From an optimization exercise on the open Yosys and OpenROAD flow, aimed at small area and a short achievable clock period; shortcuts taken in it are not production practice.
Where RTL was checked, it was by simulation tests only, not by an equivalence proof against the original.
Not every run is shown, and edits may drop behaviour that the tests do not exercise.
The RTL of run 7 was laid out without a check of its function.
Power figures rest on the tool's default switching activity, not on a simulated workload.

==> design.v <==
`timescale 1ns / 1ps
module apb_master #(parameter DATA_WIDTH = 32, parameter ADDR_WIDTH = 32) (
		output 					PSEL,
		output 					PENABLE,
		output  [ADDR_WIDTH-1:0] PADDR,
		output  [DATA_WIDTH-1:0]	PWRDATA,
		output  					PWRITE,
		output  [DATA_WIDTH-1:0]	PRDATA_o,
		input  [DATA_WIDTH-1:0]	PRDATA,
		input  [DATA_WIDTH-1:0] data_i,
		input  [ADDR_WIDTH-1:0]	addr_i,
		input 					PCLK,
		input 					PRESETn,
		input 					PREADY,
		input 					evnt_trig_i,
		input 					pwrite_i
);
parameter IDLE = 2'd0;
parameter SETUP = 2'd1;
parameter ACCESS = 2'd2;
reg [1:0]	state, next_state;
always@(posedge PCLK) begin
	if(!PRESETn)
		state <= IDLE ;
	else
		state <= next_state ;
end
always@(*) begin
	case(state)
		IDLE : begin
			if (evnt_trig_i)
				next_state <= SETUP ;
			else 
				next_state <= IDLE;
		end
		SETUP : next_state <= ACCESS;
		ACCESS : begin
			if(PREADY)
				next_state <= IDLE ;
			else 
				next_state <= ACCESS ;
		end
		default : next_state <= IDLE ;
	endcase
end
assign PSEL = PRESETn ? (state != IDLE) : 1'b0;
assign PENABLE = (state == ACCESS) ;
assign PWRITE = pwrite_i;
assign PWRDATA = data_i;
assign PADDR = addr_i;
assign PRDATA_o = PRDATA;
endmodule
`timescale 1ns / 1ps
module APB_slave #( parameter DATA_WIDTH = 32, parameter ADDR_WIDTH = 32)(
    output  reg [DATA_WIDTH-1:0] PRDATA,
    output                       PREADY_o,
    input                    PREADY,
    input   [DATA_WIDTH-1:0] PWRDATA, 
    input   [ADDR_WIDTH-1:0] PADDR,
    input                    PCLK,
    input                    PRESETn,
    input                    PWRITE,
    input                    PENABLE,
    input                    PSEL
    );
    parameter  IDLE   = 2'd0, SETUP = 2'd1, ACCESS =2'd2;
    reg [DATA_WIDTH-1:0]    APB_MEM [ADDR_WIDTH-1:0];
    reg [1:0] prsnt_state , next_state ;
    always@(posedge PCLK , negedge PRESETn) begin   
        if(!PRESETn)
            prsnt_state <= IDLE ;
        else 
            prsnt_state <= next_state ;
    end
   always@(* ) begin
        next_state <= prsnt_state;
        case (prsnt_state)
            IDLE : begin
                if(PSEL )
                    next_state <= SETUP;        
                else 
                    next_state <= IDLE;
            end
            SETUP : begin
                if(PENABLE)
                    next_state <= ACCESS;
                else 
                    next_state <= IDLE;
            end
            ACCESS : begin
                if(PREADY) begin
                    if(!PSEL) 
                        next_state <= IDLE ;
                    else
                        next_state <= SETUP ;
                end
                else 
                    next_state <= ACCESS;
            end
            default : next_state <= IDLE;
        endcase
   end
   always@(*) begin
         if(!PRESETn)
            PRDATA = 32'd0;
         else begin
            if((next_state == ACCESS) && !PWRITE && (PADDR < ADDR_WIDTH))
                PRDATA = APB_MEM[PADDR];
            else 
                PRDATA = 32'd0;    
         end
   end
   always@(posedge PCLK) begin
         if((next_state == ACCESS) && PWRITE && (PADDR < ADDR_WIDTH))
            APB_MEM[PADDR] <= PWRDATA ;
   end
   assign PREADY_o = PREADY ;
endmodule
`timescale 1ns / 1ps
module apb_top #(parameter DATA_WIDTH = 32 , parameter ADDR_WIDTH = 32) (
		output [DATA_WIDTH-1:0]	PRDATA_o,
		input 					PCLK_i,
		input 					PRESETn_i,
		input [DATA_WIDTH-1:0]	PWRDATA_i,
		input [ADDR_WIDTH-1:0]	PADDR_i,
		input 					PWRITE_i,
		input 					PREADY_i,
		input 					EVENT_i
);
	wire [DATA_WIDTH-1:0]	p_rd_intr, pwrdata_intr, paddr_intr;
	wire 					p_ready_intr, psel_intr, pena_intr, pwrite_intr;				
	apb_master  #(.DATA_WIDTH(DATA_WIDTH), .ADDR_WIDTH(ADDR_WIDTH))  master_inst(
		.PCLK(PCLK_i),
		.PRESETn(PRESETn_i),
		.evnt_trig_i(EVENT_i),
		.data_i(PWRDATA_i),
		.addr_i(PADDR_i),
		.pwrite_i(PWRITE_i),
		.PRDATA(p_rd_intr),
		.PREADY(p_ready_intr),
		.PSEL(psel_intr),
		.PENABLE(pena_intr),
		.PADDR(paddr_intr),
		.PWRDATA(pwrdata_intr),
		.PWRITE(pwrite_intr),
		.PRDATA_o(PRDATA_o)
	);
	APB_slave #(.DATA_WIDTH(DATA_WIDTH), .ADDR_WIDTH(ADDR_WIDTH)) slave_inst(
		.PREADY(PREADY_i),
		.PWRDATA(pwrdata_intr), 
		.PADDR(paddr_intr),
		.PCLK(PCLK_i),
		.PRESETn(PRESETn_i),
		.PWRITE(pwrite_intr),
		.PENABLE(pena_intr),
		.PSEL(psel_intr),
		.PRDATA(p_rd_intr),
		.PREADY_o(p_ready_intr)
	);
endmodule
==> run.sh <==
#!/bin/bash
# synth_recipe.tcl (not shown) runs the flow's synth.tcl, then flattens the netlist and writes it again
# the make line also repeats each setting of config.mk as NAME=value (left out here)
make -C /OpenROAD-flow-scripts/flow DESIGN_CONFIG=/design/flow/config.mk WORK_HOME=/design/flow/orfs CLKGATE_MAP_FILE= SYNTH_SCRIPT=/design/flow/synth_recipe.tcl finish
==> config.mk <==
export PLATFORM = sky130hd
export DESIGN_NAME = apb_top
export DESIGN_NICKNAME = apb_top
export VERILOG_FILES = /design/flow/design.v
export SDC_FILE = /design/flow/constraint.sdc
export NUM_CORES = 4
export LEC_CHECK = 0
export CAP_MARGIN = 20
export CORE_MARGIN = 2
export CORE_UTILIZATION = 40
export SLEW_MARGIN = 20
==> constraint.sdc <==
create_clock -name core_clock -period 6.0 [get_ports {PCLK_i}]
set_input_delay 1.2000 -clock core_clock [delete_from_list [all_inputs] [get_ports {PCLK_i}]]
set_output_delay 1.2000 -clock core_clock [all_outputs]
set_load 0.01 [all_outputs]
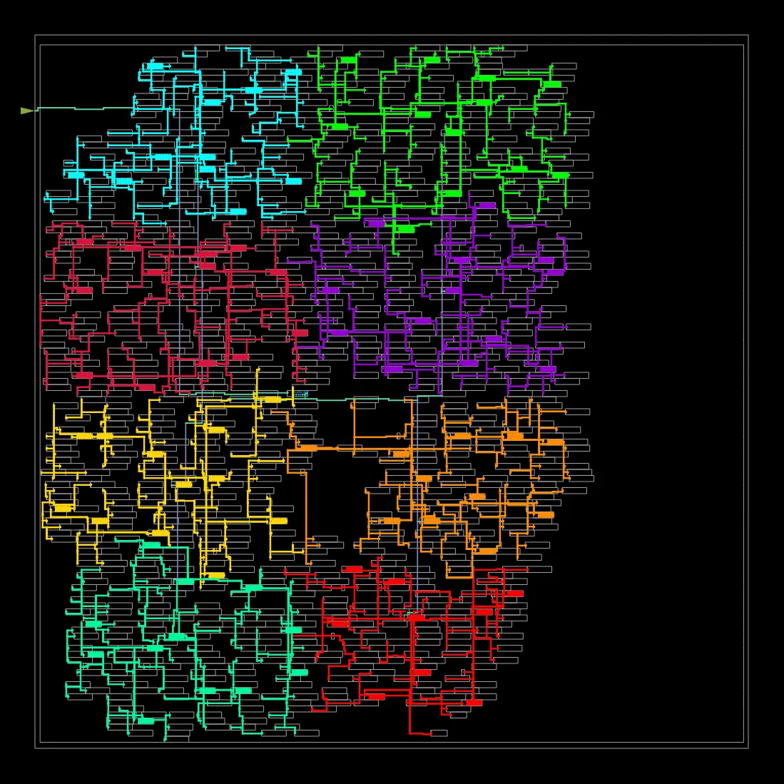
(run_1/clock_tree.png)
Root Driver: clkbuf_16
num sequential: 1028
Clock Sink Count: 1028

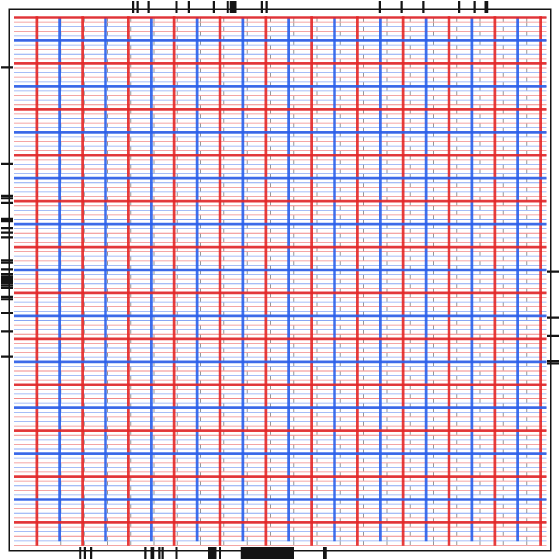
(run_1/power_grid.png)
Pins as bars on the die edge. Tap cells in grey.
[red] VSS
[blue] VDD
met5 straps: 23
signal pins: 101
Core Region: 98700 um^2
chip width: 320 um
Die Span Y: 320 um
Max IR drop VDD: 234 uV

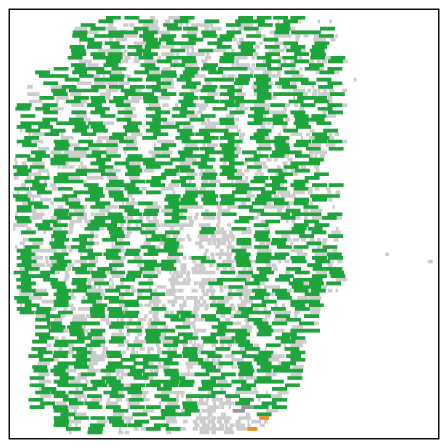
(run_1/flops_by_reg.png)
Other sequential cells in the stronger grey, the rest of the logic in the fainter grey.
[orange] `master_inst.state` | flops: 2
[green] `slave_inst.APB_MEM` | flops: 1024
not coloured: 2
seq pwr: 7890 uW
Seq area share: 67.4%

==> run notes, run 1 <==
Synthesized area per cell = 21.3 um^2
Post-route cell area = 45800 um^2
Hold WS = 0.471 ns
Maximum root-to-sink buffer count = 3
CP Class = in2out
Mux cell area share after synthesis = 13.8%
Vias in the first global route = 19700
Critical path arrival = 4.62 ns
H-tree levels = 3
CTS tree = done
Crit path launch = PADDR_i[2]
Synth Net Count = 1943
CP top delay family = buffers and inverters
Fill count = 8179
Compound-Gate Fraction of Synth Area = 3.72%
Initial Util = 40.5%
Worst-Margin Slew = 1.07 ns
CP max FO = 32
Row cnt = 115
Slew Limit Fails = 0
Global route overflow = 0
Pwr dens = 317 nW/um^2
Worst Hold Launch = slave_inst.prsnt_state[0]$_DFF_PN0_
DP Worst Slack = 0.254 ns
WP buf/inv = 4
Hold EP = slave_inst.prsnt_state[0]$_DFF_PN0_
Hold Fails Final Rpt = 0
Post-DP Area = 42800 um^2
Global-route wire length before repair = 141000 um
Post-DP HPWL = 55800 um
Critical Path Sink = PRDATA_o[30]
Worst path depth = 8
Drt first pass iters = 6
Post-Synth Adder-Cell Area = 0%
Crit path required time = 4.80 ns
Switching Fraction = 20.4%
Slowest-stage cell, CP = a2111oi_2
Synth area leader = edfxtp_1
Initial antenna violation count = 8
RSZ-0062 raised after global routing = no
PnR worst setup slack = 0.177 ns
Outcome = finished clean
Post-CTS Hold Fix Bufs = 0
Largest net degree at the start of global routing = 76
Most frequent cells in the layout = edfxtp_1 (1024), mux2i_1 (263), a22oi_1 (127)
CP startpoint kind = input pin
Routed WL = 97800 um
Num CTS Buffers = 95
Routed Antenna Nets = 0
Worst r2r dst = slave_inst.APB_MEM[7][12]$_DFFE_PP_
Fin util = 46.4%
Top-area cell type share of the netlist area = 77.0%
Post-synth EDFFs = 1024
PostCTS Resize Cnt = 0
CP cell instances = clkdlybuf4s50_1, buf_4, and4b_2, a22oi_4, o211ai_2, a2111oi_2, buf_4, clkdlybuf4s50_1
Area Overhead vs Synth = 14.6%
Final min period = 5.82 ns
Fmax = 172 MHz
Int Power = 11500 uW
Setup bufs post-CTS = 0
Yosys warns = 2
Most common cell after layout, fill and taps aside = edfxtp_1
Final setup TNS = 0 ns
Antenna diode count = 0
Fin crit share = 97.1%
Simple-gate portion of the synthesized area = 3.12%
Seq/Total Area, Yosys = 77.2%
Leakage power figure = 0.0148 uW
Seq pwr share = 54.5%
1st-iter DRT viols = 1937
Largest family of logic cells by synthesized area = multiplexers
Clk slew on worst S/H paths = 0.07 ns
Reg2Reg Launch Point = slave_inst.prsnt_state[1]$_DFF_PN0_
Flip-flop and latch count after synthesis = 1028
[run 1: layer usage]
| layer | GRT usage, % | up-vias | share of wire, % |
|---|---|---|---|
| met1 | 26.4 | 10500 | 43 |
| met5 | 0 | - | 0.074 |
| met4 | 4.79 | 12 | 1.7 |
| li1 | - | 8328 | - |
| met3 | 3.13 | 118 | 6.4 |
| met2 | 31.2 | 681 | 49 |
[run 1: registers in the layout, indices dropped and copies added (netlist names)]
register	cells
slave_inst.prsnt_state	2
master_inst.state	2
slave_inst.APB_MEM	1024
[run 1: area by class of cell]
cell class                      instances  area (um^2)  area share (%)
Multi-Input combinational cell        728         8500            18.6
Timing Repair Buffer                  202         1730            3.78
Inverter                                1         3.75         0.00820
Clock inverter                         63          604            1.32
Clock buffer                          110         2480            5.41
Tap cell                             1287         1610            3.52
Sequential cell                      1028        30800            67.4
[run 1: power groups by stage]
stage / clock network [uW] / logic, uW / registers, uW
finish: 6030 / 571 / 7890
global route: 6400 / 608 / 7890
CTS: 6130 / 584 / 7900
detailed placement: 0 / 583 / 8060
global placement: 0 / 572 / 8060
floorplan: 0 / 334 / 8050
==> inputs of run 2 (changes only) <==
==> design.v (replaced) <==
module apb_master (
    input  wire PCLK,
    input  wire PRESETn,
    input  wire evnt_trig_i,
    input  wire PREADY,
    output wire m_setup,
    output wire m_access
);
    localparam [1:0] IDLE = 2'd0, SETUP = 2'd1, ACCESS = 2'd2;
    reg [1:0] state;
    reg [1:0] next_state;
    always @(*) begin
        case (state)
            IDLE:    next_state = evnt_trig_i ? SETUP : IDLE;
            SETUP:   next_state = ACCESS;
            ACCESS:  next_state = PREADY ? IDLE : ACCESS;
            default: next_state = IDLE;
        endcase
    end
    always @(posedge PCLK) begin
        if (!PRESETn) state <= IDLE;
        else          state <= next_state;
    end
    assign m_setup  = (state == SETUP);
    assign m_access = (state == ACCESS);
endmodule
module regbit (
    input  wire clk,
    input  wire we,
    input  wire hold,
    input  wire d,
    output reg  q
);
    always @(posedge clk)
        q <= (we & d) | (hold & q);
endmodule
module rd_and_or3 (
    input  wire [2:0] d,
    input  wire [2:0] s,
    output wire       y_n
);
    assign y_n = ~|(d & s);
endmodule
module rd_and_or2 (
    input  wire [1:0] d,
    input  wire [1:0] s,
    output wire       y_n
);
    assign y_n = ~|(d & s);
endmodule
module rd_bit (
    input  wire [31:0] d,
    input  wire [31:0] s,
    output wire        y
);
    wire [10:0] part_n;
    genvar g;
    generate
        for (g = 0; g < 10; g = g + 1) begin : g_part
            rd_and_or3 u_part (.d(d[3*g+2:3*g]), .s(s[3*g+2:3*g]), .y_n(part_n[g]));
        end
    endgenerate
    rd_and_or2 u_last (.d(d[31:30]), .s(s[31:30]), .y_n(part_n[10]));
    assign y = ~&part_n;
endmodule
module APB_slave (
    input  wire        PCLK,
    input  wire        PRESETn,
    input  wire        PREADY,
    input  wire        PWRITE,
    input  wire [31:0] PADDR,
    input  wire [31:0] PWRDATA,
    input  wire        m_setup,
    input  wire        m_access,
    output wire [31:0] PRDATA
);
    localparam [1:0] IDLE = 2'd0, SETUP = 2'd1, ACCESS = 2'd2;
    reg [1:0] state;
    reg [1:0] next_state;
    wire psel    = PRESETn & (m_setup | m_access);
    wire penable = m_access;
    always @(*) begin
        case (state)
            IDLE:    next_state = psel ? SETUP : IDLE;
            SETUP:   next_state = penable ? ACCESS : IDLE;
            ACCESS:  next_state = PREADY ? (psel ? SETUP : IDLE) : ACCESS;
            default: next_state = IDLE;
        endcase
    end
    always @(posedge PCLK or negedge PRESETn) begin
        if (!PRESETn) state <= IDLE;
        else          state <= next_state;
    end
    wire in_mem = PRESETn & (next_state == ACCESS) & ~|PADDR[31:5];
    wire rd_en  = in_mem & ~PWRITE;
    wire wr_en  = in_mem & PWRITE;
    wire [31:0] word_hit;
    genvar i, b;
    generate
        for (i = 0; i < 32; i = i + 1) begin : g_word_hit
            assign word_hit[i] = (PADDR[4:0] == i);
        end
    endgenerate
    wire [31:0] rd_sel = word_hit & {32{rd_en}};
    wire [31:0] wr_sel = word_hit & {32{wr_en}};
    wire [31:0] keep   = ~wr_sel;
    wire [31:0] bit_col [0:31];
    generate
        for (i = 0; i < 32; i = i + 1) begin : g_word
            for (b = 0; b < 32; b = b + 1) begin : g_bit
                regbit u_bit (.clk(PCLK), .we(wr_sel[i]), .hold(keep[i]),
                              .d(PWRDATA[b]), .q(bit_col[b][i]));
            end
        end
        for (b = 0; b < 32; b = b + 1) begin : g_rd
            rd_bit u_rd (.d(bit_col[b]), .s(rd_sel), .y(PRDATA[b]));
        end
    endgenerate
endmodule
module apb_top #(parameter DATA_WIDTH = 32, parameter ADDR_WIDTH = 32) (
    output [DATA_WIDTH-1:0] PRDATA_o,
    input                   PCLK_i,
    input                   PRESETn_i,
    input  [DATA_WIDTH-1:0] PWRDATA_i,
    input  [ADDR_WIDTH-1:0] PADDR_i,
    input                   PWRITE_i,
    input                   PREADY_i,
    input                   EVENT_i
);
    wire m_setup, m_access;
    apb_master master_inst (
        .PCLK(PCLK_i), .PRESETn(PRESETn_i), .evnt_trig_i(EVENT_i),
        .PREADY(PREADY_i), .m_setup(m_setup), .m_access(m_access)
    );
    APB_slave slave_inst (
        .PCLK(PCLK_i), .PRESETn(PRESETn_i), .PREADY(PREADY_i),
        .PWRITE(PWRITE_i), .PADDR(PADDR_i), .PWRDATA(PWRDATA_i),
        .m_setup(m_setup), .m_access(m_access), .PRDATA(PRDATA_o)
    );
endmodule
--- a/config.mk
+++ b/config.mk
@@ -10,2 +10,4 @@
 export CORE_UTILIZATION = 40
+export SETUP_SLACK_MARGIN = 2.5
 export SLEW_MARGIN = 20
+export SYNTH_HIERARCHICAL = 1
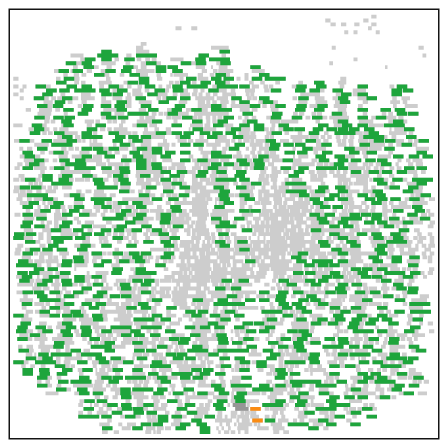
(run_2/flops_by_reg.png)
Other sequential cells in the stronger grey, the rest of the logic in the fainter grey.
[green] `slave_inst.g_word.g_bit.u_bit.q` | flops: 1024 | where: widely spread
[orange] `master_inst.state` | flops: 2
not coloured: 2
Seq. cell area: 20600 um^2
Seq area share: 43.0%

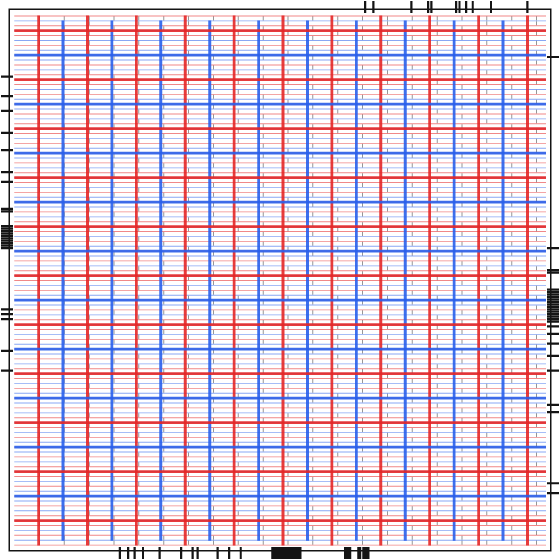
(run_2/power_grid.png)
Pins as bars on the die edge. Tap cells in grey.
[blue] VDD
[red] VSS
tap cells: 1155
met1 rails: 109
signal pins: 101
Die Span Y: 300 um
Core Region: 86800 um^2
Max IR drop VDD: 252 uV
chip width: 300 um

==> run 2 against run 1 <==
- non-clock buffer count rose by 414
- flip-flop and latch count unchanged
- register-to-register slack worse by 0.94 ns
- synthesized area is 12% lower
- critical path type unchanged
- global-route usage increased by 12 points
- sequential share of layout area is 24 points lower
- via count rose by 69%
- critical endpoint is now PRDATA_o[6]
- still clean
- clock power up 9.1%
- largest cell class unchanged
- setup slack better by 0.21 ns
- clock skew up 0.0029 ns
- largest power group unchanged
==> run notes, run 2 <==
Netlist cell types = 28
Fin crit share = 93.5% (-3.6 points)
Critical Path Sink = PRDATA_o[6]
Max-slew headroom = 44.9%
Initial Util = 40.3% (-0.12 points)
Hold Fails Final Rpt = 0 (unchanged)
Synthesized area = 35000 um^2
Max reg flops = 1024 (unchanged)
Critical path arrival = 4.41 ns (-0.21 ns)
Seq pwr = 6830 uW (-13%)
Global-route wire length before repair = 211000 um (+50%)
Switching Fraction = 21.7% (+1.3 points)
Placed Instances = 4254
Drt via density = 7.15
I/O Buffers = 100
Synth area leader = dfxtp_1
Synth Net Count = 2774 (+43%)
Sw power = 2970 uW
Root Driver = clkbuf_16
CP cell instances = clkbuf_2, or4_1, a2111o_2, buf_12, buf_12, buf_12, nor4_4, buf_4, buf_6, buf_6, buf_16, a222oi_1, buf_4, nand4_1, buf_4, or3_4, buf_6
Int Power = 10700 uW (-7.1%)
Pwr dens = 286 nW/um^2 (-9.7%)
Outcome = finished clean
Clk_skew = 0.0230 ns
# Max-Cap Violations = 0
RSZ-0062 raised after global routing = yes
Met1 usage = 41.2% (+15 points)
Initial antenna violation count = 3 (-5)
DP Worst Slack = -0.246 ns (-0.499 ns)
Area of the multi-input gates = 15300 um^2 (+80%)
DRC = 0
Fraction of layout cells with a size suffix above 1 = 25.5%
Top post-synthesis cells by count = dfxtp_1 (1026), a22o_1 (1024), a222oi_1 (320)
Vias in the first global route = 31500 (+60%)
Post-route cell area = 47900 um^2 (+4.7%)
Global route overflow = 0 (unchanged)
Final setup TNS = 0 ns (unchanged)
Worst path depth = 17 (+9)
Top Metal Used = met5
1st-iter DRT viols = 5918 (+210%)
Routed Antenna Nets = 0 (unchanged)
Ys flop type = dfxtp_1
Die area = 89900 um^2
PnR worst setup slack = 0.390 ns (+0.214 ns)
Post-CTS Hold Fix Bufs = 0 (unchanged)
Slowest-stage cell, CP = a2111o_2
Clock Latency Late Sink = 0.68 ns
Leading power group = sequential cells
GRT met3 Usage = 6.41% (+3.3 points)
Drt first pass iters = 14 (+8)
Maximum root-to-sink buffer count = 3 (unchanged)
Crit path required time = 4.80 ns (about the same)
CP startpoint kind = input pin
# IOs = 101
H-tree levels = 3 (unchanged)
Grt met2 use = 47.5% (+16 points)
GRT Max-Usage Layer = met2
Clock-net power = 6580 uW (+9.1%)
Global Route Usage Sum = 31.0%
Reg2Reg Launch Point = slave_inst.state[0]$_DFF_PN0_
Biggest register = slave_inst.g_word.g_bit.u_bit.q
Crit path launch = PADDR_i[30]
Seq pwr share = 49.9% (-4.6 points)
Routed wl met2 = 67100 um (+40%)
Num CTS Buffers = 104 (+9.5%)
Synthesized area per cell = 12.9 um^2 (-39%)
Largest regs = slave_inst.g_word.g_bit.u_bit.q: 1024 flops, master_inst.state: 2 flops, slave_inst.state: 2 flops
Fin util = 55.2% (+8.8 points)
Seq/Total Area, Yosys = 58.8% (-18 points)
Post-DP HPWL = 83300 um (+49%)
Hold WS = 0.465 ns (-0.00649 ns)
Final Non-Filler Cells = 4636
Most common cell after layout, fill and taps aside = dfxtp_1
Fill count = 7152 (-13%)
CTS tree = done
Final RePlAce weighted congestion = 0.865
Flip-flop and latch count after synthesis = 1028 (unchanged)
Clk slew on worst S/H paths = 0.06 ns (about the same)
Slew Limit Fails = 0 (unchanged)
Power Combinational = 284 uW (-50%)
CP top delay family = buffers and inverters
Post-synth EDFFs = 0 (-100%)
Clock Sink Count = 1028 (unchanged)
Yosys warns = 9 (+7)
Leakage power figure = 0.0188 uW (+27%)
Met3 routed WL = 16500 um (+160%)
Async SR Flop Fraction = 0.195%
M1 WL = 59300 um (+42%)
CP Class = in2out
Crit. End Element = output pin
Routed WL = 151000 um (+54%)
WP buf/inv = 11 (+7)
CP max FO = 8 (-75%)
Top-area cell type share of the netlist area = 58.7% (-18 points)
Final Power = 13700 uW
Final min period = 5.61 ns (-0.214 ns)
Worst r2r dst = slave_inst.g_word[30].g_bit[16].u_bit.q$_DFF_P_
Gate power share = 2.1%
Fmax = 178 MHz (+3.8%)
Row cnt = 108 (-6.1%)
Largest net degree at the start of global routing = 33 (-57%)
Most frequent cells in the layout = dfxtp_1 (1026), a22o_1 (1024), a222oi_1 (320)
Worst-Margin Slew = 0.827 ns (-0.246 ns)
Area Overhead vs Synth = 36.9%
Post-DP Area = 41300 um^2 (-3.7%)
FF-to-FF path depth = 12
-- run 2: area by class of cell --
cell class              instances  share of cell area, %
well taps                    1155                   3.02
repair buffers                616                   14.9
diodes                          1                0.00522
clock inverters                33                  0.755
clock buffers                 155                   6.47
flip-flops and latches       1028                   43.0
multi-input cells            1648                   31.9
-- run 2: Yosys stat by module (local to each module, per instance), a selection --
module      cells  flip-flops and latches  copies in the design  cell area, um^2
APB_slave     169                       2                     1             1080
apb_master      8                       2                     1             78.8
rd_and_or2      1                       0                    32             12.5
rd_and_or3      1                       0                   320             10.0
rd_bit          4                       0                    32             23.8
regbit          2                       1                  1024             28.8
-- run 2: cell families after synthesis --
| kind of cell | count (synthesis) | share of synthesized area [%] |
|---|---|---|
| buf+inv | 30 | 0.465 |
| flops | 1028 | 58.8 |
| simple gates | 269 | 4.72 |
| compound gates | 1378 | 36.0 |
-- run 2: timing repair --
action / in CTS / in global routing
cloned: 21 / 22
buffers inserted: 104 / 46
resized for setup: 338 / 129
pin swaps: 89 / 107
endpoints found under the setup margin: 992 / 480
==> inputs of run 3 (changes only) <==
--- a/config.mk
+++ b/config.mk
@@ -10,3 +10,2 @@
 export CORE_UTILIZATION = 40
-export SETUP_SLACK_MARGIN = 2.5
 export SLEW_MARGIN = 20
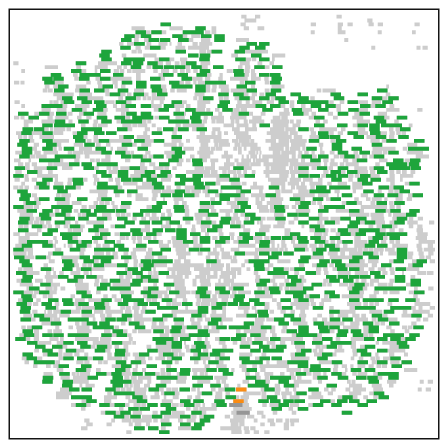
(run_3/flops_by_reg.png)
Other sequential cells in the stronger grey, the rest of the logic in the fainter grey.
[green] `slave_inst.g_word.g_bit.u_bit.q` | flops: 1024 | where: widely spread
[orange] `master_inst.state` | flops: 2
fin util: 52.3%
Seq area share: 45.4%
seq pwr: 6830 uW

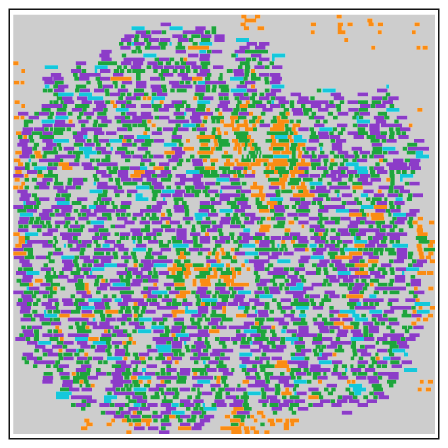
(run_3/placement_by_type.png)
Fill, decap, tap and diode cells in grey.
[green] combinational and other logic | cells: 1647
[purple] sequential cells | cells: 1028
[orange] remaining buffers and delay cells | cells: 438
[cyan] clock drivers and dummy loads | cells: 196
row cnt: 108
post-route cell area: 45400 um^2

==> run 3 against run 2 <==
- the layout now fails its checks (setup timing)
- cell area shrank 5.2%
- hold slack improved by 0.0039 ns
- total power grew 2.2%
- critical endpoint is now PRDATA_o[4]
==> run notes, run 3 <==
Power share of the clock group = 49.2%
Post-DP HPWL = 81300 um (-2.3%)
Clk slew on worst S/H paths = 0.06 ns (about the same)
Pwr dens = 308 nW/um^2 (+7.8%)
Post-Syn Instances = 2705
Antenna diode count = 1 (unchanged)
Top post-synthesis cells by count = dfxtp_1 (1026), a22o_1 (1024), a222oi_1 (320)
# Max-Cap Violations = 0 (unchanged)
Initial Util = 40.3% (unchanged)
Netlist cell types = 28 (unchanged)
Largest family of logic cells by synthesized area = compound AO/OA/AOI/OAI gates
Slew Limit Fails = 0 (unchanged)
Final Power = 14000 uW (+2.2%)
Critical path arrival = 4.90 ns (+0.49 ns)
H-tree levels = 3 (unchanged)
Yosys warns = 9 (unchanged)
Routed WL = 143000 um (-5.0%)
Crit path required time = 4.80 ns (about the same)
CTS tree = done
Fin crit share = 102% (+8.2 points)
Outcome = failed layout checks
Clock Latency Late Sink = 0.71 ns (+0.03 ns)
Synth top area cells = dfxtp_1 (59%), a22o_1 (26%), a222oi_1 (9.2%), nor4_1 (1.2%), nand4_1 (1.2%)
Crit. End Element = output pin
Core Region = 86800 um^2 (unchanged)
Synthesized area per cell = 12.9 um^2 (unchanged)
Non-clk buf share = 10.2% (-4.6 points)
Hold WS = 0.469 ns (+0.00387 ns)
Top-area cell type share of the netlist area = 58.7% (unchanged)
Final setup TNS = -0.316 ns (-0.316 ns)
Area Overhead vs Synth = 29.7%
Seq/Total Area, Yosys = 58.8% (unchanged)
Die Span Y = 300 um (unchanged)
Top Metal Used = met4
I/O Buffers = 100 (unchanged)
Area of the multi-input gates = 15100 um^2 (-1.5%)
Sw power = 3020 uW (+1.5%)
Failing Checks = setup timing
Largest regs = slave_inst.g_word.g_bit.u_bit.q: 1024 flops, master_inst.state: 2 flops, slave_inst.state: 2 flops
PostCTS Resize Cnt = 12 (-96%)
CLK BUF = 151 (-2.6%)
Num CTS Buffers = 106 (+1.9%)
ClkCell Share = 8.05% (+0.83 points)
Final nets = 3290
Die area = 89900 um^2 (unchanged)
CP Class = in2out
Routed Antenna Nets = 0 (unchanged)
Mux cell area share after synthesis = 0% (unchanged)
Async SR Flop Fraction = 0.195% (unchanged)
Met1 usage = 39.3% (-1.8 points)
Post-Synth Adder-Cell Area = 0% (unchanged)
CP startpoint kind = input pin
Final setup viols = 5
Synth Net Count = 2774 (unchanged)
Placed Instances = 4210 (-1.0%)
CP max FO = 19 (+11)
Initial antenna violation count = 4 (+1)
Final RePlAce weighted congestion = 0.866 (+0.15%)
Fmax = 164 MHz (-8.1%)
Post-DP Area = 40800 um^2 (-1.2%)
Compound-Gate Fraction of Synth Area = 36.0% (unchanged)
Synthesized area = 35000 um^2 (unchanged)
DP Worst Slack = -0.232 ns (+0.0141 ns)
Clk_skew = 0.0257 ns (+0.00268 ns)
Seq pwr share = 48.8% (-1.1 points)
Tap cells = 1155 (unchanged)
Seq. cell area = 20600 um^2 (unchanged)
Leading power group = clock
Non-clk bufs = 438 (-29%)
Global route overflow = 0 (unchanged)
Met3 routed WL = 15600 um (-5.2%)
Hold crit path type = reg2reg
Clock Sink Count = 1028 (unchanged)
Inverters = 0 (unchanged)
Gate power share = 2.0% (about the same)
Biggest register = slave_inst.g_word.g_bit.u_bit.q
Switching Fraction = 21.6% (-0.16 points)
Setup bufs post-CTS = 5 (-95%)
Leakage power figure = 0.0178 uW (-5.1%)
Fraction of layout cells with a size suffix above 1 = 19.2% (-6.3 points)
Most frequent cells in the layout = dfxtp_1 (1026), a22o_1 (1024), a222oi_1 (320)
Post-CTS Hold Fix Bufs = 0 (unchanged)
1st-iter DRT viols = 5875 (-0.73%)
Power Combinational = 284 uW (about the same)
Flip-flop and latch count after synthesis = 1028 (unchanged)
DRC = 0 (unchanged)
Global Route Usage Sum = 29.7% (-1.2 points)
Max IR drop VDD = 247 uV (-2.0%)
GRT Max-Usage Layer = met2
PnR worst setup slack = -0.105 ns (-0.495 ns)
Post-synth EDFFs = 0 (unchanged)
RSZ-0062 raised after global routing = yes
M1 WL = 57400 um (-3.3%)
Int Power = 11000 uW (+2.4%)
Fraction of area in multi-input gates = 33.2% (+1.3 points)
Final Non-Filler Cells = 4465 (-3.7%)
# IOs = 101 (unchanged)
Clock-net power = 6880 uW (+4.6%)
#MultiIn Comb = 1647 (-0.061%)
Hold Fails Final Rpt = 0 (unchanged)
Chip width = 300 um (unchanged)
Wirelength per Cell = 32.1 um
Most common cell in the netlist = dfxtp_1
Grt met2 use = 46.0% (-1.5 points)
Num sequential = 1028 (unchanged)
Routed wl met2 = 63800 um (-4.8%)
Most common cell after layout, fill and taps aside = dfxtp_1
Largest net degree at the start of global routing = 53 (+61%)
Global-route wire length before repair = 204000 um (-3.5%)
Max-slew headroom = 26.4% (-19 points)
Post-synthesis xor/xnor area fraction = 0% (unchanged)
Simple-gate portion of the synthesized area = 4.72% (unchanged)
Drt via density = 7.10 (-0.71%)
Ys flop type = dfxtp_1
Worst-Margin Slew = 1.10 ns (+0.278 ns)
Dominant kind of cell by area = flip-flops and latches
Fill count = 7335 (+2.6%)
Root Driver = clkbuf_16
Drt first pass iters = 13 (-1)
Vias = 31700
Synth area leader = dfxtp_1
Max reg flops = 1024 (unchanged)
Final min period = 6.10 ns (+0.495 ns)
Vias in the first global route = 30600 (-3.0%)
Maximum root-to-sink buffer count = 3 (unchanged)
GRT met3 Usage = 6.69% (+0.28 points)
run 3: cell counts after synthesis:
Identical to the previous run, type by type.
run 3: path summary, 6_finish.rpt:
| kind | startpoint | endpoint | slack (ns) | cells after the start |
|---|---|---|---|---|
| worst max-delay path | PADDR_i[19] | PRDATA_o[4] | -0.10 | 10 |
| worst min-delay path | slave_inst.state[0]$_DFF_PN0_ | slave_inst.state[0]$_DFF_PN0_ | 0.47 | 1 |
| worst max register to register | slave_inst.state[0]$_DFF_PN0_ | slave_inst.g_word[14].g_bit[9].u_bit.q$_DFF_P_ | 2.45 | 8 |
| worst min register to register | slave_inst.state[0]$_DFF_PN0_ | slave_inst.state[0]$_DFF_PN0_ | 0.47 | 1 |
| max in group asynchronous | PRESETn_i | slave_inst.state[0]$_DFF_PN0_ | 5.10 | 2 |
| min in group asynchronous | PRESETn_i | slave_inst.state[1]$_DFF_PN0_ | 0.80 | 2 |
run 3: critical path, stage by stage:
cell and delay [ns]:
clkdlybuf4s50_1 0.40, or4_1 0.50, a2111o_2 0.61, clkbuf_16 0.27
nor4_4 0.36, buf_12 0.22, a222oi_1 0.12, nand4_1 0.43
or3_1 0.21, clkdlybuf4s50_1 0.54
==> inputs of run 4 (changes only) <==
--- a/design.v
+++ b/design.v
@@ -50,2 +50,9 @@
 endmodule
+module rd_out (
+    input  wire [10:0] part_n,
+    input  wire        en,
+    output wire        y
+);
+    assign y = en & ~&part_n;
+endmodule
 module rd_bit (
@@ -53,2 +60,3 @@
     input  wire [31:0] s,
+    input  wire        en,
     output wire        y
@@ -63,3 +71,17 @@
     rd_and_or2 u_last (.d(d[31:30]), .s(s[31:30]), .y_n(part_n[10]));
-    assign y = ~&part_n;
+    rd_out u_out (.part_n(part_n), .en(en), .y(y));
+endmodule
+module line_and (
+    input  wire a,
+    input  wire b,
+    output wire y
+);
+    assign y = a & b;
+endmodule
+module line_nand (
+    input  wire a,
+    input  wire b,
+    output wire y
+);
+    assign y = ~(a & b);
 endmodule
@@ -93,15 +115,26 @@
     end
-    wire in_mem = PRESETn & (next_state == ACCESS) & ~|PADDR[31:5];
+    wire in_mem = (next_state == ACCESS) & ~|PADDR[31:5];
     wire rd_en  = in_mem & ~PWRITE;
     wire wr_en  = in_mem & PWRITE;
-    wire [31:0] word_hit;
+    wire [3:0] lo;
+    wire [7:0] hi;
+    wire [7:0] hi_wr;
     genvar i, b;
     generate
-        for (i = 0; i < 32; i = i + 1) begin : g_word_hit
-            assign word_hit[i] = (PADDR[4:0] == i);
+        for (i = 0; i < 4; i = i + 1) begin : g_lo
+            assign lo[i] = (PADDR[1:0] == i);
+        end
+        for (i = 0; i < 8; i = i + 1) begin : g_hi
+            assign hi[i]    = (PADDR[4:2] == i);
+            assign hi_wr[i] = hi[i] & wr_en;
         end
     endgenerate
-    wire [31:0] rd_sel = word_hit & {32{rd_en}};
-    wire [31:0] wr_sel = word_hit & {32{wr_en}};
-    wire [31:0] keep   = ~wr_sel;
+    wire [31:0] rd_sel, wr_sel, keep;
+    generate
+        for (i = 0; i < 32; i = i + 1) begin : g_line
+            line_and  u_rs (.a(lo[i%4]), .b(hi[i/4]),    .y(rd_sel[i]));
+            line_and  u_ws (.a(lo[i%4]), .b(hi_wr[i/4]), .y(wr_sel[i]));
+            line_nand u_kp (.a(lo[i%4]), .b(hi_wr[i/4]), .y(keep[i]));
+        end
+    endgenerate
     wire [31:0] bit_col [0:31];
@@ -115,3 +148,3 @@
         for (b = 0; b < 32; b = b + 1) begin : g_rd
-            rd_bit u_rd (.d(bit_col[b]), .s(rd_sel), .y(PRDATA[b]));
+            rd_bit u_rd (.d(bit_col[b]), .s(rd_sel), .en(rd_en), .y(PRDATA[b]));
         end
==> flow/run.sh (new file) <==
#!/bin/bash
# Standard synthesis, then the standard ORFS layout with free cell sizing
# (no footprint matching) and plain buffers on the ports.
set -euo pipefail
bash standard.sh synth > synth.log 2>&1
bash standard.sh MATCH_CELL_FOOTPRINT=0 \
  "BUFFER_PORTS_ARGS=-buffer_cell sky130_fd_sc_hd__buf_2" \
  finish > layout.log 2>&1
==> standard.sh (new file) <==
#!/bin/bash
# synth_recipe.tcl (not shown) runs the flow's synth.tcl, then flattens the netlist and writes it again
# the make line also repeats each setting of config.mk as NAME=value (left out here)
make -C /OpenROAD-flow-scripts/flow DESIGN_CONFIG=/design/flow/config.mk WORK_HOME=/design/flow/orfs CLKGATE_MAP_FILE= SYNTH_SCRIPT=/design/flow/synth_recipe.tcl "${@:-finish}"
--- a/config.mk
+++ b/config.mk
@@ -10,2 +10,3 @@
 export CORE_UTILIZATION = 40
+export SETUP_SLACK_MARGIN = 2.5
 export SLEW_MARGIN = 20
removed: run.sh
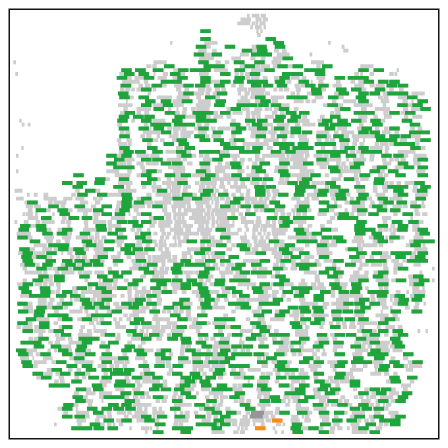
(run_4/flops_by_reg.png)
Other sequential cells in the stronger grey, the rest of the logic in the fainter grey.
[orange] `master_inst.state` | flops: 2
[green] `slave_inst.g_word.g_bit.u_bit.q` | flops: 1024 | where: widely spread
not coloured: 2
fin util: 49.6%
Seq area share: 48.0%

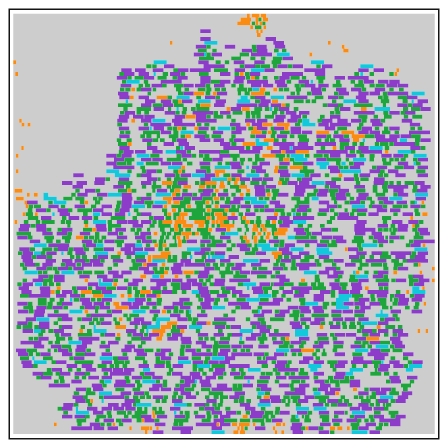
(run_4/placement_by_type.png)
Fill, decap, tap and diode cells in grey.
[cyan] clock drivers and dummy loads | cells: 191
[purple] sequential cells | cells: 1028
[green] combinational and other logic | cells: 1655
[orange] remaining buffers and delay cells | cells: 298
Core Region: 86500 um^2
post-route cell area: 42900 um^2

==> run 4 against run 3 <==
- now clean on timing, DRC and antenna
- non-clock buffer count down 140
- utilization down 2.7 points
- routed wire length up 0.39%
- die area down 0.50%
- critical endpoint is now PRDATA_o[6]
==> run notes, run 4 <==
Chip width = 299 um (-0.25%)
Fin crit share = 79.7% (-22 points)
Final Power = 13900 uW (-0.31%)
Critical path arrival = 3.58 ns (-1.32 ns)
Tap cells = 1155 (unchanged)
Slew Limit Fails = 0 (unchanged)
Area of the multi-input gates = 14600 um^2 (-2.8%)
Fmax = 209 MHz (+28%)
Yosys warns = 9 (unchanged)
Seq pwr share = 48.9% (about the same)
Synth Net Count = 2747 (-0.97%)
Global Route Usage Sum = 30.4% (+0.73 points)
Largest net degree at the start of global routing = 33 (-38%)
Largest regs = slave_inst.g_word.g_bit.u_bit.q: 1024 flops, master_inst.state: 2 flops, slave_inst.state: 2 flops
Hold WS = 0.314 ns (-0.155 ns)
Fraction of layout cells with a size suffix above 1 = 18.3% (-0.84 points)
Global route overflow = 0 (unchanged)
Top-area cell type share of the netlist area = 59.0% (+0.30 points)
Die area = 89400 um^2 (-0.50%)
# IOs = 101 (unchanged)
DRC = 0 (unchanged)
Setup bufs post-CTS = 56 (+51)
CP top delay family = compound AO/OA/AOI/OAI gates
Outcome = finished clean
Vias = 31100 (-1.8%)
PnR worst setup slack = 1.22 ns (+1.32 ns)
Leading power group = sequential cells
Most frequent cell on the critical path = buf_6
Final min period = 4.78 ns (-1.32 ns)
Seq/Total Area, Yosys = 59.1% (+0.30 points)
Switching Fraction = 21.8% (+0.22 points)
Most frequent cells in the layout = dfxtp_1 (1026), a22o_1 (1024), a222oi_1 (320)
Ys flop type = dfxtp_1
Num sequential = 1028 (unchanged)
CP Class = in2out
Top post-synthesis cells by count = dfxtp_1 (1026), a22o_1 (1024), a222oi_1 (320)
Final RePlAce weighted congestion = 0.819 (-5.4%)
RSZ-0062 raised after global routing = yes
Max IR drop VDD = 270 uV (+9.5%)
Seq. cell area = 20600 um^2 (unchanged)
Final setup viols = 0 (-5)
Top Metal Used = met5
Placed Instances = 4043 (-4.0%)
CP cell instances = buf_12, nor2b_4, buf_6, and2_4, buf_6, buf_6, a222oi_1, nand4_1, o31a_1, buf_2
Clk_skew = 0.0261 ns (+0.000470 ns)
Antenna diode count = 2 (+1)
Fill count = 7503 (+2.3%)
Slowest-stage cell, CP = a222oi_1
Compound-Gate Fraction of Synth Area = 37.0% (+0.99 points)
CP startpoint kind = input pin
Post-synth EDFFs = 0 (unchanged)
DP Worst Slack = 0.806 ns (+1.04 ns)
#MultiIn Comb = 1654 (+0.43%)
Initial Util = 40.3% (-0.081 points)
Critical Path Max Stage Delay = 0.54 ns (-0.07 ns)
Post-Syn Instances = 2678 (-1.0%)
GRT Max-Usage Layer = met2
Grt met2 use = 45.2% (-0.79 points)
Maximum root-to-sink buffer count = 3 (unchanged)
Worst-Margin Slew = 0.918 ns (-0.187 ns)
H-tree levels = 3 (unchanged)
-- run 4: cell types whose count changed after synthesis, moves of 2 or more --
cell,change
nor2b_1,-2
buf_6,-5
or4_1,-33
buf_1,-4
o31a_1,+32
or3_1,-31
nand3_1,-6
nand2_1,+25
clkbuf_1,-16
nor4_1,-55
nor2_1,+7
and2_1,+65
clkbuf_2,-3
-- run 4: final timing paths --
kind | slack [ns] | depth (start not counted) | endpoint | from
worst max-delay path | 1.22 | 10 | PRDATA_o[6] | PADDR_i[1]
worst min-delay path | 0.31 | 1 | slave_inst.state[1]$_DFF_PN0_ | PRESETn_i
worst max register to register | 2.88 | 7 | slave_inst.g_word[13].g_bit[25].u_bit.q$_DFF_P_ | slave_inst.state[0]$_DFF_PN0_
worst min register to register | 0.47 | 1 | slave_inst.state[0]$_DFF_PN0_ | slave_inst.state[0]$_DFF_PN0_
max in group asynchronous | 5.57 | 1 | slave_inst.state[0]$_DFF_PN0_ | PRESETn_i
min in group core_clock | 0.47 | 1 | slave_inst.state[0]$_DFF_PN0_ | slave_inst.state[0]$_DFF_PN0_
==> inputs of run 5 (changes only) <==
--- a/config.mk
+++ b/config.mk
@@ -9,3 +9,4 @@
 export CORE_MARGIN = 2
-export CORE_UTILIZATION = 40
+export CORE_UTILIZATION = 65
+export PLACE_DENSITY = 0.72
 export SETUP_SLACK_MARGIN = 2.5
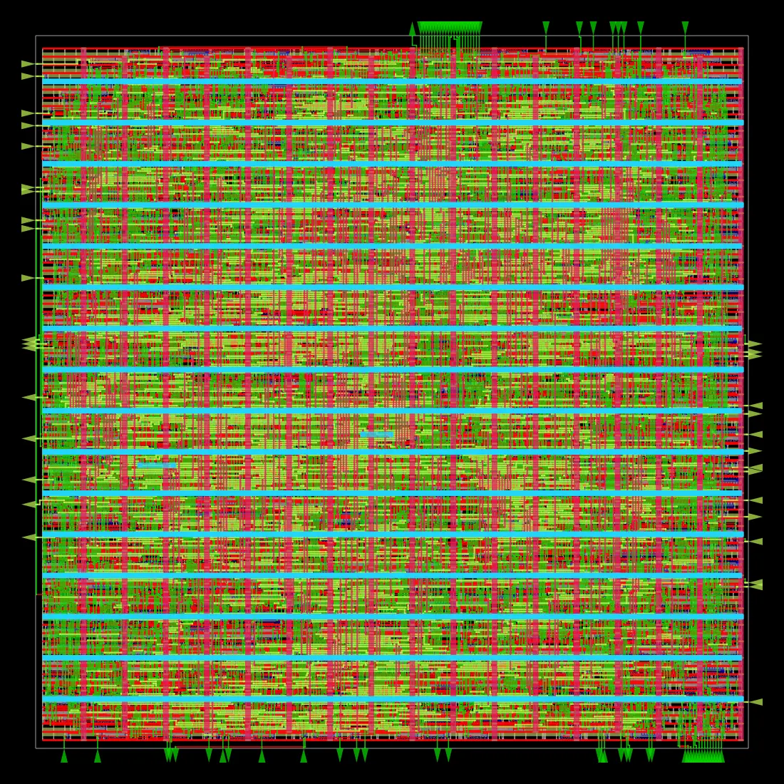
(run_5/chip.png)
Routed WL: 136000 um
die area: 55400 um^2
# IOs: 101
Final Non-Filler Cells: 3815
row cnt: 84

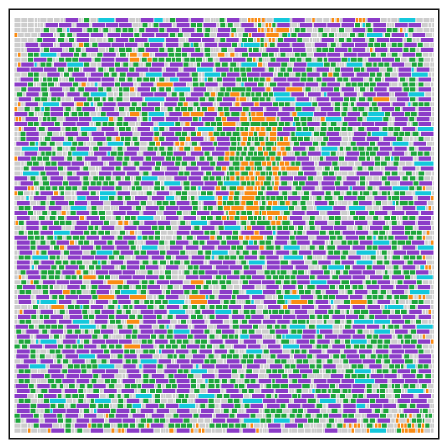
(run_5/placement_by_type.png)
Fill, decap, tap and diode cells in grey.
[cyan] clock drivers and dummy loads | cells: 181
[green] combinational and other logic | cells: 1654
[purple] sequential cells | cells: 1028
[orange] remaining buffers and delay cells | cells: 262
fin util: 78.8%
Seq area share: 49.5%
post-route cell area: 41600 um^2

==> run 5 against run 4 <==
- still clean on timing, DRC and antenna
- first-iteration DRC count is 30% higher
- synthesized area stayed put
- critical path depth is 1 lower
- flip-flop and latch count stayed put
- critical endpoint is now PRDATA_o[3]
- highest routed layer unchanged
==> run notes, run 5 <==
Routed wl met2 = 56300 um
Fmax = 208 MHz (-0.36%)
# Max-Cap Violations = 0
Met3 routed WL = 22800 um
Global-route wire length before repair = 193000 um
Post-Synth Adder-Cell Area = 0%
Gate power share = 2.4%
WP buf/inv = 4
Final nets = 3114
Largest regs = slave_inst.g_word.g_bit.u_bit.q: 1024 flops, master_inst.state: 2 flops, slave_inst.state: 2 flops
Drt first pass iters = 13
Clock Latency Late Sink = 0.65 ns
PostCTS Resize Cnt = 113
GRT Max-Usage Layer = met2
CP Class = in2out
I/O Buffers = 100
Synthesized area per cell = 13.0 um^2
Num sequential = 1028 (unchanged)
Hold crit path type = in2async
Ys flop type = dfxtp_1
Post-synthesis xor/xnor area fraction = 0%
Drt via density = 8.39
Biggest register = slave_inst.g_word.g_bit.u_bit.q
Simple-gate portion of the synthesized area = 3.85%
Tap cells = 688 (-40%)
Post-DP HPWL = 68900 um
Synth Net Count = 2747 (unchanged)
Seq pwr share = 50.6% (+1.7 points)
Async SR Flop Fraction = 0.195%
Leakage power figure = 0.0162 uW
Initial antenna violation count = 2
Global route overflow = 0 (unchanged)
Clock Sink Count = 1028
Fraction of area in multi-input gates = 35.1%
Critical Path Max Stage Delay = 0.72 ns (+0.18 ns)
Root Driver = clkbuf_16
Max-slew headroom = 39.8%
Max reg flops = 1024
Slew Limit Fails = 0 (unchanged)
Max IR drop VDD = 265 uV (-2.0%)
Reg2Reg Launch Point = slave_inst.state[0]$_DFF_PN0_
Grt met2 use = 64.9% (+20 points)
Setup bufs post-CTS = 25 (-55%)
Int Power = 10600 uW
CP startpoint kind = input pin
Most common cell in the netlist = dfxtp_1
Flip-flop and latch count after synthesis = 1028
1st-iter DRT viols = 7106
Hold Fails Final Rpt = 0
Synth area leader = dfxtp_1
Crit path launch = PADDR_i[4]
Switching Fraction = 21.5% (-0.24 points)
Die Span Y = 235 um
Most frequent cells in the layout = dfxtp_1 (1026), a22o_1 (1024), a222oi_1 (320)
Chip width = 235 um (-21%)
Synth top area cells = dfxtp_1 (59%), a22o_1 (26%), a222oi_1 (9.2%), and2_1 (1.2%), nand4_1 (1.2%)
Outcome = finished clean
Compound-Gate Fraction of Synth Area = 37.0% (unchanged)
Clock-net power = 6330 uW
Post-Syn Instances = 2678 (unchanged)
Final RePlAce weighted congestion = 0.921 (+12%)
H-tree levels = 3 (unchanged)
Inverters = 1
Crit. End Element = output pin
Leading power group = sequential cells
Critical path arrival = 3.60 ns (+0.02 ns)
Most frequent cell on the critical path = buf_2
Clk slew on worst S/H paths = 0.06 ns
Synthesized area = 34800 um^2
Seq pwr = 6830 uW
CP cell instances = buf_2, inv_4, nor2_1, and2_4, buf_12, a222oi_1, nand4_1, o31a_1, buf_2
Non-clk buf share = 5.40%
Vias = 32000 (+2.9%)
Yosys warns = 9 (unchanged)
Area of the multi-input gates = 14600 um^2 (-0.31%)
Global Route Usage Sum = 45.6% (+15 points)
DRC = 0 (unchanged)
Pwr dens = 324 nW/um^2
Area Overhead vs Synth = 19.4%
Fill count = 3265 (-56%)
Vias in the first global route = 30500
Antenna diode count = 2 (unchanged)
Top-area cell type share of the netlist area = 59.0% (unchanged)
Post-synth EDFFs = 0 (unchanged)
Dominant kind of cell by area = flip-flops and latches
Final min period = 4.80 ns (+0.0172 ns)
Num CTS Buffers = 99
Top post-synthesis cells by count = dfxtp_1 (1026), a22o_1 (1024), a222oi_1 (320)
Fraction of layout cells with a size suffix above 1 = 17.1% (-1.3 points)
Initial Util = 66.0% (+26 points)
Top Metal Used = met5
#MultiIn Comb = 1653 (-0.060%)
Largest family of logic cells by synthesized area = compound AO/OA/AOI/OAI gates
Seq/Total Area, Yosys = 59.1% (unchanged)
Fin crit share = 80.0% (+0.29 points)
Sw power = 2900 uW
Met1 usage = 59.5%
Final Power = 13500 uW (-3.4%)
Worst-Margin Slew = 0.902 ns (-0.0153 ns)
Final setup viols = 0 (unchanged)
DP Worst Slack = 0.908 ns (+0.102 ns)
Most common cell after layout, fill and taps aside = dfxtp_1
PnR worst setup slack = 1.20 ns (-0.0172 ns)
Power share of the clock group = 47.0%
Final setup TNS = 0 ns
Non-clk bufs = 262
Placed Instances = 3547 (-12%)
Post-DP Area = 36900 um^2
CTS tree = done
Slowest-stage cell, CP = a222oi_1
Routed Antenna Nets = 0
Hold WS = 0.334 ns (+0.0198 ns)
Post-CTS Hold Fix Bufs = 0
Crit path required time = 4.80 ns
RSZ-0062 raised after global routing = yes
Netlist cell types = 27
Seq. cell area = 20600 um^2 (unchanged)
GRT met3 Usage = 15.3%
Clk_skew = 0.0185 ns (-0.00762 ns)
M1 WL = 47600 um
CP max FO = 6
ClkCell Share = 7.89%
Mux cell area share after synthesis = 0%
Core Region = 52800 um^2 (-39%)
CLK BUF = 141
Maximum root-to-sink buffer count = 3 (unchanged)
Power Combinational = 320 uW
CP top delay family = compound AO/OA/AOI/OAI gates
Largest net degree at the start of global routing = 33 (unchanged)
Wirelength per Cell = 35.7 um
[run 5: Yosys stat by module, one instance, submodules excluded, excerpt]
| module | area, um^2 | copies in the design |
|---|---|---|
| APB_slave | 305 | 1 |
| apb_master | 78.8 | 1 |
| line_and | 6.26 | 64 |
| line_nand | 3.75 | 32 |
| rd_and_or2 | 12.5 | 32 |
| rd_and_or3 | 10.0 | 320 |
| rd_out | 26.3 | 32 |
| regbit | 28.8 | 1024 |
[run 5: logic make-up (layout without fill, tap and decap cells)]
logic type,count (synthesis),after routing
AO/OA/AOI/OAI,1410,1410
buffers and inverters,2,444
flip-flops,1028,1028
other,0,2
AND/OR/NAND/NOR,238,243
[run 5: path summary, 6_finish.rpt]
check	to	depth (start not counted)	slack (ns)
worst max-delay path	PRDATA_o[3]	9	1.20
worst min-delay path	slave_inst.state[1]$_DFF_PN0_	1	0.33
worst max register to register	slave_inst.g_word[16].g_bit[23].u_bit.q$_DFF_P_	7	2.64
worst min register to register	slave_inst.g_word[12].g_bit[18].u_bit.q$_DFF_P_	1	0.47
max in group asynchronous	slave_inst.state[0]$_DFF_PN0_	1	5.55
min in group core_clock	slave_inst.g_word[12].g_bit[18].u_bit.q$_DFF_P_	1	0.47
==> inputs of run 6 (changes only) <==
==> flow/run.sh (replaced) <==
#!/bin/bash
# Standard synthesis, then the standard ORFS layout with free cell sizing
# (no footprint matching), plain buffers on the ports, and a clock tree of
# mid-size buffers without dummy loads.
set -euo pipefail
bash standard.sh synth > synth.log 2>&1
bash standard.sh MATCH_CELL_FOOTPRINT=0 \
  "BUFFER_PORTS_ARGS=-buffer_cell sky130_fd_sc_hd__buf_2" \
  "CTS_ARGS=-sink_clustering_enable -repair_clock_nets -dont_use_dummy_load -buf_list {sky130_fd_sc_hd__clkbuf_4 sky130_fd_sc_hd__clkbuf_8} -sink_clustering_size 16 -sink_clustering_max_diameter 50" \
  finish > layout.log 2>&1
--- a/config.mk
+++ b/config.mk
@@ -9,4 +9,3 @@
 export CORE_MARGIN = 2
-export CORE_UTILIZATION = 65
-export PLACE_DENSITY = 0.72
+export CORE_UTILIZATION = 40
 export SETUP_SLACK_MARGIN = 2.5
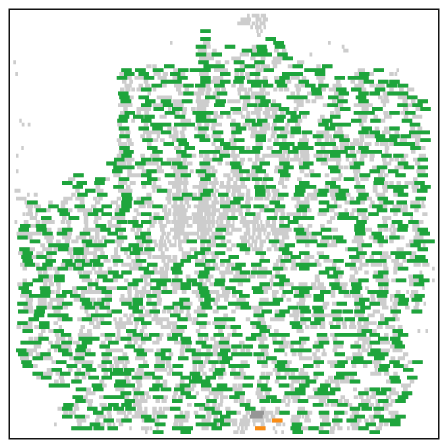
(run_6/flops_by_reg.png)
Other sequential cells in the stronger grey, the rest of the logic in the fainter grey.
[green] `slave_inst.g_word.g_bit.u_bit.q` | flops: 1024 | where: widely spread
[orange] `master_inst.state` | flops: 2
not coloured: 2
seq pwr: 6820 uW
fin util: 47.5%
Seq area share: 50.1%

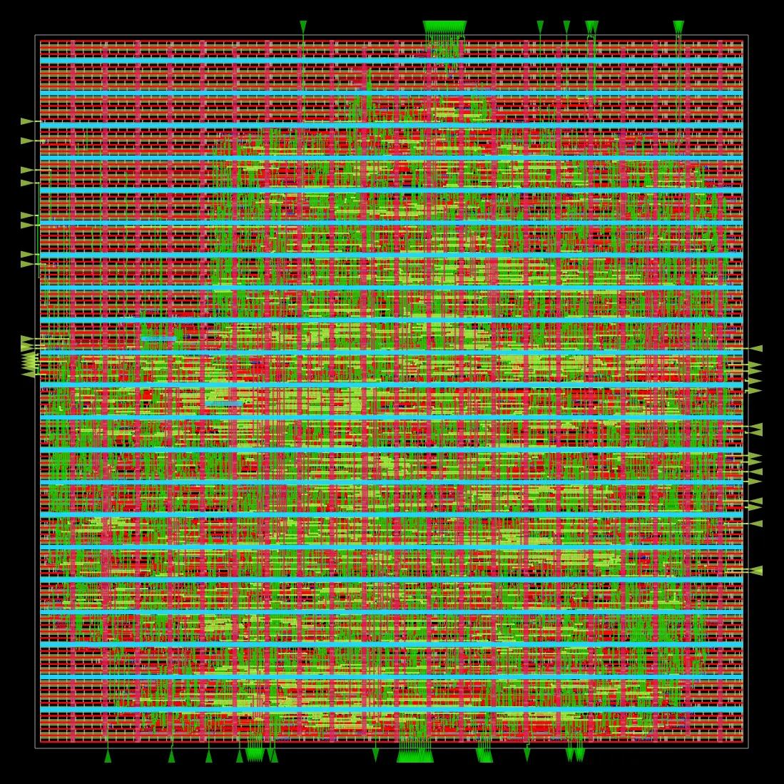
(run_6/chip.png)
die area: 89400 um^2
post-route cell area: 41100 um^2
Routed WL: 143000 um
Final Non-Filler Cells: 4260
Die Span Y: 299 um

==> run 6 against run 5 <==
- non-clock buffer count rose by 60
- sequential share of layout area rose by 0.62 points
- clock power fell by 41%
- setup slack improved by 0.061 ns
- maximum frequency rose by 1.3%
- synthesized area did not move
- total power fell by 19%
- combinational power rose by 11%
- sequential power barely moved
- critical path type unchanged
- critical endpoint is now PRDATA_o[6]
- largest cell class unchanged
==> run notes, run 6 <==
Routed Antenna Nets = 0 (unchanged)
Worst-Margin Slew = 0.949 ns (+0.0468 ns)
Initial Util = 40.3% (-26 points)
Outcome = finished clean
Global route overflow = 0 (unchanged)
Post-DP HPWL = 77900 um (+13%)
CP Class = in2out
Grt met2 use = 44.7% (-20 points)
Seq pwr share = 62.5% (+12 points)
Crit path launch = PADDR_i[1]
Final nets = 3174 (+1.9%)
Final setup viols = 0 (unchanged)
Post-synth EDFFs = 0 (unchanged)
Global Route Usage Sum = 30.1% (-16 points)
CP cell instances = buf_12, nor2b_4, buf_6, and2_4, buf_6, buf_6, a222oi_1, nand4_1, o31a_1, buf_2
Switching Fraction = 23.2% (+1.7 points)
Area of the multi-input gates = 14600 um^2 (+0.25%)
Synth Net Count = 2747 (unchanged)
Pwr dens = 266 nW/um^2 (-18%)
Hold Fails Final Rpt = 0 (unchanged)
Max-slew headroom = 36.7% (-3.1 points)
CP max FO = 5 (-1)
Maximum root-to-sink buffer count = 3 (unchanged)
Non-clk bufs = 322 (+23%)
GRT met3 Usage = 8.15% (-7.2 points)
Biggest register = slave_inst.g_word.g_bit.u_bit.q
Power Combinational = 355 uW (+11%)
H-tree levels = 3 (unchanged)
I/O Buffers = 100 (unchanged)
# IOs = 101 (unchanged)
Root Driver = clkbuf_8
Clock Sink Count = 1028 (unchanged)
Critical Path Max Stage Delay = 0.48 ns (-0.24 ns)
Gate power share = 3.3% (+0.9 points)
Clk_skew = 0.0766 ns (+0.0581 ns)
Sw power = 2530 uW (-13%)
#MultiIn Comb = 1653 (unchanged)
Ys flop type = dfxtp_1
Fraction of layout cells with a size suffix above 1 = 17.8% (+0.67 points)
Critical path arrival = 3.54 ns (-0.06 ns)
Synth area leader = dfxtp_1
Post-DP Area = 37700 um^2 (+2.3%)
Num sequential = 1028 (unchanged)
Tap cells = 1155 (+68%)
Max reg flops = 1024 (unchanged)
Antenna diode count = 2 (unchanged)
Drt via density = 7.28 (-13%)
Worst r2r dst = slave_inst.g_word[19].g_bit[20].u_bit.q$_DFF_P_
Core Region = 86500 um^2 (+64%)
Hold crit path type = in2async
Post-CTS Hold Fix Bufs = 0 (unchanged)
CTS tree = done
Leading power group = sequential cells
Synth top area cells = dfxtp_1 (59%), a22o_1 (26%), a222oi_1 (9.2%), and2_1 (1.2%), nand4_1 (1.2%)
Vias in the first global route = 30000 (-1.9%)
Row cnt = 108 (+29%)
Num CTS Buffers = 99 (unchanged)
Drt first pass iters = 10 (-3)
Slew Limit Fails = 0 (unchanged)
CLK BUF = 99 (-30%)
Hold WS = 0.237 ns (-0.0972 ns)
Post-Syn Instances = 2678 (unchanged)
CP top delay family = compound AO/OA/AOI/OAI gates
Fmax = 211 MHz (+1.3%)
Worst path depth = 10 (+1)
Clock Latency Late Sink = 0.78 ns (+0.13 ns)
Vias = 31000 (-3.2%)
R2R Setup Slk = 2.72 ns (+0.08 ns)
Setup bufs post-CTS = 67 (+170%)
Synthesized area = 34800 um^2 (unchanged)
Clock-net power = 3730 uW (-41%)
Fill count = 7686 (+140%)
CP startpoint kind = input pin
Yosys warns = 9 (unchanged)
Critical Path Sink = PRDATA_o[6]
FF-to-FF path depth = 7 (unchanged)
Seq/Total Area, Yosys = 59.1% (unchanged)
Most frequent cells in the layout = dfxtp_1 (1026), a22o_1 (1024), a222oi_1 (320)
Largest net degree at the start of global routing = 33 (unchanged)
Crit. End Element = output pin
Non-clk buf share = 7.36% (+2.0 points)
Max IR drop VDD = 171 uV (-35%)
Most common cell in the netlist = dfxtp_1
WP buf/inv = 5 (+1)
Reg2Reg Launch Point = slave_inst.state[0]$_DFF_PN0_
GRT Max-Usage Layer = met2
Wirelength per Cell = 33.6 um (-5.9%)
Fin crit share = 79.0% (-1.0 points)
Top post-synthesis cells by count = dfxtp_1 (1026), a22o_1 (1024), a222oi_1 (320)
1st-iter DRT viols = 5537 (-22%)
Initial antenna violation count = 3 (+1)
Final RePlAce weighted congestion = 0.819 (-11%)
Fraction of area in multi-input gates = 35.6% (+0.53 points)
Inverters = 1 (unchanged)
Area Overhead vs Synth = 17.9%
RSZ-0062 raised after global routing = yes
Dominant kind of cell by area = flip-flops and latches
Slowest-stage cell, CP = a222oi_1
Most common cell after layout, fill and taps aside = dfxtp_1
Netlist cell types = 27 (unchanged)
Top-area cell type share of the netlist area = 59.0% (unchanged)
Flip-flop and latch count after synthesis = 1028 (unchanged)
Placed Instances = 4043 (+14%)
Global-route wire length before repair = 204000 um (+5.4%)
ClkCell Share = 3.32% (-4.6 points)
Clk slew on worst S/H paths = 0.10 ns (+0.04 ns)
Final min period = 4.74 ns (-0.0610 ns)
DRC = 0 (unchanged)
Met1 usage = 40.8% (-19 points)
Final setup TNS = 0 ns (unchanged)
Seq. cell area = 20600 um^2 (unchanged)
Largest regs = slave_inst.g_word.g_bit.u_bit.q: 1024 flops, master_inst.state: 2 flops, slave_inst.state: 2 flops
PostCTS Resize Cnt = 183 (+62%)
Power share of the clock group = 34.2% (-13 points)
Final Power = 10900 uW (-19%)
Crit path required time = 4.80 ns (about the same)
# Max-Cap Violations = 0 (unchanged)
Int Power = 8370 uW (-21%)
Async SR Flop Fraction = 0.195% (unchanged)
Most frequent cell on the critical path = buf_6
Synthesized area per cell = 13.0 um^2 (unchanged)
Chip width = 299 um (+27%)
Leakage power figure = 0.0156 uW (-3.2%)
## run 6: changes by cell type in the layout (fill, tap and decap cells not counted), sizes merged
cell / previous run / this run
clkbuf: 152 / 116
inv: 3 / 1
buf: 251 / 305
clkinv: 26 / 0
clkinvlp: 3 / 0
bufinv: 9 / 0
## run 6: per-module statistics from Yosys, one instance, submodules excluded, excerpt
module	cell area [um^2]	copies in the design	cells
rd_and_or3	10.0	320	1
regbit	28.8	1024	2
apb_master	78.8	1	8
line_nand	3.75	32	1
rd_out	26.3	32	4
line_and	6.26	64	1
APB_slave	305	1	46
## run 6: kinds of logic after synthesis
group | synth area share [%]
AO/OA/AOI/OAI | 37.0
flip-flops | 59.1
AND/OR/NAND/NOR | 3.85
buffers and inverters | 0.0431
## run 6: metal layers
metal	vias up	routed length (um)
met2	2201	61700
li1	12600	-
met3	379	17200
met1	15800	57400
met4	4	6890
met5	-	26
## run 6: per-stage QoR
| step | utilization [%] | setup slack [ns] |
|---|---|---|
| final | 47.5 | 1.26 |
| after global routing | 47.5 | 1.30 |
| after CTS | 46.7 | 1.36 |
| after detailed placement | 43.6 | 0.806 |
| after global placement | 43.6 | 0.857 |
| after floorplan | - | 1.65 |
## Run 7: files that changed since run 6, shown whole
==> design.v <==
module apb_master (
    input  wire PCLK,
    input  wire PRESETn,
    input  wire evnt_trig_i,
    input  wire PREADY,
    output wire m_setup,
    output wire m_access
);
    localparam [1:0] IDLE = 2'd0, SETUP = 2'd1, ACCESS = 2'd2;
    reg [1:0] state;
    reg [1:0] next_state;
    always @(*) begin
        case (state)
            IDLE:    next_state = evnt_trig_i ? SETUP : IDLE;
            SETUP:   next_state = ACCESS;
            ACCESS:  next_state = PREADY ? IDLE : ACCESS;
            default: next_state = IDLE;
        endcase
    end
    always @(posedge PCLK) begin
        if (!PRESETn) state <= IDLE;
        else          state <= next_state;
    end
    assign m_setup  = (state == SETUP);
    assign m_access = (state == ACCESS);
endmodule
module regbit (
    input  wire clk,
    input  wire we,
    input  wire hold,
    input  wire d,
    output reg  q
);
    always @(posedge clk)
        q <= (we & d) | (hold & q);
endmodule
module rd_and_or8 (
    input  wire [7:0] d,
    input  wire [7:0] s,
    output wire       y
);
    assign y = |(d & s);
endmodule
module rd_or2_n (
    input  wire a,
    input  wire b,
    output wire y_n
);
    assign y_n = ~(a | b);
endmodule
module rd_out (
    input  wire a_n,
    input  wire b_n,
    input  wire en_n,
    output wire y
);
    assign y = ~((a_n & b_n) | en_n);
endmodule
module rd_bit (
    input  wire [31:0] d,
    input  wire [31:0] s,
    input  wire        en_n,
    output wire        y
);
    wire [3:0] part;
    wire [1:0] half_n;
    genvar g;
    generate
        for (g = 0; g < 4; g = g + 1) begin : g_part
            rd_and_or8 u_part (.d(d[8*g+7:8*g]), .s(s[8*g+7:8*g]), .y(part[g]));
        end
        for (g = 0; g < 2; g = g + 1) begin : g_half
            rd_or2_n u_half (.a(part[2*g]), .b(part[2*g+1]), .y_n(half_n[g]));
        end
    endgenerate
    rd_out u_out (.a_n(half_n[0]), .b_n(half_n[1]), .en_n(en_n), .y(y));
endmodule
module inv_cell (
    input  wire a,
    output wire y
);
    assign y = ~a;
endmodule
module nand2_cell (
    input  wire a,
    input  wire b,
    output wire y
);
    assign y = ~(a & b);
endmodule
module nand3_cell (
    input  wire a,
    input  wire b,
    input  wire c,
    output wire y
);
    assign y = ~(a & b & c);
endmodule
module rd_en_gen (
    input  wire [26:0] addr_hi,
    input  wire        pwrite,
    input  wire        pready,
    input  wire        s_access,
    input  wire        s_setup_m_access,
    output wire        en_n
);
    wire access = s_setup_m_access | (s_access & ~pready);
    assign en_n = ~(access & ~|addr_hi & ~pwrite);
endmodule
module line_nor (
    input  wire a_n,
    input  wire b_n,
    output wire y
);
    assign y = ~(a_n | b_n);
endmodule
module line_or (
    input  wire a_n,
    input  wire b_n,
    output wire y
);
    assign y = a_n | b_n;
endmodule
module APB_slave (
    input  wire        PCLK,
    input  wire        PRESETn,
    input  wire        PREADY,
    input  wire        PWRITE,
    input  wire [31:0] PADDR,
    input  wire [31:0] PWRDATA,
    input  wire        m_setup,
    input  wire        m_access,
    output wire [31:0] PRDATA
);
    localparam [1:0] IDLE = 2'd0, SETUP = 2'd1, ACCESS = 2'd2;
    reg [1:0] state;
    reg [1:0] next_state;
    wire psel    = PRESETn & (m_setup | m_access);
    wire penable = m_access;
    always @(*) begin
        case (state)
            IDLE:    next_state = psel ? SETUP : IDLE;
            SETUP:   next_state = penable ? ACCESS : IDLE;
            ACCESS:  next_state = PREADY ? (psel ? SETUP : IDLE) : ACCESS;
            default: next_state = IDLE;
        endcase
    end
    always @(posedge PCLK or negedge PRESETn) begin
        if (!PRESETn) state <= IDLE;
        else          state <= next_state;
    end
    wire in_mem  = (next_state == ACCESS) & ~|PADDR[31:5];
    wire wr_en   = in_mem & PWRITE;
    wire [1:0] rd_en_n;
    genvar i, b;
    generate
        for (i = 0; i < 2; i = i + 1) begin : g_en
            rd_en_gen u_en (.addr_hi(PADDR[31:5]), .pwrite(PWRITE), .pready(PREADY),
                            .s_access(state == ACCESS),
                            .s_setup_m_access((state == SETUP) & penable),
                            .en_n(rd_en_n[i]));
        end
    endgenerate
    wire [4:0] a_n;
    wire [3:0] lo_n;
    wire [7:0] hi_n;
    generate
        for (i = 0; i < 5; i = i + 1) begin : g_inv
            inv_cell u_inv (.a(PADDR[i]), .y(a_n[i]));
        end
        for (i = 0; i < 4; i = i + 1) begin : g_lo
            nand2_cell u_lo (.a(i[0] ? PADDR[0] : a_n[0]),
                             .b(i[1] ? PADDR[1] : a_n[1]), .y(lo_n[i]));
        end
        for (i = 0; i < 8; i = i + 1) begin : g_hi
            nand3_cell u_hi (.a(i[0] ? PADDR[2] : a_n[2]),
                             .b(i[1] ? PADDR[3] : a_n[3]),
                             .c(i[2] ? PADDR[4] : a_n[4]), .y(hi_n[i]));
        end
    endgenerate
    wire [7:0] hi_wr_n = hi_n | {8{~wr_en}};
    wire [31:0] rd_sel, wr_sel, keep;
    generate
        for (i = 0; i < 32; i = i + 1) begin : g_line
            line_nor u_rs (.a_n(lo_n[i%4]), .b_n(hi_n[i/4]),    .y(rd_sel[i]));
            line_nor u_ws (.a_n(lo_n[i%4]), .b_n(hi_wr_n[i/4]), .y(wr_sel[i]));
            line_or  u_kp (.a_n(lo_n[i%4]), .b_n(hi_wr_n[i/4]), .y(keep[i]));
        end
    endgenerate
    wire [31:0] bit_col [0:31];
    generate
        for (i = 0; i < 32; i = i + 1) begin : g_word
            for (b = 0; b < 32; b = b + 1) begin : g_bit
                regbit u_bit (.clk(PCLK), .we(wr_sel[i]), .hold(keep[i]),
                              .d(PWRDATA[b]), .q(bit_col[b][i]));
            end
        end
        for (b = 0; b < 32; b = b + 1) begin : g_rd
            rd_bit u_rd (.d(bit_col[b]), .s(rd_sel), .en_n(rd_en_n[b/16]), .y(PRDATA[b]));
        end
    endgenerate
endmodule
module apb_top #(parameter DATA_WIDTH = 32, parameter ADDR_WIDTH = 32) (
    output [DATA_WIDTH-1:0] PRDATA_o,
    input                   PCLK_i,
    input                   PRESETn_i,
    input  [DATA_WIDTH-1:0] PWRDATA_i,
    input  [ADDR_WIDTH-1:0] PADDR_i,
    input                   PWRITE_i,
    input                   PREADY_i,
    input                   EVENT_i
);
    wire m_setup, m_access;
    apb_master master_inst (
        .PCLK(PCLK_i), .PRESETn(PRESETn_i), .evnt_trig_i(EVENT_i),
        .PREADY(PREADY_i), .m_setup(m_setup), .m_access(m_access)
    );
    APB_slave slave_inst (
        .PCLK(PCLK_i), .PRESETn(PRESETn_i), .PREADY(PREADY_i),
        .PWRITE(PWRITE_i), .PADDR(PADDR_i), .PWRDATA(PWRDATA_i),
        .m_setup(m_setup), .m_access(m_access), .PRDATA(PRDATA_o)
    );
endmodule
==> config.mk <==
export PLATFORM = sky130hd
export DESIGN_NAME = apb_top
export DESIGN_NICKNAME = apb_top
export VERILOG_FILES = /design/flow/design.v
export SDC_FILE = /design/flow/constraint.sdc
export NUM_CORES = 4
export LEC_CHECK = 0
export CAP_MARGIN = 20
export CORE_MARGIN = 2
export CORE_UTILIZATION = 55
export PLACE_DENSITY = 0.65
export SETUP_SLACK_MARGIN = 2.5
export SLEW_MARGIN = 20
export SYNTH_HIERARCHICAL = 1
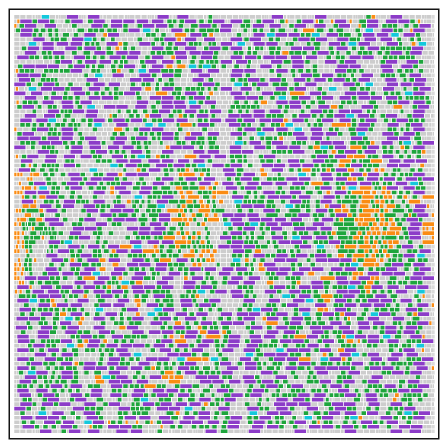
(run_7/placement_by_type.png)
Fill, decap, tap and diode cells in grey.
[cyan] clock drivers | cells: 92
[green] combinational and other logic | cells: 1944
[purple] sequential cells | cells: 1028
[orange] remaining buffers and delay cells | cells: 380
fin util: 67.3%
row cnt: 93
Seq area share: 47.6%
post-route cell area: 43200 um^2
Core Region: 64200 um^2

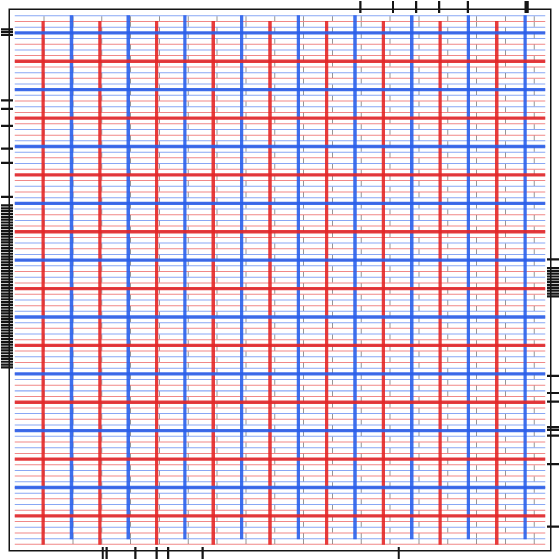
(run_7/power_grid.png)
Pins as bars on the die edge. Tap cells in grey.
[blue] VDD
[red] VSS
met5 straps: 18
tap cells: 855
met4 straps: 18
rows: 93
chip width: 258 um
Die Span Y: 258 um
Max IR drop VDD: 215 uV

==> run 7 against run 6 <==
- via count grew 4.1%
- sequential power barely moved
- flip-flop and latch count stayed put
- die area down 25%
- synthesized cell count up 10%
- register-to-register slack gained 0.31 ns
- clock skew is 0.030 ns lower
- synthesized area is 2.3% higher
- critical endpoint is now PRDATA_o[23]
- highest routed layer unchanged
==> run notes, run 7 <==
Outcome = finished clean
Final nets = 3515 (+11%)
Post-synth EDFFs = 0 (unchanged)
Area Overhead vs Synth = 21.4%
Most frequent cells in the layout = dfxtp_1 (1026), a22o_1 (1024), a22oi_1 (395)
Area of the multi-input gates = 16700 um^2 (+14%)
Initial Util = 55.4% (+15 points)
Slew Limit Fails = 0 (unchanged)
Hold crit path type = in2async
FF-to-FF path depth = 7 (unchanged)
R2R Setup Slk = 3.03 ns (+0.31 ns)
Drt first pass iters = 8 (-2)
Dominant kind of cell by area = flip-flops and latches
Fill count = 4911 (-36%)
Final Non-Filler Cells = 4300 (+0.94%)
Final RePlAce weighted congestion = 0.887 (+8.2%)
DP Worst Slack = 0.849 ns (+0.0426 ns)
Leading power group = sequential cells
Clock-net power = 3580 uW (-4%)
Post-CTS Hold Fix Bufs = 0 (unchanged)
# IOs = 101 (unchanged)
CP startpoint kind = input pin
CP top delay family = buffers and inverters
Slowest-stage cell, CP = nand4_1
Seq. cell area = 20600 um^2 (unchanged)
Tap cells = 855 (-26%)
Crit path required time = 4.80 ns (about the same)
Clk_skew = 0.0467 ns (-0.0299 ns)
Routed Antenna Nets = 0 (unchanged)
Post-DP Area = 38600 um^2 (+2.3%)
Placed Instances = 4034 (-0.22%)
Clock Sink Count = 1028 (unchanged)
Clk slew on worst S/H paths = 0.09 ns (about the same)
Netlist cell types = 26 (-3.7%)
Vias = 32300 (+4.1%)
Top-area cell type share of the netlist area = 57.7% (-1.3 points)
Sw power = 2530 uW (about the same)
Fraction of layout cells with a size suffix above 1 = 22.9% (+5.2 points)
Switching Fraction = 23.4% (+0.17 points)
PnR worst setup slack = 1.50 ns (+0.242 ns)
Largest regs = slave_inst.g_word.g_bit.u_bit.q: 1024 flops, master_inst.state: 2 flops, slave_inst.state: 2 flops
Final min period = 4.50 ns (-0.242 ns)
CLK BUF = 92 (-7.1%)
#MultiIn Comb = 1937 (+17%)
Synthesized area per cell = 12.1 um^2 (-7.3%)
Initial antenna violation count = 2 (-1)
Fraction of area in multi-input gates = 38.5% (+2.9 points)
Maximum root-to-sink buffer count = 3 (unchanged)
Int Power = 8300 uW (-0.90%)
Inverters = 7 (+6)
Non-clk bufs = 380 (+18%)
H-tree levels = 3 (unchanged)
Seq/Total Area, Yosys = 57.8% (-1.3 points)
Num CTS Buffers = 92 (-7.1%)
Die area = 66800 um^2 (-25%)
CP cell instances = buf_12, clkinvlp_4, nand3_4, buf_6, nor2_4, buf_12, buf_12, buf_6, a22oi_2, nand4_1, nor2_1, a21oi_2, buf_2
Hold Fails Final Rpt = 0 (unchanged)
Largest net degree at the start of global routing = 33 (unchanged)
Leakage power figure = 0.0159 uW (+1.3%)
Post-Syn Instances = 2955 (+10%)
Final setup viols = 0 (unchanged)
Critical Path Max Stage Delay = 0.32 ns (-0.16 ns)
Global-route wire length before repair = 205000 um (+0.92%)
Async SR Flop Fraction = 0.195% (unchanged)
Seq pwr = 6820 uW (about the same)
Power share of the clock group = 33.0% (-1.2 points)
Num sequential = 1028 (unchanged)
Worst r2r dst = slave_inst.g_word[3].g_bit[13].u_bit.q$_DFF_P_
Vias in the first global route = 31300 (+4.3%)
Global route overflow = 0 (unchanged)
Pwr dens = 250 nW/um^2 (-5.7%)
Root Driver = clkbuf_8
WP buf/inv = 7 (+2)
Non-clk buf share = 8.34% (+0.98 points)
Power Combinational = 432 uW (+22%)
# Max-Cap Violations = 0 (unchanged)
Global Route Usage Sum = 40.8% (+11 points)
Flip-flop and latch count after synthesis = 1028 (unchanged)
CP Class = in2out
Setup bufs post-CTS = 133 (+99%)
Critical path arrival = 3.30 ns (-0.24 ns)
Fin crit share = 74.9% (-4.0 points)
Antenna diode count = 1 (-1)
Worst-Margin Slew = 1.06 ns (+0.108 ns)
[run 7: cell count changes in the layout (fill, tap and decap cells not counted), moves of 60 or more]
cell / previous run / this run
nand4_1: 65 / 131
nor2_4: 4 / 70
a22oi_2: 32 / 117
nor2_2: 5 / 65
a22oi_1: 0 / 395
a222oi_1: 320 / 0
[run 7: routing by layer]
layer / GRT usage, % / vias to the layer above / share of wire [%]
li1: - / 13400 / -
met1: 55.6 / 16400 / 40
met2: 58.7 / 2211 / 42
met3: 13.6 / 317 / 13
met4: 18.6 / 2 / 4.5
met5: 0 / - / 0.0078
[run 7: cell families after synthesis]
kind of cell	count (synthesis)	synth area share, %
flops	1028	57.8
simple gates	348	5.25
compound gates	1572	36.9
buf+inv	7	0.0738
[run 7: worst max path at each step]
stage,slack (ns),end,start,cells past startpoint
2_1_floorplan,2.27,PRDATA_o[0],PADDR_i[22],3
4_1_cts,1.66,PRDATA_o[20],PADDR_i[2],11
3_5_place_dp,0.85,PRDATA_o[4],PADDR_i[0],9
6_report,1.50,PRDATA_o[23],PADDR_i[4],13
5_1_grt,1.47,PRDATA_o[9],PADDR_i[4],12
3_3_place_gp,0.88,PRDATA_o[4],PADDR_i[0],9
==> inputs of run 8 (changes only) <==
--- a/design.v
+++ b/design.v
@@ -77,33 +77,21 @@
 endmodule
-module inv_cell (
-    input  wire a,
-    output wire y
+module predec2_n (
+    input  wire [1:0] a,
+    output wire [3:0] y_n
 );
-    assign y = ~a;
+    assign y_n[0] = ~(~a[1] & ~a[0]);
+    assign y_n[1] = ~(~a[1] &  a[0]);
+    assign y_n[2] = ~( a[1] & ~a[0]);
+    assign y_n[3] = ~( a[1] &  a[0]);
 endmodule
-module nand2_cell (
-    input  wire a,
-    input  wire b,
-    output wire y
+module predec3_n (
+    input  wire [2:0] a,
+    output wire [7:0] y_n
 );
-    assign y = ~(a & b);
-endmodule
-module nand3_cell (
-    input  wire a,
-    input  wire b,
-    input  wire c,
-    output wire y
-);
-    assign y = ~(a & b & c);
-endmodule
-module rd_en_gen (
-    input  wire [26:0] addr_hi,
-    input  wire        pwrite,
-    input  wire        pready,
-    input  wire        s_access,
-    input  wire        s_setup_m_access,
-    output wire        en_n
-);
-    wire access = s_setup_m_access | (s_access & ~pready);
-    assign en_n = ~(access & ~|addr_hi & ~pwrite);
+    genvar k;
+    generate
+        for (k = 0; k < 8; k = k + 1) begin : g_k
+            assign y_n[k] = ~(a == k);
+        end
+    endgenerate
 endmodule
@@ -152,32 +140,11 @@
     wire in_mem  = (next_state == ACCESS) & ~|PADDR[31:5];
+    wire rd_en_n = ~(in_mem & ~PWRITE);
     wire wr_en   = in_mem & PWRITE;
-    wire [1:0] rd_en_n;
-    genvar i, b;
-    generate
-        for (i = 0; i < 2; i = i + 1) begin : g_en
-            rd_en_gen u_en (.addr_hi(PADDR[31:5]), .pwrite(PWRITE), .pready(PREADY),
-                            .s_access(state == ACCESS),
-                            .s_setup_m_access((state == SETUP) & penable),
-                            .en_n(rd_en_n[i]));
-        end
-    endgenerate
-    wire [4:0] a_n;
     wire [3:0] lo_n;
     wire [7:0] hi_n;
-    generate
-        for (i = 0; i < 5; i = i + 1) begin : g_inv
-            inv_cell u_inv (.a(PADDR[i]), .y(a_n[i]));
-        end
-        for (i = 0; i < 4; i = i + 1) begin : g_lo
-            nand2_cell u_lo (.a(i[0] ? PADDR[0] : a_n[0]),
-                             .b(i[1] ? PADDR[1] : a_n[1]), .y(lo_n[i]));
-        end
-        for (i = 0; i < 8; i = i + 1) begin : g_hi
-            nand3_cell u_hi (.a(i[0] ? PADDR[2] : a_n[2]),
-                             .b(i[1] ? PADDR[3] : a_n[3]),
-                             .c(i[2] ? PADDR[4] : a_n[4]), .y(hi_n[i]));
-        end
-    endgenerate
     wire [7:0] hi_wr_n = hi_n | {8{~wr_en}};
+    predec2_n u_pd_lo (.a(PADDR[1:0]), .y_n(lo_n));
+    predec3_n u_pd_hi (.a(PADDR[4:2]), .y_n(hi_n));
     wire [31:0] rd_sel, wr_sel, keep;
+    genvar i, b;
     generate
@@ -198,3 +165,3 @@
         for (b = 0; b < 32; b = b + 1) begin : g_rd
-            rd_bit u_rd (.d(bit_col[b]), .s(rd_sel), .en_n(rd_en_n[b/16]), .y(PRDATA[b]));
+            rd_bit u_rd (.d(bit_col[b]), .s(rd_sel), .en_n(rd_en_n), .y(PRDATA[b]));
         end
--- a/config.mk
+++ b/config.mk
@@ -11,3 +11,3 @@
 export PLACE_DENSITY = 0.65
-export SETUP_SLACK_MARGIN = 2.5
+export SETUP_SLACK_MARGIN = 1.8
 export SLEW_MARGIN = 20
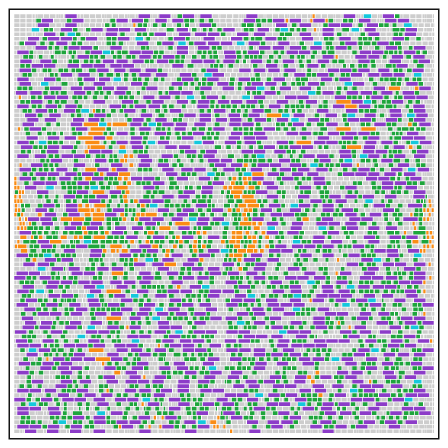
(run_8/placement_by_type.png)
Fill, decap, tap and diode cells in grey.
[cyan] clock drivers | cells: 92
[purple] sequential cells | cells: 1028
[orange] remaining buffers and delay cells | cells: 255
[green] combinational and other logic | cells: 1899
Seq area share: 50.2%
Core Region: 64100 um^2
post-route cell area: 41000 um^2
fin util: 64.0%

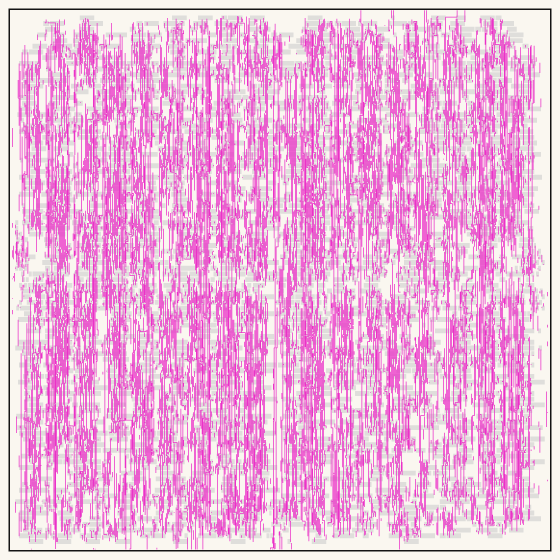
(run_8/layer_met2.png)
longest straight run: 109 um
nets with wire on the layer: 2988
Routed WL: 135000 um
Vias: 31000
grt met2 use: 55.8%

==> run 8 against run 7 <==
- still clean
- flip-flop and latch count stayed put
- non-clock buffer count is 125 lower
- cell area is 5.1% lower
- clock skew is 0.042 ns higher
- die area is 0.31% lower
- utilization is 3.3 points lower
- register-to-register slack worse by 0.31 ns
- first-iteration DRC count is 6.6% lower
- largest cell class unchanged
- routed wire length is 3.9% lower
==> run notes, run 8 <==
Outcome = finished clean
Dominant kind of cell by area = flip-flops and latches
#MultiIn Comb = 1898 (-2.0%)
Post-DP Area = 38000 um^2 (-1.6%)
Die Span Y = 258 um (-0.15%)
Slowest-stage cell, CP = or3b_4
CP max FO = 8
Synthesized area per cell = 12.1 um^2 (+0.57%)
Crit path launch = PADDR_i[3]
CP top delay family = simple AND/OR/NAND/NOR gates
Wirelength per Cell = 32.7 um
Synthesized area = 35500 um^2
Final nets = 3345 (-4.8%)
Power Combinational = 343 uW (-21%)
Post-synth EDFFs = 0 (unchanged)
Global-route wire length before repair = 195000 um (-5.2%)
Met1 usage = 52.7% (-2.9 points)
Die area = 66600 um^2 (-0.31%)
R2R Setup Slk = 2.72 ns (-0.31 ns)
H-tree levels = 3 (unchanged)
Global route overflow = 0 (unchanged)
CP Class = in2out
Clk slew on worst S/H paths = 0.09 ns (about the same)
Final RePlAce weighted congestion = 0.861 (-2.9%)
Pwr dens = 262 nW/um^2 (+4.7%)
Fraction of area in multi-input gates = 38.1% (-0.41 points)
Num sequential = 1028 (unchanged)
Most frequent cell on the critical path = nor2_4
Fraction of layout cells with a size suffix above 1 = 16.5% (-6.5 points)
Drt first pass iters = 6 (-2)
Met3 routed WL = 17500 um (-7.4%)
Clock-net power = 3590 uW (about the same)
Critical Path Max Stage Delay = 0.39 ns (+0.07 ns)
Area of the multi-input gates = 15600 um^2 (-6.1%)
Fmax = 224 MHz
Seq pwr = 6820 uW (about the same)
PnR worst setup slack = 1.53 ns (+0.0319 ns)
M1 WL = 54100 um (-3.8%)
Reg2Reg Launch Point = master_inst.state[1]$_SDFF_PN0_
Chip width = 258 um (-0.15%)
Clk_skew = 0.0884 ns (+0.0417 ns)
Vias in the first global route = 29600 (-5.2%)
Row cnt = 93 (unchanged)
Top-area cell type share of the netlist area = 57.9% (+0.18 points)
Area Overhead vs Synth = 15.5%
Hold crit path type = in2async
DRC = 0
Most common cell in the netlist = dfxtp_1
Inverters = 1 (-6)
Gate power share = 3.2%
Post-Syn Instances = 2929 (-0.88%)
Routed wl met2 = 56500 um (-4.5%)
Top post-synthesis cells by count = dfxtp_1 (1026), a22o_1 (1024), a22oi_1 (512)
Final setup viols = 0 (unchanged)
Netlist cell types = 31 (+19%)
Seq pwr share = 63.4%
Ys flop type = dfxtp_1
Routed Antenna Nets = 0 (unchanged)
Initial antenna violation count = 10 (+8)
Clock Sink Count = 1028 (unchanged)
RSZ-0062 raised after global routing = yes
Synth Net Count = 2998
Seq/Total Area, Yosys = 58.0% (+0.18 points)
Non-clk buf share = 5.95% (-2.4 points)
Antenna diode count = 5 (+4)
Largest net degree at the start of global routing = 33 (unchanged)
Async SR Flop Fraction = 0.195% (unchanged)
Final setup TNS = 0 ns
Int Power = 8260 uW (-0.44%)
Critical path arrival = 3.27 ns (-0.03 ns)
WP buf/inv = 4 (-3)
DP Worst Slack = 0.970 ns (+0.121 ns)
Crit path required time = 4.80 ns (about the same)
Max IR drop VDD = 183 uV (-15%)
# IOs = 101 (unchanged)
Slew Limit Fails = 0 (unchanged)
Largest regs = slave_inst.g_word.g_bit.u_bit.q: 1024 flops, master_inst.state: 2 flops, slave_inst.state: 2 flops
FF-to-FF path depth = 7 (unchanged)
Seq. cell area = 20600 um^2 (unchanged)
# Max-Cap Violations = 0 (unchanged)
Power share of the clock group = 33.4% (+0.4 points)
Synth top area cells = dfxtp_1 (58%), a22o_1 (25%), a22oi_1 (11%), nand4_1 (2.3%), nor2_1 (1.4%)
Initial Util = 55.4% (-0.073 points)
Leakage power figure = 0.0150 uW (-5.1%)
Final Non-Filler Cells = 4134 (-3.9%)
Max-slew headroom = 32.6%
Clock Latency Late Sink = 0.74 ns
Biggest register = slave_inst.g_word.g_bit.u_bit.q
CP startpoint kind = input pin
Sw power = 2490 uW (-1.5%)
CTS tree = done
Most common cell after layout, fill and taps aside = dfxtp_1
Drt via density = 7.49
Worst-Margin Slew = 1.01 ns (-0.0466 ns)
Most frequent cells in the layout = dfxtp_1 (1026), a22o_1 (1024), a22oi_1 (479)
Tap cells = 855 (unchanged)
Post-DP HPWL = 71400 um
Flip-flop and latch count after synthesis = 1028 (unchanged)
Root Driver = clkbuf_8
Worst path depth = 10 (-3)
Yosys warns = 9
Fill count = 5011 (+2.0%)
Final min period = 4.47 ns (-0.0319 ns)
GRT Max-Usage Layer = met2
Switching Fraction = 23.2% (-0.19 points)
Hold WS = 0.240 ns
1st-iter DRT viols = 4070
Crit. End Element = output pin
I/O Buffers = 100
Global Route Usage Sum = 38.9% (-2.0 points)
Non-clk bufs = 255 (-33%)
ClkCell Share = 3.09%
Maximum root-to-sink buffer count = 3 (unchanged)
GRT met3 Usage = 11.9% (-1.7 points)
Synth area leader = dfxtp_1
CLK BUF = 92 (unchanged)
Fin crit share = 74.4% (-0.53 points)
Hold Fails Final Rpt = 0 (unchanged)
Top Metal Used = met5
Final Power = 10800 uW
Placed Instances = 3981 (-1.3%)
Num CTS Buffers = 92 (unchanged)
Max reg flops = 1024
Leading power group = sequential cells
CP cell instances = buf_6, or3b_4, nor2_4, buf_12, clkbuf_16, a22oi_1, nand4_1, nor2_4, a21oi_2, buf_2
-- run 8: changes by cell type after synthesis, moves of 3 or more --
cell	change
or3b_1	+3
nand4_1	-3
nand3_1	-7
or4_1	-4
nand2_1	-5
inv_1	-6
nand4b_1	+8
or3_1	-7
nor4_1	-11
nand3b_1	+4
-- run 8: timing repair --
action	CTS	global route
hold buffers	0	0
cloned	18	3
hold endpoints to repair	0	0
pin swaps	111	57
gates resized for setup	208	49
setup endpoints to repair	32	32
setup buffers	28	7
-- run 8: worst paths after layout --
check | end
setup / recovery | PRDATA_o[14]
hold / removal | slave_inst.state[0]$_DFF_PN0_
setup reg to reg | slave_inst.g_word[3].g_bit[4].u_bit.q$_DFF_P_
hold reg to reg | slave_inst.state[0]$_DFF_PN0_
max in group asynchronous | slave_inst.state[1]$_DFF_PN0_
min in group core_clock | slave_inst.state[0]$_DFF_PN0_
-- run 8: logic make-up (layout without fill, tap and decap cells) --
group | Yosys count | count (layout) | share of synthesized area [%]
compound gates | 1571 | 1571 | 37.0
buf+inv | 4 | 348 | 0.0740
flops | 1028 | 1028 | 58.0
other cells | 0 | 5 | 0
simple gates | 326 | 327 | 4.98
==> inputs of run 9 (changes only) <==
--- a/config.mk
+++ b/config.mk
@@ -11,3 +11,3 @@
 export PLACE_DENSITY = 0.65
-export SETUP_SLACK_MARGIN = 1.8
+export SETUP_SLACK_MARGIN = 1.6
 export SLEW_MARGIN = 20
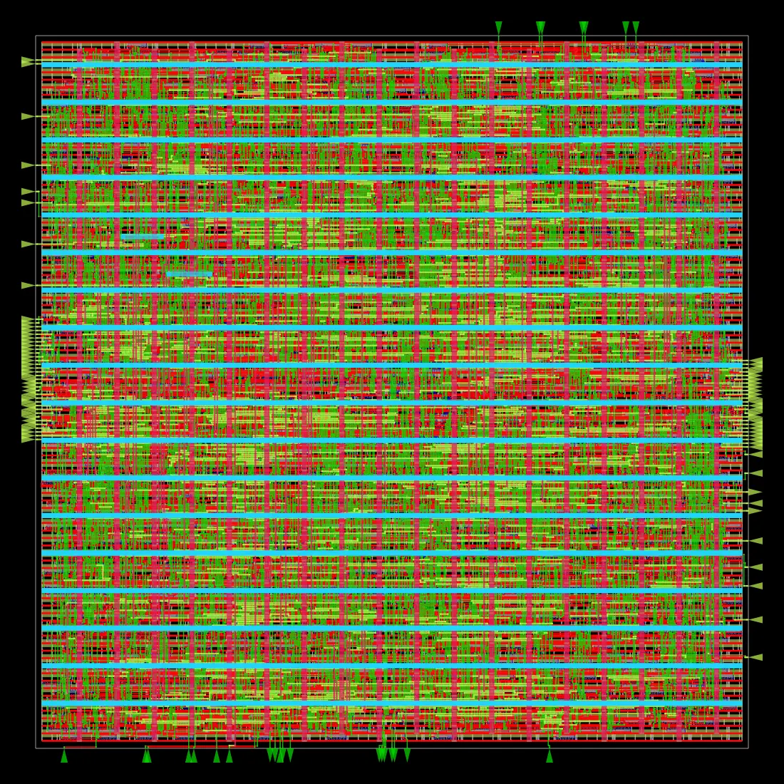
(run_9/chip.png)
chip width: 258 um
fin util: 62.7%

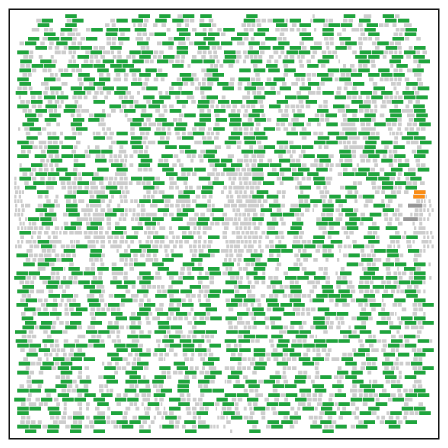
(run_9/flops_by_reg.png)
Other sequential cells in the stronger grey, the rest of the logic in the fainter grey.
[green] `slave_inst.g_word.g_bit.u_bit.q` | flops: 1024 | where: widely spread
[orange] `master_inst.state` | flops: 2
not coloured: 2
Seq area share: 51.2%

==> run 9 against run 8 <==
- first-iteration DRC count is 1.9% higher
- flip-flop and latch count did not move
- sequential power about the same
- total power is 0.35% lower
- clock power about the same
- maximum frequency shrank 0.36%
- largest cell class unchanged
==> run notes, run 9 <==
Outcome = finished clean
Die area = 66600 um^2 (unchanged)
Slowest-stage cell, CP = buf_6
Most common cell in the netlist = dfxtp_1
Fin crit share = 74.7% (+0.27 points)
Routed WL = 132000 um (-2.3%)
Clock Sink Count = 1028 (unchanged)
Power Combinational = 314 uW (-8.5%)
Compound-Gate Fraction of Synth Area = 37.0% (unchanged)
Final min period = 4.48 ns (+0.0161 ns)
Initial Util = 55.4% (unchanged)
Fill count = 5121 (+2.2%)
Pwr dens = 267 nW/um^2 (+1.7%)
Area of the multi-input gates = 15400 um^2 (-1.7%)
Critical path arrival = 3.28 ns (about the same)
Gate power share = 2.9% (-0.3 points)
Dominant kind of cell by area = flip-flops and latches
Most frequent cells in the layout = dfxtp_1 (1026), a22o_1 (1024), a22oi_1 (505)
Post-DP HPWL = 71400 um (unchanged)
Final RePlAce weighted congestion = 0.861 (unchanged)
Crit path required time = 4.80 ns (about the same)
Yosys warns = 9 (unchanged)
I/O Buffers = 100 (unchanged)
Synthesized area per cell = 12.1 um^2 (unchanged)
Largest family of logic cells by synthesized area = compound AO/OA/AOI/OAI gates
Area Overhead vs Synth = 13.3%
Flip-flop and latch count after synthesis = 1028 (unchanged)
Hold Fails Final Rpt = 0 (unchanged)
Largest regs = slave_inst.g_word.g_bit.u_bit.q: 1024 flops, master_inst.state: 2 flops, slave_inst.state: 2 flops
Global Route Usage Sum = 37.9% (-0.96 points)
Fmax = 223 MHz (-0.36%)
CLK BUF = 92 (unchanged)
Seq pwr share = 63.6% (+0.2 points)
CTS tree = done
Most common cell after layout, fill and taps aside = dfxtp_1
CP max FO = 32 (+24)
Vias in the first global route = 29400 (-0.66%)
Netlist cell types = 31 (unchanged)
Async SR Flop Fraction = 0.195% (unchanged)
Setup bufs post-CTS = 10 (-64%)
Root Driver = clkbuf_8
Leakage power figure = 0.0148 uW (-1.9%)
Core Region = 64100 um^2 (unchanged)
Clk slew on worst S/H paths = 0.09 ns (about the same)
Seq pwr = 6820 uW (about the same)
H-tree levels = 3 (unchanged)
Tap cells = 855 (unchanged)
Clk_skew = 0.0802 ns (-0.00821 ns)
Antenna diode count = 4 (-1)
Drt via density = 7.48 (-0.11%)
Ys flop type = dfxtp_1
RSZ-0062 raised after global routing = yes
WP buf/inv = 4 (unchanged)
Global route overflow = 0 (unchanged)
Max-slew headroom = 32.6% (about the same)
Initial antenna violation count = 10 (unchanged)
Row cnt = 93 (unchanged)
Worst-Margin Slew = 1.01 ns (+0.0000885 ns)
Vias = 30700 (-0.83%)
Simple-gate portion of the synthesized area = 4.98% (unchanged)
Post-CTS Hold Fix Bufs = 0 (unchanged)
Biggest register = slave_inst.g_word.g_bit.u_bit.q
Seq/Total Area, Yosys = 58.0% (unchanged)
DRC = 0 (unchanged)
Num CTS Buffers = 92 (unchanged)
Synthesized area = 35500 um^2 (unchanged)
Post-synth EDFFs = 0 (unchanged)
Routed Antenna Nets = 0 (unchanged)
Drt first pass iters = 5 (-1)
#MultiIn Comb = 1897 (-0.053%)
Leading power group = sequential cells
Largest net degree at the start of global routing = 33 (unchanged)
Clock Latency Late Sink = 0.73 ns (about the same)
ClkCell Share = 3.15% (+0.062 points)
1st-iter DRT viols = 4148 (+1.9%)
Post-synthesis xor/xnor area fraction = 0% (unchanged)
Switching Fraction = 23.1% (-0.13 points)
Synth area leader = dfxtp_1
Power share of the clock group = 33.4% (about the same)
Mux cell area share after synthesis = 0% (unchanged)
# Max-Cap Violations = 0 (unchanged)
Int Power = 8250 uW (-0.19%)
Slew Limit Fails = 0 (unchanged)
Crit. End Element = output pin
Max IR drop VDD = 180 uV (-1.3%)
Non-clk buf share = 4.73% (-1.2 points)
Final Power = 10700 uW (-0.35%)
Final setup TNS = 0 ns (unchanged)
Final setup viols = 0 (unchanged)
Fraction of layout cells with a size suffix above 1 = 14.9% (-1.5 points)
Synth Net Count = 2998 (unchanged)
run 9: cell counts after synthesis:
No cell type changed its count.
run 9: final timing paths:
kind,from,end,slack [ns],depth (start not counted)
max,PADDR_i[1],PRDATA_o[1],1.52,10
min,PRESETn_i,slave_inst.state[0]$_DFF_PN0_,0.25,1
max reg2reg,master_inst.state[1]$_SDFF_PN0_,slave_inst.g_word[3].g_bit[4].u_bit.q$_DFF_P_,2.70,7
min reg2reg,slave_inst.state[0]$_DFF_PN0_,slave_inst.state[0]$_DFF_PN0_,0.46,1
max in group asynchronous,PRESETn_i,slave_inst.state[1]$_DFF_PN0_,5.63,1
min in group core_clock,slave_inst.state[0]$_DFF_PN0_,slave_inst.state[0]$_DFF_PN0_,0.46,1
run 9: stage by stage:
step	cell area, um^2	instances
2_1_floorplan	35600	2929
6_report	40200	4104
4_1_cts	39800	4086
3_5_place_dp	38000	3981
3_3_place_gp	38000	3981
5_1_grt	40200	4104
run 9: layer usage:
layer / global-route usage [%] / part of all wire, %
met5: 0 / 0.021
met2: 54.6 / 43
met1: 52.0 / 41
met4: 19.1 / 4.1
met3: 10.7 / 12
==> inputs of run 10 (changes only) <==
--- a/config.mk
+++ b/config.mk
@@ -11,3 +11,3 @@
 export PLACE_DENSITY = 0.65
-export SETUP_SLACK_MARGIN = 1.6
+export SETUP_SLACK_MARGIN = 2.5
 export SLEW_MARGIN = 20
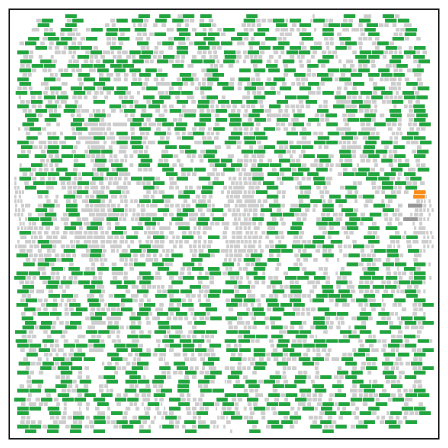
(run_10/flops_by_reg.png)
Other sequential cells in the stronger grey, the rest of the logic in the fainter grey.
[green] `slave_inst.g_word.g_bit.u_bit.q` | flops: 1024 | where: widely spread
[orange] `master_inst.state` | flops: 2
not coloured: 2
fin util: 64.1%
Seq area share: 50.1%

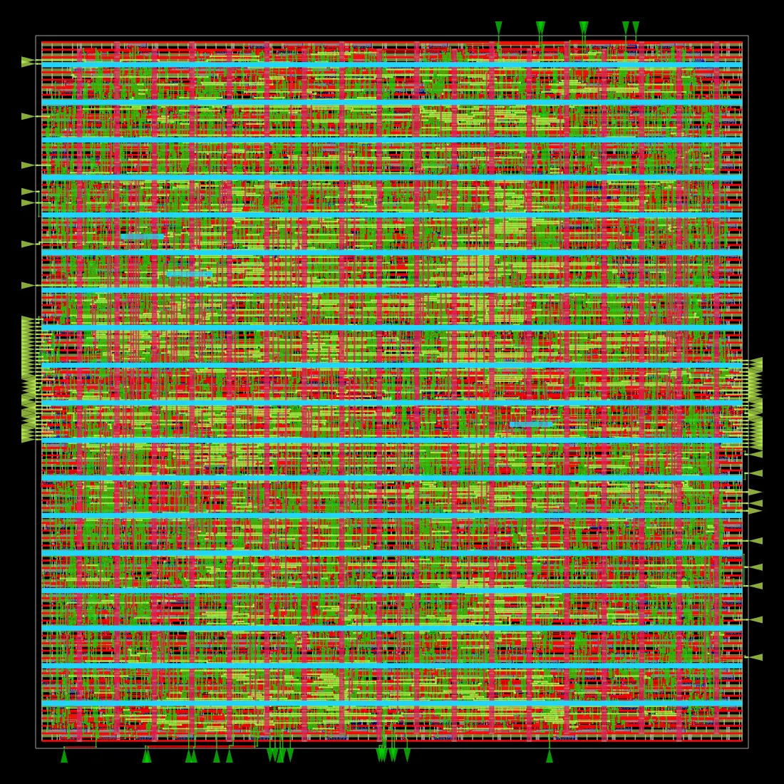
(run_10/chip.png)
Routed WL: 135000 um
post-route cell area: 41100 um^2

==> run 10 against run 9 <==
- still clean
- synthesized cell count is the same
- combinational power is 9.6% higher
- synthesized area unchanged
- utilization is 1.3 points higher
- register-to-register slack improved by 0.05 ns
- flip-flop and latch count did not move
- count of clock-buffer cells in the layout unchanged
- non-clock buffer count is 35 higher
- setup slack better by 0.034 ns
- die area is the same
- critical path type unchanged
- largest cell class unchanged
- largest power group unchanged
- highest routed layer unchanged
==> run notes, run 10 <==
Fill count = 5014 (-2.1%)
Worst-Margin Slew = 1.01 ns (+0.00362 ns)
Seq. cell area = 20600 um^2
DRC = 0 (unchanged)
Max reg flops = 1024
Critical Path Max Stage Delay = 0.38 ns
Seq/Total Area, Yosys = 58.0% (unchanged)
Synth area leader = dfxtp_1
Worst r2r dst = slave_inst.g_word[3].g_bit[4].u_bit.q$_DFF_P_
Fraction of layout cells with a size suffix above 1 = 16.5% (+1.6 points)
Row cnt = 93 (unchanged)
Synthesized area = 35500 um^2 (unchanged)
I/O Buffers = 100 (unchanged)
Clk slew on worst S/H paths = 0.09 ns (about the same)
Non-clk buf share = 6.19% (+1.5 points)
Final setup TNS = 0 ns (unchanged)
Netlist cell types = 31 (unchanged)
Final RePlAce weighted congestion = 0.861 (unchanged)
Post-Syn Instances = 2929
Area of the multi-input gates = 15600 um^2 (+1.4%)
Top-area cell type share of the netlist area = 57.9%
Area Overhead vs Synth = 15.7%
Most frequent cells in the layout = dfxtp_1 (1026), a22o_1 (1024), a22oi_1 (488)
Maximum root-to-sink buffer count = 3
Largest regs = slave_inst.g_word.g_bit.u_bit.q: 1024 flops, master_inst.state: 2 flops, slave_inst.state: 2 flops
Final setup viols = 0 (unchanged)
Synth Net Count = 2998 (unchanged)
Num sequential = 1028
Antenna diode count = 4 (unchanged)
DP Worst Slack = 0.970 ns
PostCTS Resize Cnt = 214
Dominant kind of cell by area = flip-flops and latches
Crit. End Element = output pin
Yosys warns = 9 (unchanged)
Critical path arrival = 3.25 ns (-0.03 ns)
Synth top area cells = dfxtp_1 (58%), a22o_1 (25%), a22oi_1 (11%), nand4_1 (2.3%), nor2_1 (1.4%)
Largest net degree at the start of global routing = 33 (unchanged)
Global Route Usage Sum = 39.0% (+1.1 points)
Post-DP Area = 38000 um^2 (unchanged)
#MultiIn Comb = 1898 (+0.053%)
Fraction of area in multi-input gates = 38.0%
Worst path depth = 10 (unchanged)
Hold crit path type = in2async
Core Region = 64100 um^2 (unchanged)
Max-slew headroom = 32.4% (-0.24 points)
Grt met2 use = 55.9% (+1.2 points)
WP buf/inv = 4 (unchanged)
Async SR Flop Fraction = 0.195% (unchanged)
Clock Latency Late Sink = 0.74 ns (about the same)
Initial Util = 55.4% (unchanged)
Critical Path Sink = PRDATA_o[16]
Die area = 66600 um^2 (unchanged)
RSZ-0062 raised after global routing = yes
Hold Fails Final Rpt = 0 (unchanged)
Slew Limit Fails = 0 (unchanged)
Root Driver = clkbuf_8
Most common cell after layout, fill and taps aside = dfxtp_1
Slowest-stage cell, CP = or3b_4
GRT met3 Usage = 11.7% (+0.94 points)
Most frequent cell on the critical path = nor2_4
Final Power = 10800 uW (+0.38%)
Initial antenna violation count = 10 (unchanged)
PnR worst setup slack = 1.55 ns
CLK BUF = 92 (unchanged)
Top post-synthesis cells by count = dfxtp_1 (1026), a22o_1 (1024), a22oi_1 (512)
Die Span Y = 258 um
Met1 usage = 53.1% (+1.1 points)
H-tree levels = 3 (unchanged)
ClkCell Share = 3.08% (-0.066 points)
Drt first pass iters = 6 (+1)
CTS tree = done
# Max-Cap Violations = 0 (unchanged)
Crit path launch = PADDR_i[3]
Inverters = 1
Vias in the first global route = 29700 (+0.91%)
CP Class = in2out
Most common cell in the netlist = dfxtp_1
Placed Instances = 3981 (unchanged)
Vias = 31100 (+1.2%)
FF-to-FF path depth = 7 (unchanged)
1st-iter DRT viols = 4159 (+0.27%)
GRT Max-Usage Layer = met2
Post-DP HPWL = 71400 um (unchanged)
Max IR drop VDD = 184 uV (+2.0%)
Flip-flop and latch count after synthesis = 1028 (unchanged)
Num CTS Buffers = 92 (unchanged)
CP cell instances = buf_6, or3b_4, nor2_4, buf_12, clkbuf_16, a22oi_1, nand4_1, nor2_4, a21oi_2, buf_2
Chip width = 258 um (unchanged)
Leakage power figure = 0.0151 uW (+2.3%)
Global route overflow = 0 (unchanged)
Clk_skew = 0.0898 ns (+0.00963 ns)
Reg2Reg Launch Point = master_inst.state[1]$_SDFF_PN0_
Post-synth EDFFs = 0 (unchanged)
Pwr dens = 262 nW/um^2 (-1.7%)
Post-CTS Hold Fix Bufs = 0 (unchanged)
CP startpoint kind = input pin
Biggest register = slave_inst.g_word.g_bit.u_bit.q
Crit path required time = 4.80 ns (about the same)
Outcome = finished clean
R2R Setup Slk = 2.75 ns (+0.05 ns)
CP top delay family = simple AND/OR/NAND/NOR gates
Hold WS = 0.240 ns
Tap cells = 855 (unchanged)
Final min period = 4.45 ns (-0.0339 ns)
Synthesized area per cell = 12.1 um^2 (unchanged)
Fin crit share = 74.1% (-0.57 points)
# IOs = 101
Global-route wire length before repair = 196000 um
Final Non-Filler Cells = 4140 (+0.88%)
Drt via density = 7.50 (+0.30%)
Final nets = 3352
Routed Antenna Nets = 0 (unchanged)
CP max FO = 8 (-75%)
Non-clk bufs = 262
Wirelength per Cell = 32.7 um
Setup bufs post-CTS = 31 (+21)
Ys flop type = dfxtp_1
Clock Sink Count = 1028 (unchanged)
Fmax = 225 MHz (+0.76%)
-- run 10: changes by cell type in the layout (fill, tap and decap cells not counted), moves of 7 or more --
cell	previous run	this run
nor2_4	21	41
a22oi_1	505	488
a22oi_2	7	24
nor2_2	86	71
clkbuf_16	5	19
buf_4	83	96
buf_8	2	9
-- run 10: per-module statistics from Yosys (local to each module, per instance), excerpt --
module      times used  cell area (um^2)
APB_slave            1               265
apb_master           1              78.8
regbit            1024              28.8
predec2_n            1              22.5
rd_out              32              8.76
line_or             32              6.26
line_nor            64              3.75
-- run 10: cell families after synthesis --
group / after synthesis / synth area share, %
compound gates: 1571 / 37.0
buf+inv: 4 / 0.0740
flops: 1028 / 58.0
simple gates: 326 / 4.98
-- run 10: metal layers --
| layer | share of wire [%] | vias up |
|---|---|---|
| met1 | 40 | 15700 |
| met4 | 5.0 | 6 |
| met2 | 42 | 2078 |
| met5 | 0.031 | - |
| li1 | - | 13000 |
| met3 | 13 | 345 |
-- run 10: report_power, final --
part           internal [uW]  switching, uW  total (uW)  leakage [uW]
logic                   78.7            266         344       0.00615
clock network           1370           2230        3590      0.000661
registers               6820           1.24        6820       0.00829
total                   8260           2500       10800        0.0151
==> inputs of run 11 (changes only) <==
--- a/config.mk
+++ b/config.mk
@@ -11,4 +11,5 @@
 export PLACE_DENSITY = 0.65
-export SETUP_SLACK_MARGIN = 2.5
+export SETUP_SLACK_MARGIN = 1.5
 export SLEW_MARGIN = 20
 export SYNTH_HIERARCHICAL = 1
+export TNS_END_PERCENT = 5
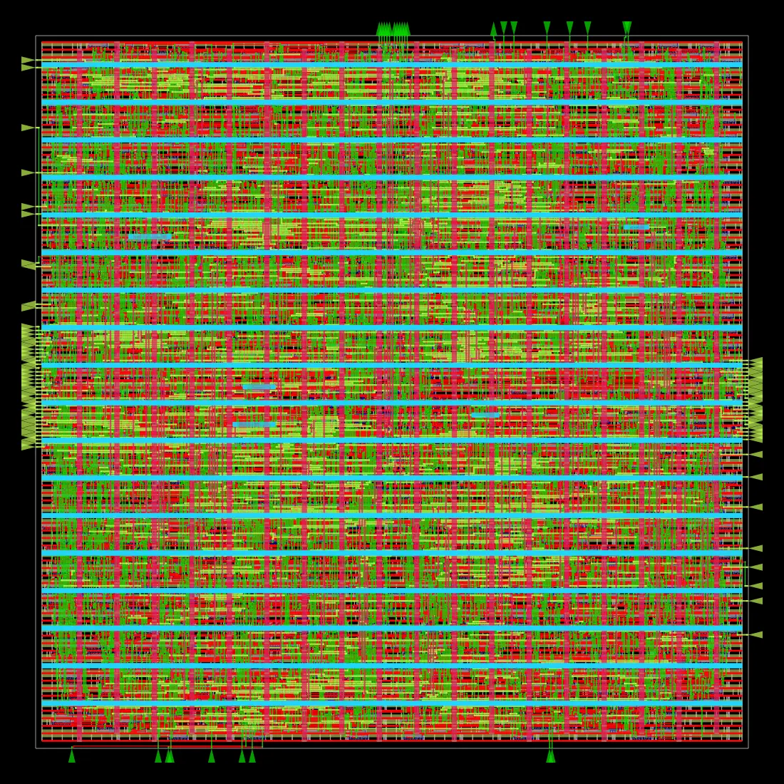
(run_11/chip.png)
Routed WL: 130000 um
post-route cell area: 39900 um^2
Die Span Y: 258 um

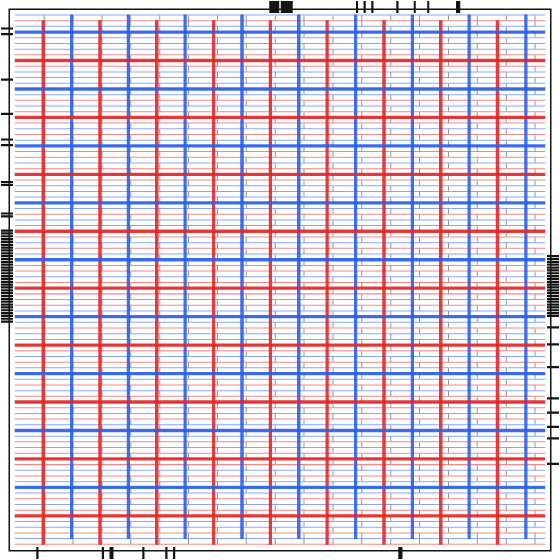
(run_11/power_grid.png)
Pins as bars on the die edge. Tap cells in grey.
[red] VSS
[blue] VDD
met5 straps: 18
rows: 93
tap cells: 855
signal pins: 101
Max IR drop VDD: 197 uV

==> run 11 against run 10 <==
- via count decreased by 1.6%
- maximum frequency decreased by 3.0%
- non-clock buffer count decreased by 24
- sequential share of layout area increased by 1.4 points
- sequential power about the same
- total power decreased by 0.47%
- highest routed layer unchanged
==> run notes, run 11 <==
Outcome = finished clean
Dominant kind of cell by area = flip-flops and latches
Core Region = 64100 um^2 (unchanged)
Simple-gate portion of the synthesized area = 4.98% (unchanged)
Seq area share = 51.6% (+1.4 points)
Reg2Reg Launch Point = master_inst.state[1]$_SDFF_PN0_
Critical Path Max Stage Delay = 0.41 ns (+0.03 ns)
Post-CTS Hold Fix Bufs = 0 (unchanged)
Num CTS Buffers = 94 (+2.2%)
Initial antenna violation count = 8 (-2)
CP Class = in2out
# Max-Cap Violations = 0 (unchanged)
Row cnt = 93 (unchanged)
Largest regs = slave_inst.g_word.g_bit.u_bit.q: 1024 flops, master_inst.state: 2 flops, slave_inst.state: 2 flops
RSZ-0062 raised after global routing = yes
CP top delay family = simple AND/OR/NAND/NOR gates
Vias in the first global route = 29500 (-0.79%)
Mux cell area share after synthesis = 0% (unchanged)
Most common cell in the netlist = dfxtp_1
Post-synth EDFFs = 0 (unchanged)
Most frequent cells in the layout = dfxtp_1 (1026), a22o_1 (1024), a22oi_1 (509)
Flip-flop and latch count after synthesis = 1028 (unchanged)
Synth area leader = dfxtp_1
Post-Synth Adder-Cell Area = 0% (unchanged)
Area Overhead vs Synth = 12.5%
Vias = 30600 (-1.6%)
Worst r2r dst = slave_inst.g_word[24].g_bit[19].u_bit.q$_DFF_P_
Drt first pass iters = 6 (unchanged)
Hold Fails Final Rpt = 0 (unchanged)
Post-DP Area = 38100 um^2 (+0.26%)
Clk slew on worst S/H paths = 0.08 ns (about the same)
Final setup viols = 0 (unchanged)
Worst-Margin Slew = 0.997 ns (-0.0176 ns)
ClkCell Share = 3.24% (+0.16 points)
Area of the multi-input gates = 15200 um^2 (-2.3%)
PnR worst setup slack = 1.42 ns (-0.137 ns)
Synthesized area = 35500 um^2 (unchanged)
Critical Path Sink = PRDATA_o[13]
Max-slew headroom = 33.5% (+1.2 points)
Clk_skew = 0.0379 ns (-0.0519 ns)
H-tree levels = 3 (unchanged)
Non-clk buf share = 4.34% (-1.8 points)
Crit path required time = 4.80 ns (about the same)
Clock Sink Count = 1028 (unchanged)
Final min period = 4.58 ns (+0.137 ns)
DRC = 0 (unchanged)
# IOs = 101 (unchanged)
Pwr dens = 268 nW/um^2 (+2.4%)
Top-area cell type share of the netlist area = 57.9% (unchanged)
WP buf/inv = 4 (unchanged)
R2R Setup Slk = 2.73 ns (-0.02 ns)
Biggest register = slave_inst.g_word.g_bit.u_bit.q
CTS tree = done
Seq. cell area = 20600 um^2 (unchanged)
Compound-Gate Fraction of Synth Area = 37.0% (unchanged)
Top post-synthesis cells by count = dfxtp_1 (1026), a22o_1 (1024), a22oi_1 (512)
Yosys warns = 9 (unchanged)
Seq/Total Area, Yosys = 58.0% (unchanged)
Initial Util = 55.4% (unchanged)
Synth Net Count = 2998 (unchanged)
Antenna diode count = 3 (-1)
CP startpoint kind = input pin
CP cell instances = buf_2, nand2b_2, buf_12, nor2_2, buf_4, a22oi_1, nand4_1, nor2_1, a21oi_2, buf_2
Hold WS = 0.290 ns (+0.0499 ns)
Setup bufs post-CTS = 12 (-61%)
Most frequent cell on the critical path = buf_2
Final Power = 10700 uW (-0.47%)
Wirelength per Cell = 31.5 um (-3.7%)
Crit path launch = PADDR_i[1]
Clock Latency Late Sink = 0.70 ns (-0.04 ns)
Fin crit share = 76.4% (+2.3 points)
Ys flop type = dfxtp_1
Global Route Usage Sum = 37.7% (-1.3 points)
FF-to-FF path depth = 7 (unchanged)
#MultiIn Comb = 1897 (-0.053%)
run 11: cell count changes in the layout (fill, tap and decap cells not counted), sizes merged:
cell	delta
clkbuf	-17
buf	-5
diode	-1
nand2b	-1
run 11: per-layer routing:
metal  part of all wire (%)  track usage (%)
met1                     41             52.1
met4                    4.7             16.6
met5                  0.041                0
met3                     12             10.4
met2                     42             55.1
run 11: cell families (layout without fill, tap and decap cells):
family          after synthesis  count (layout)
compound gates             1571            1571
flops                      1028            1028
simple gates                326             326
buf+inv                       4             333
other cells                   0               3
run 11: per-module statistics from Yosys (local to each module, per instance), a selection:
module,times used,flops+latches,cell area [um^2],cells
apb_master,1,2,78.8,8
rd_and_or8,128,0,36.3,5
rd_or2_n,64,0,3.75,1
predec2_n,1,0,22.5,4
rd_out,32,0,8.76,1
APB_slave,1,2,265,29
line_nor,64,0,3.75,1
predec3_n,1,0,60.1,8
regbit,1024,1,28.8,2
run 11: power breakdown:
group	switching [uW]	internal [uW]	leakage, uW	total (uW)
registers	1.20	6820	0.00829	6820
clock network	2190	1390	0.000676	3580
logic	250	57.7	0.00576	308

## Gallery

Full-chip view from the flow's report step.
image #1
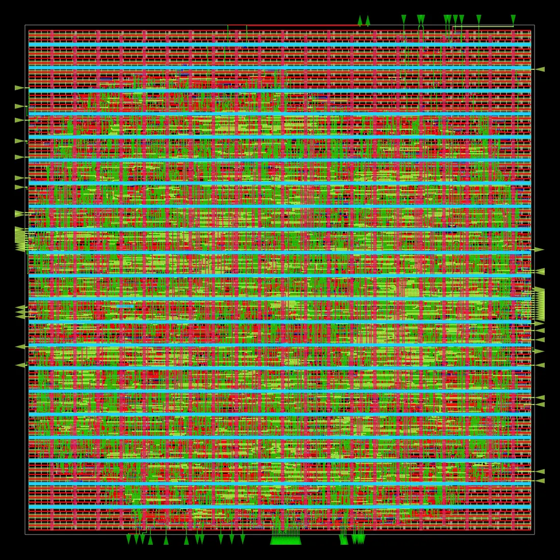
image #2
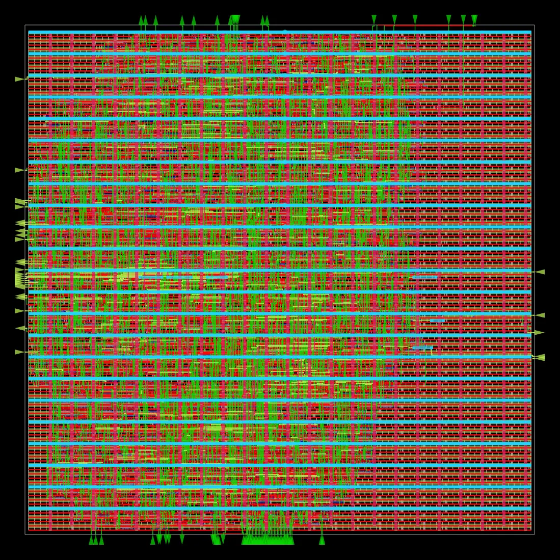
image #3
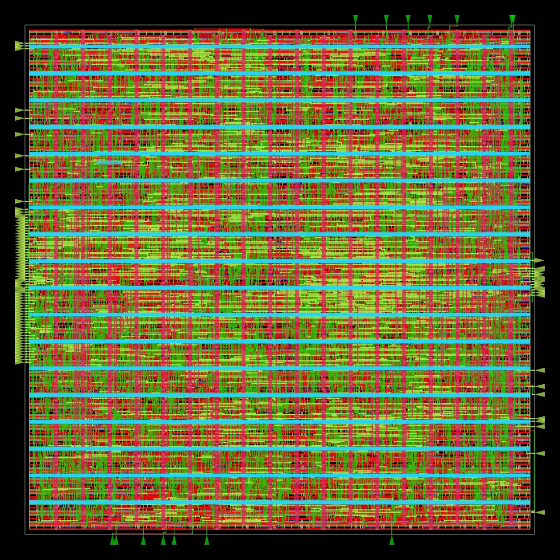
image #4
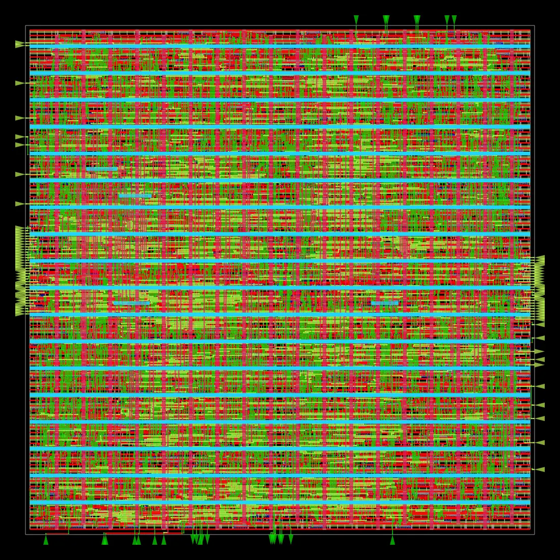
image #5
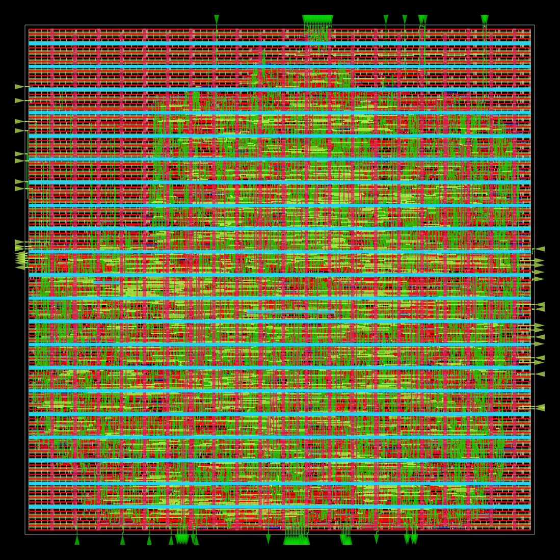
run 1 -> image #2
run 7 -> image #3
run 8 -> image #4
run 4 -> image #5
run 2 -> image #1
The one with the fewest cells is image #2.
The one with the least wire is image #2.

==> re-timing with driven ports <==
The results above use ideal ports. As a check the final layouts listed here were re-extracted and re-timed, cells and wires unchanged.
Step 1 (the two cells are an assumption about what drives the block):
set clk [get_ports {PCLK_i}]
set_driving_cell -lib_cell sky130_fd_sc_hd__clkbuf_16 $clk
set_driving_cell -lib_cell sky130_fd_sc_hd__buf_2 [delete_from_list [all_inputs] $clk]
Step 2 times the ports against the registers' clock, not the clock port: input delays grow and output delays shrink by t, the midpoint of the rising clock arrivals with the driver on.
Three values: ideal, step 1, step 2; two values: the first two.
| run | shift t [ns] | setup slack, ns | clock arrival spread, ns | worst data-port slew with drivers (ns) |
|---|---|---|---|---|
| run 1 | 0.715 | 0.177 / 0.058 / 0.058 | 0.022 / 0.022 | 0.17 |
| run 2 | 0.751 | 0.390 / 0.367 / 0.367 | 0.036 / 0.036 | 0.05 |
| run 3 | 0.764 | -0.105 / -0.137 / -0.137 | 0.030 / 0.030 | 0.05 |
| run 4 | 0.734 | 1.218 / 1.166 / 1.166 | 0.038 / 0.038 | 0.07 |
| run 5 | 0.714 | 1.200 / 1.148 / 1.148 | 0.026 / 0.025 | 0.09 |
| run 6 | 0.802 | 1.261 / 1.210 / 1.210 | 0.104 / 0.104 | 0.09 |
| run 7 | 0.762 | 1.503 / 1.439 / 1.439 | 0.075 / 0.075 | 0.08 |
| run 8 | 0.768 | 1.535 / 1.501 / 1.501 | 0.097 / 0.097 | 0.09 |
| run 9 | 0.764 | 1.519 / 1.459 / 1.459 | 0.095 / 0.095 | 0.09 |
| run 10 | 0.767 | 1.553 / 1.478 / 1.478 | 0.098 / 0.098 | 0.09 |
| run 11 | 0.760 | 1.416 / 1.302 / 1.302 | 0.065 / 0.065 | 0.13 |
The setup slack of run 1, which loses most, moves by -0.119 ns with the drivers and by -0.119 ns with both steps.
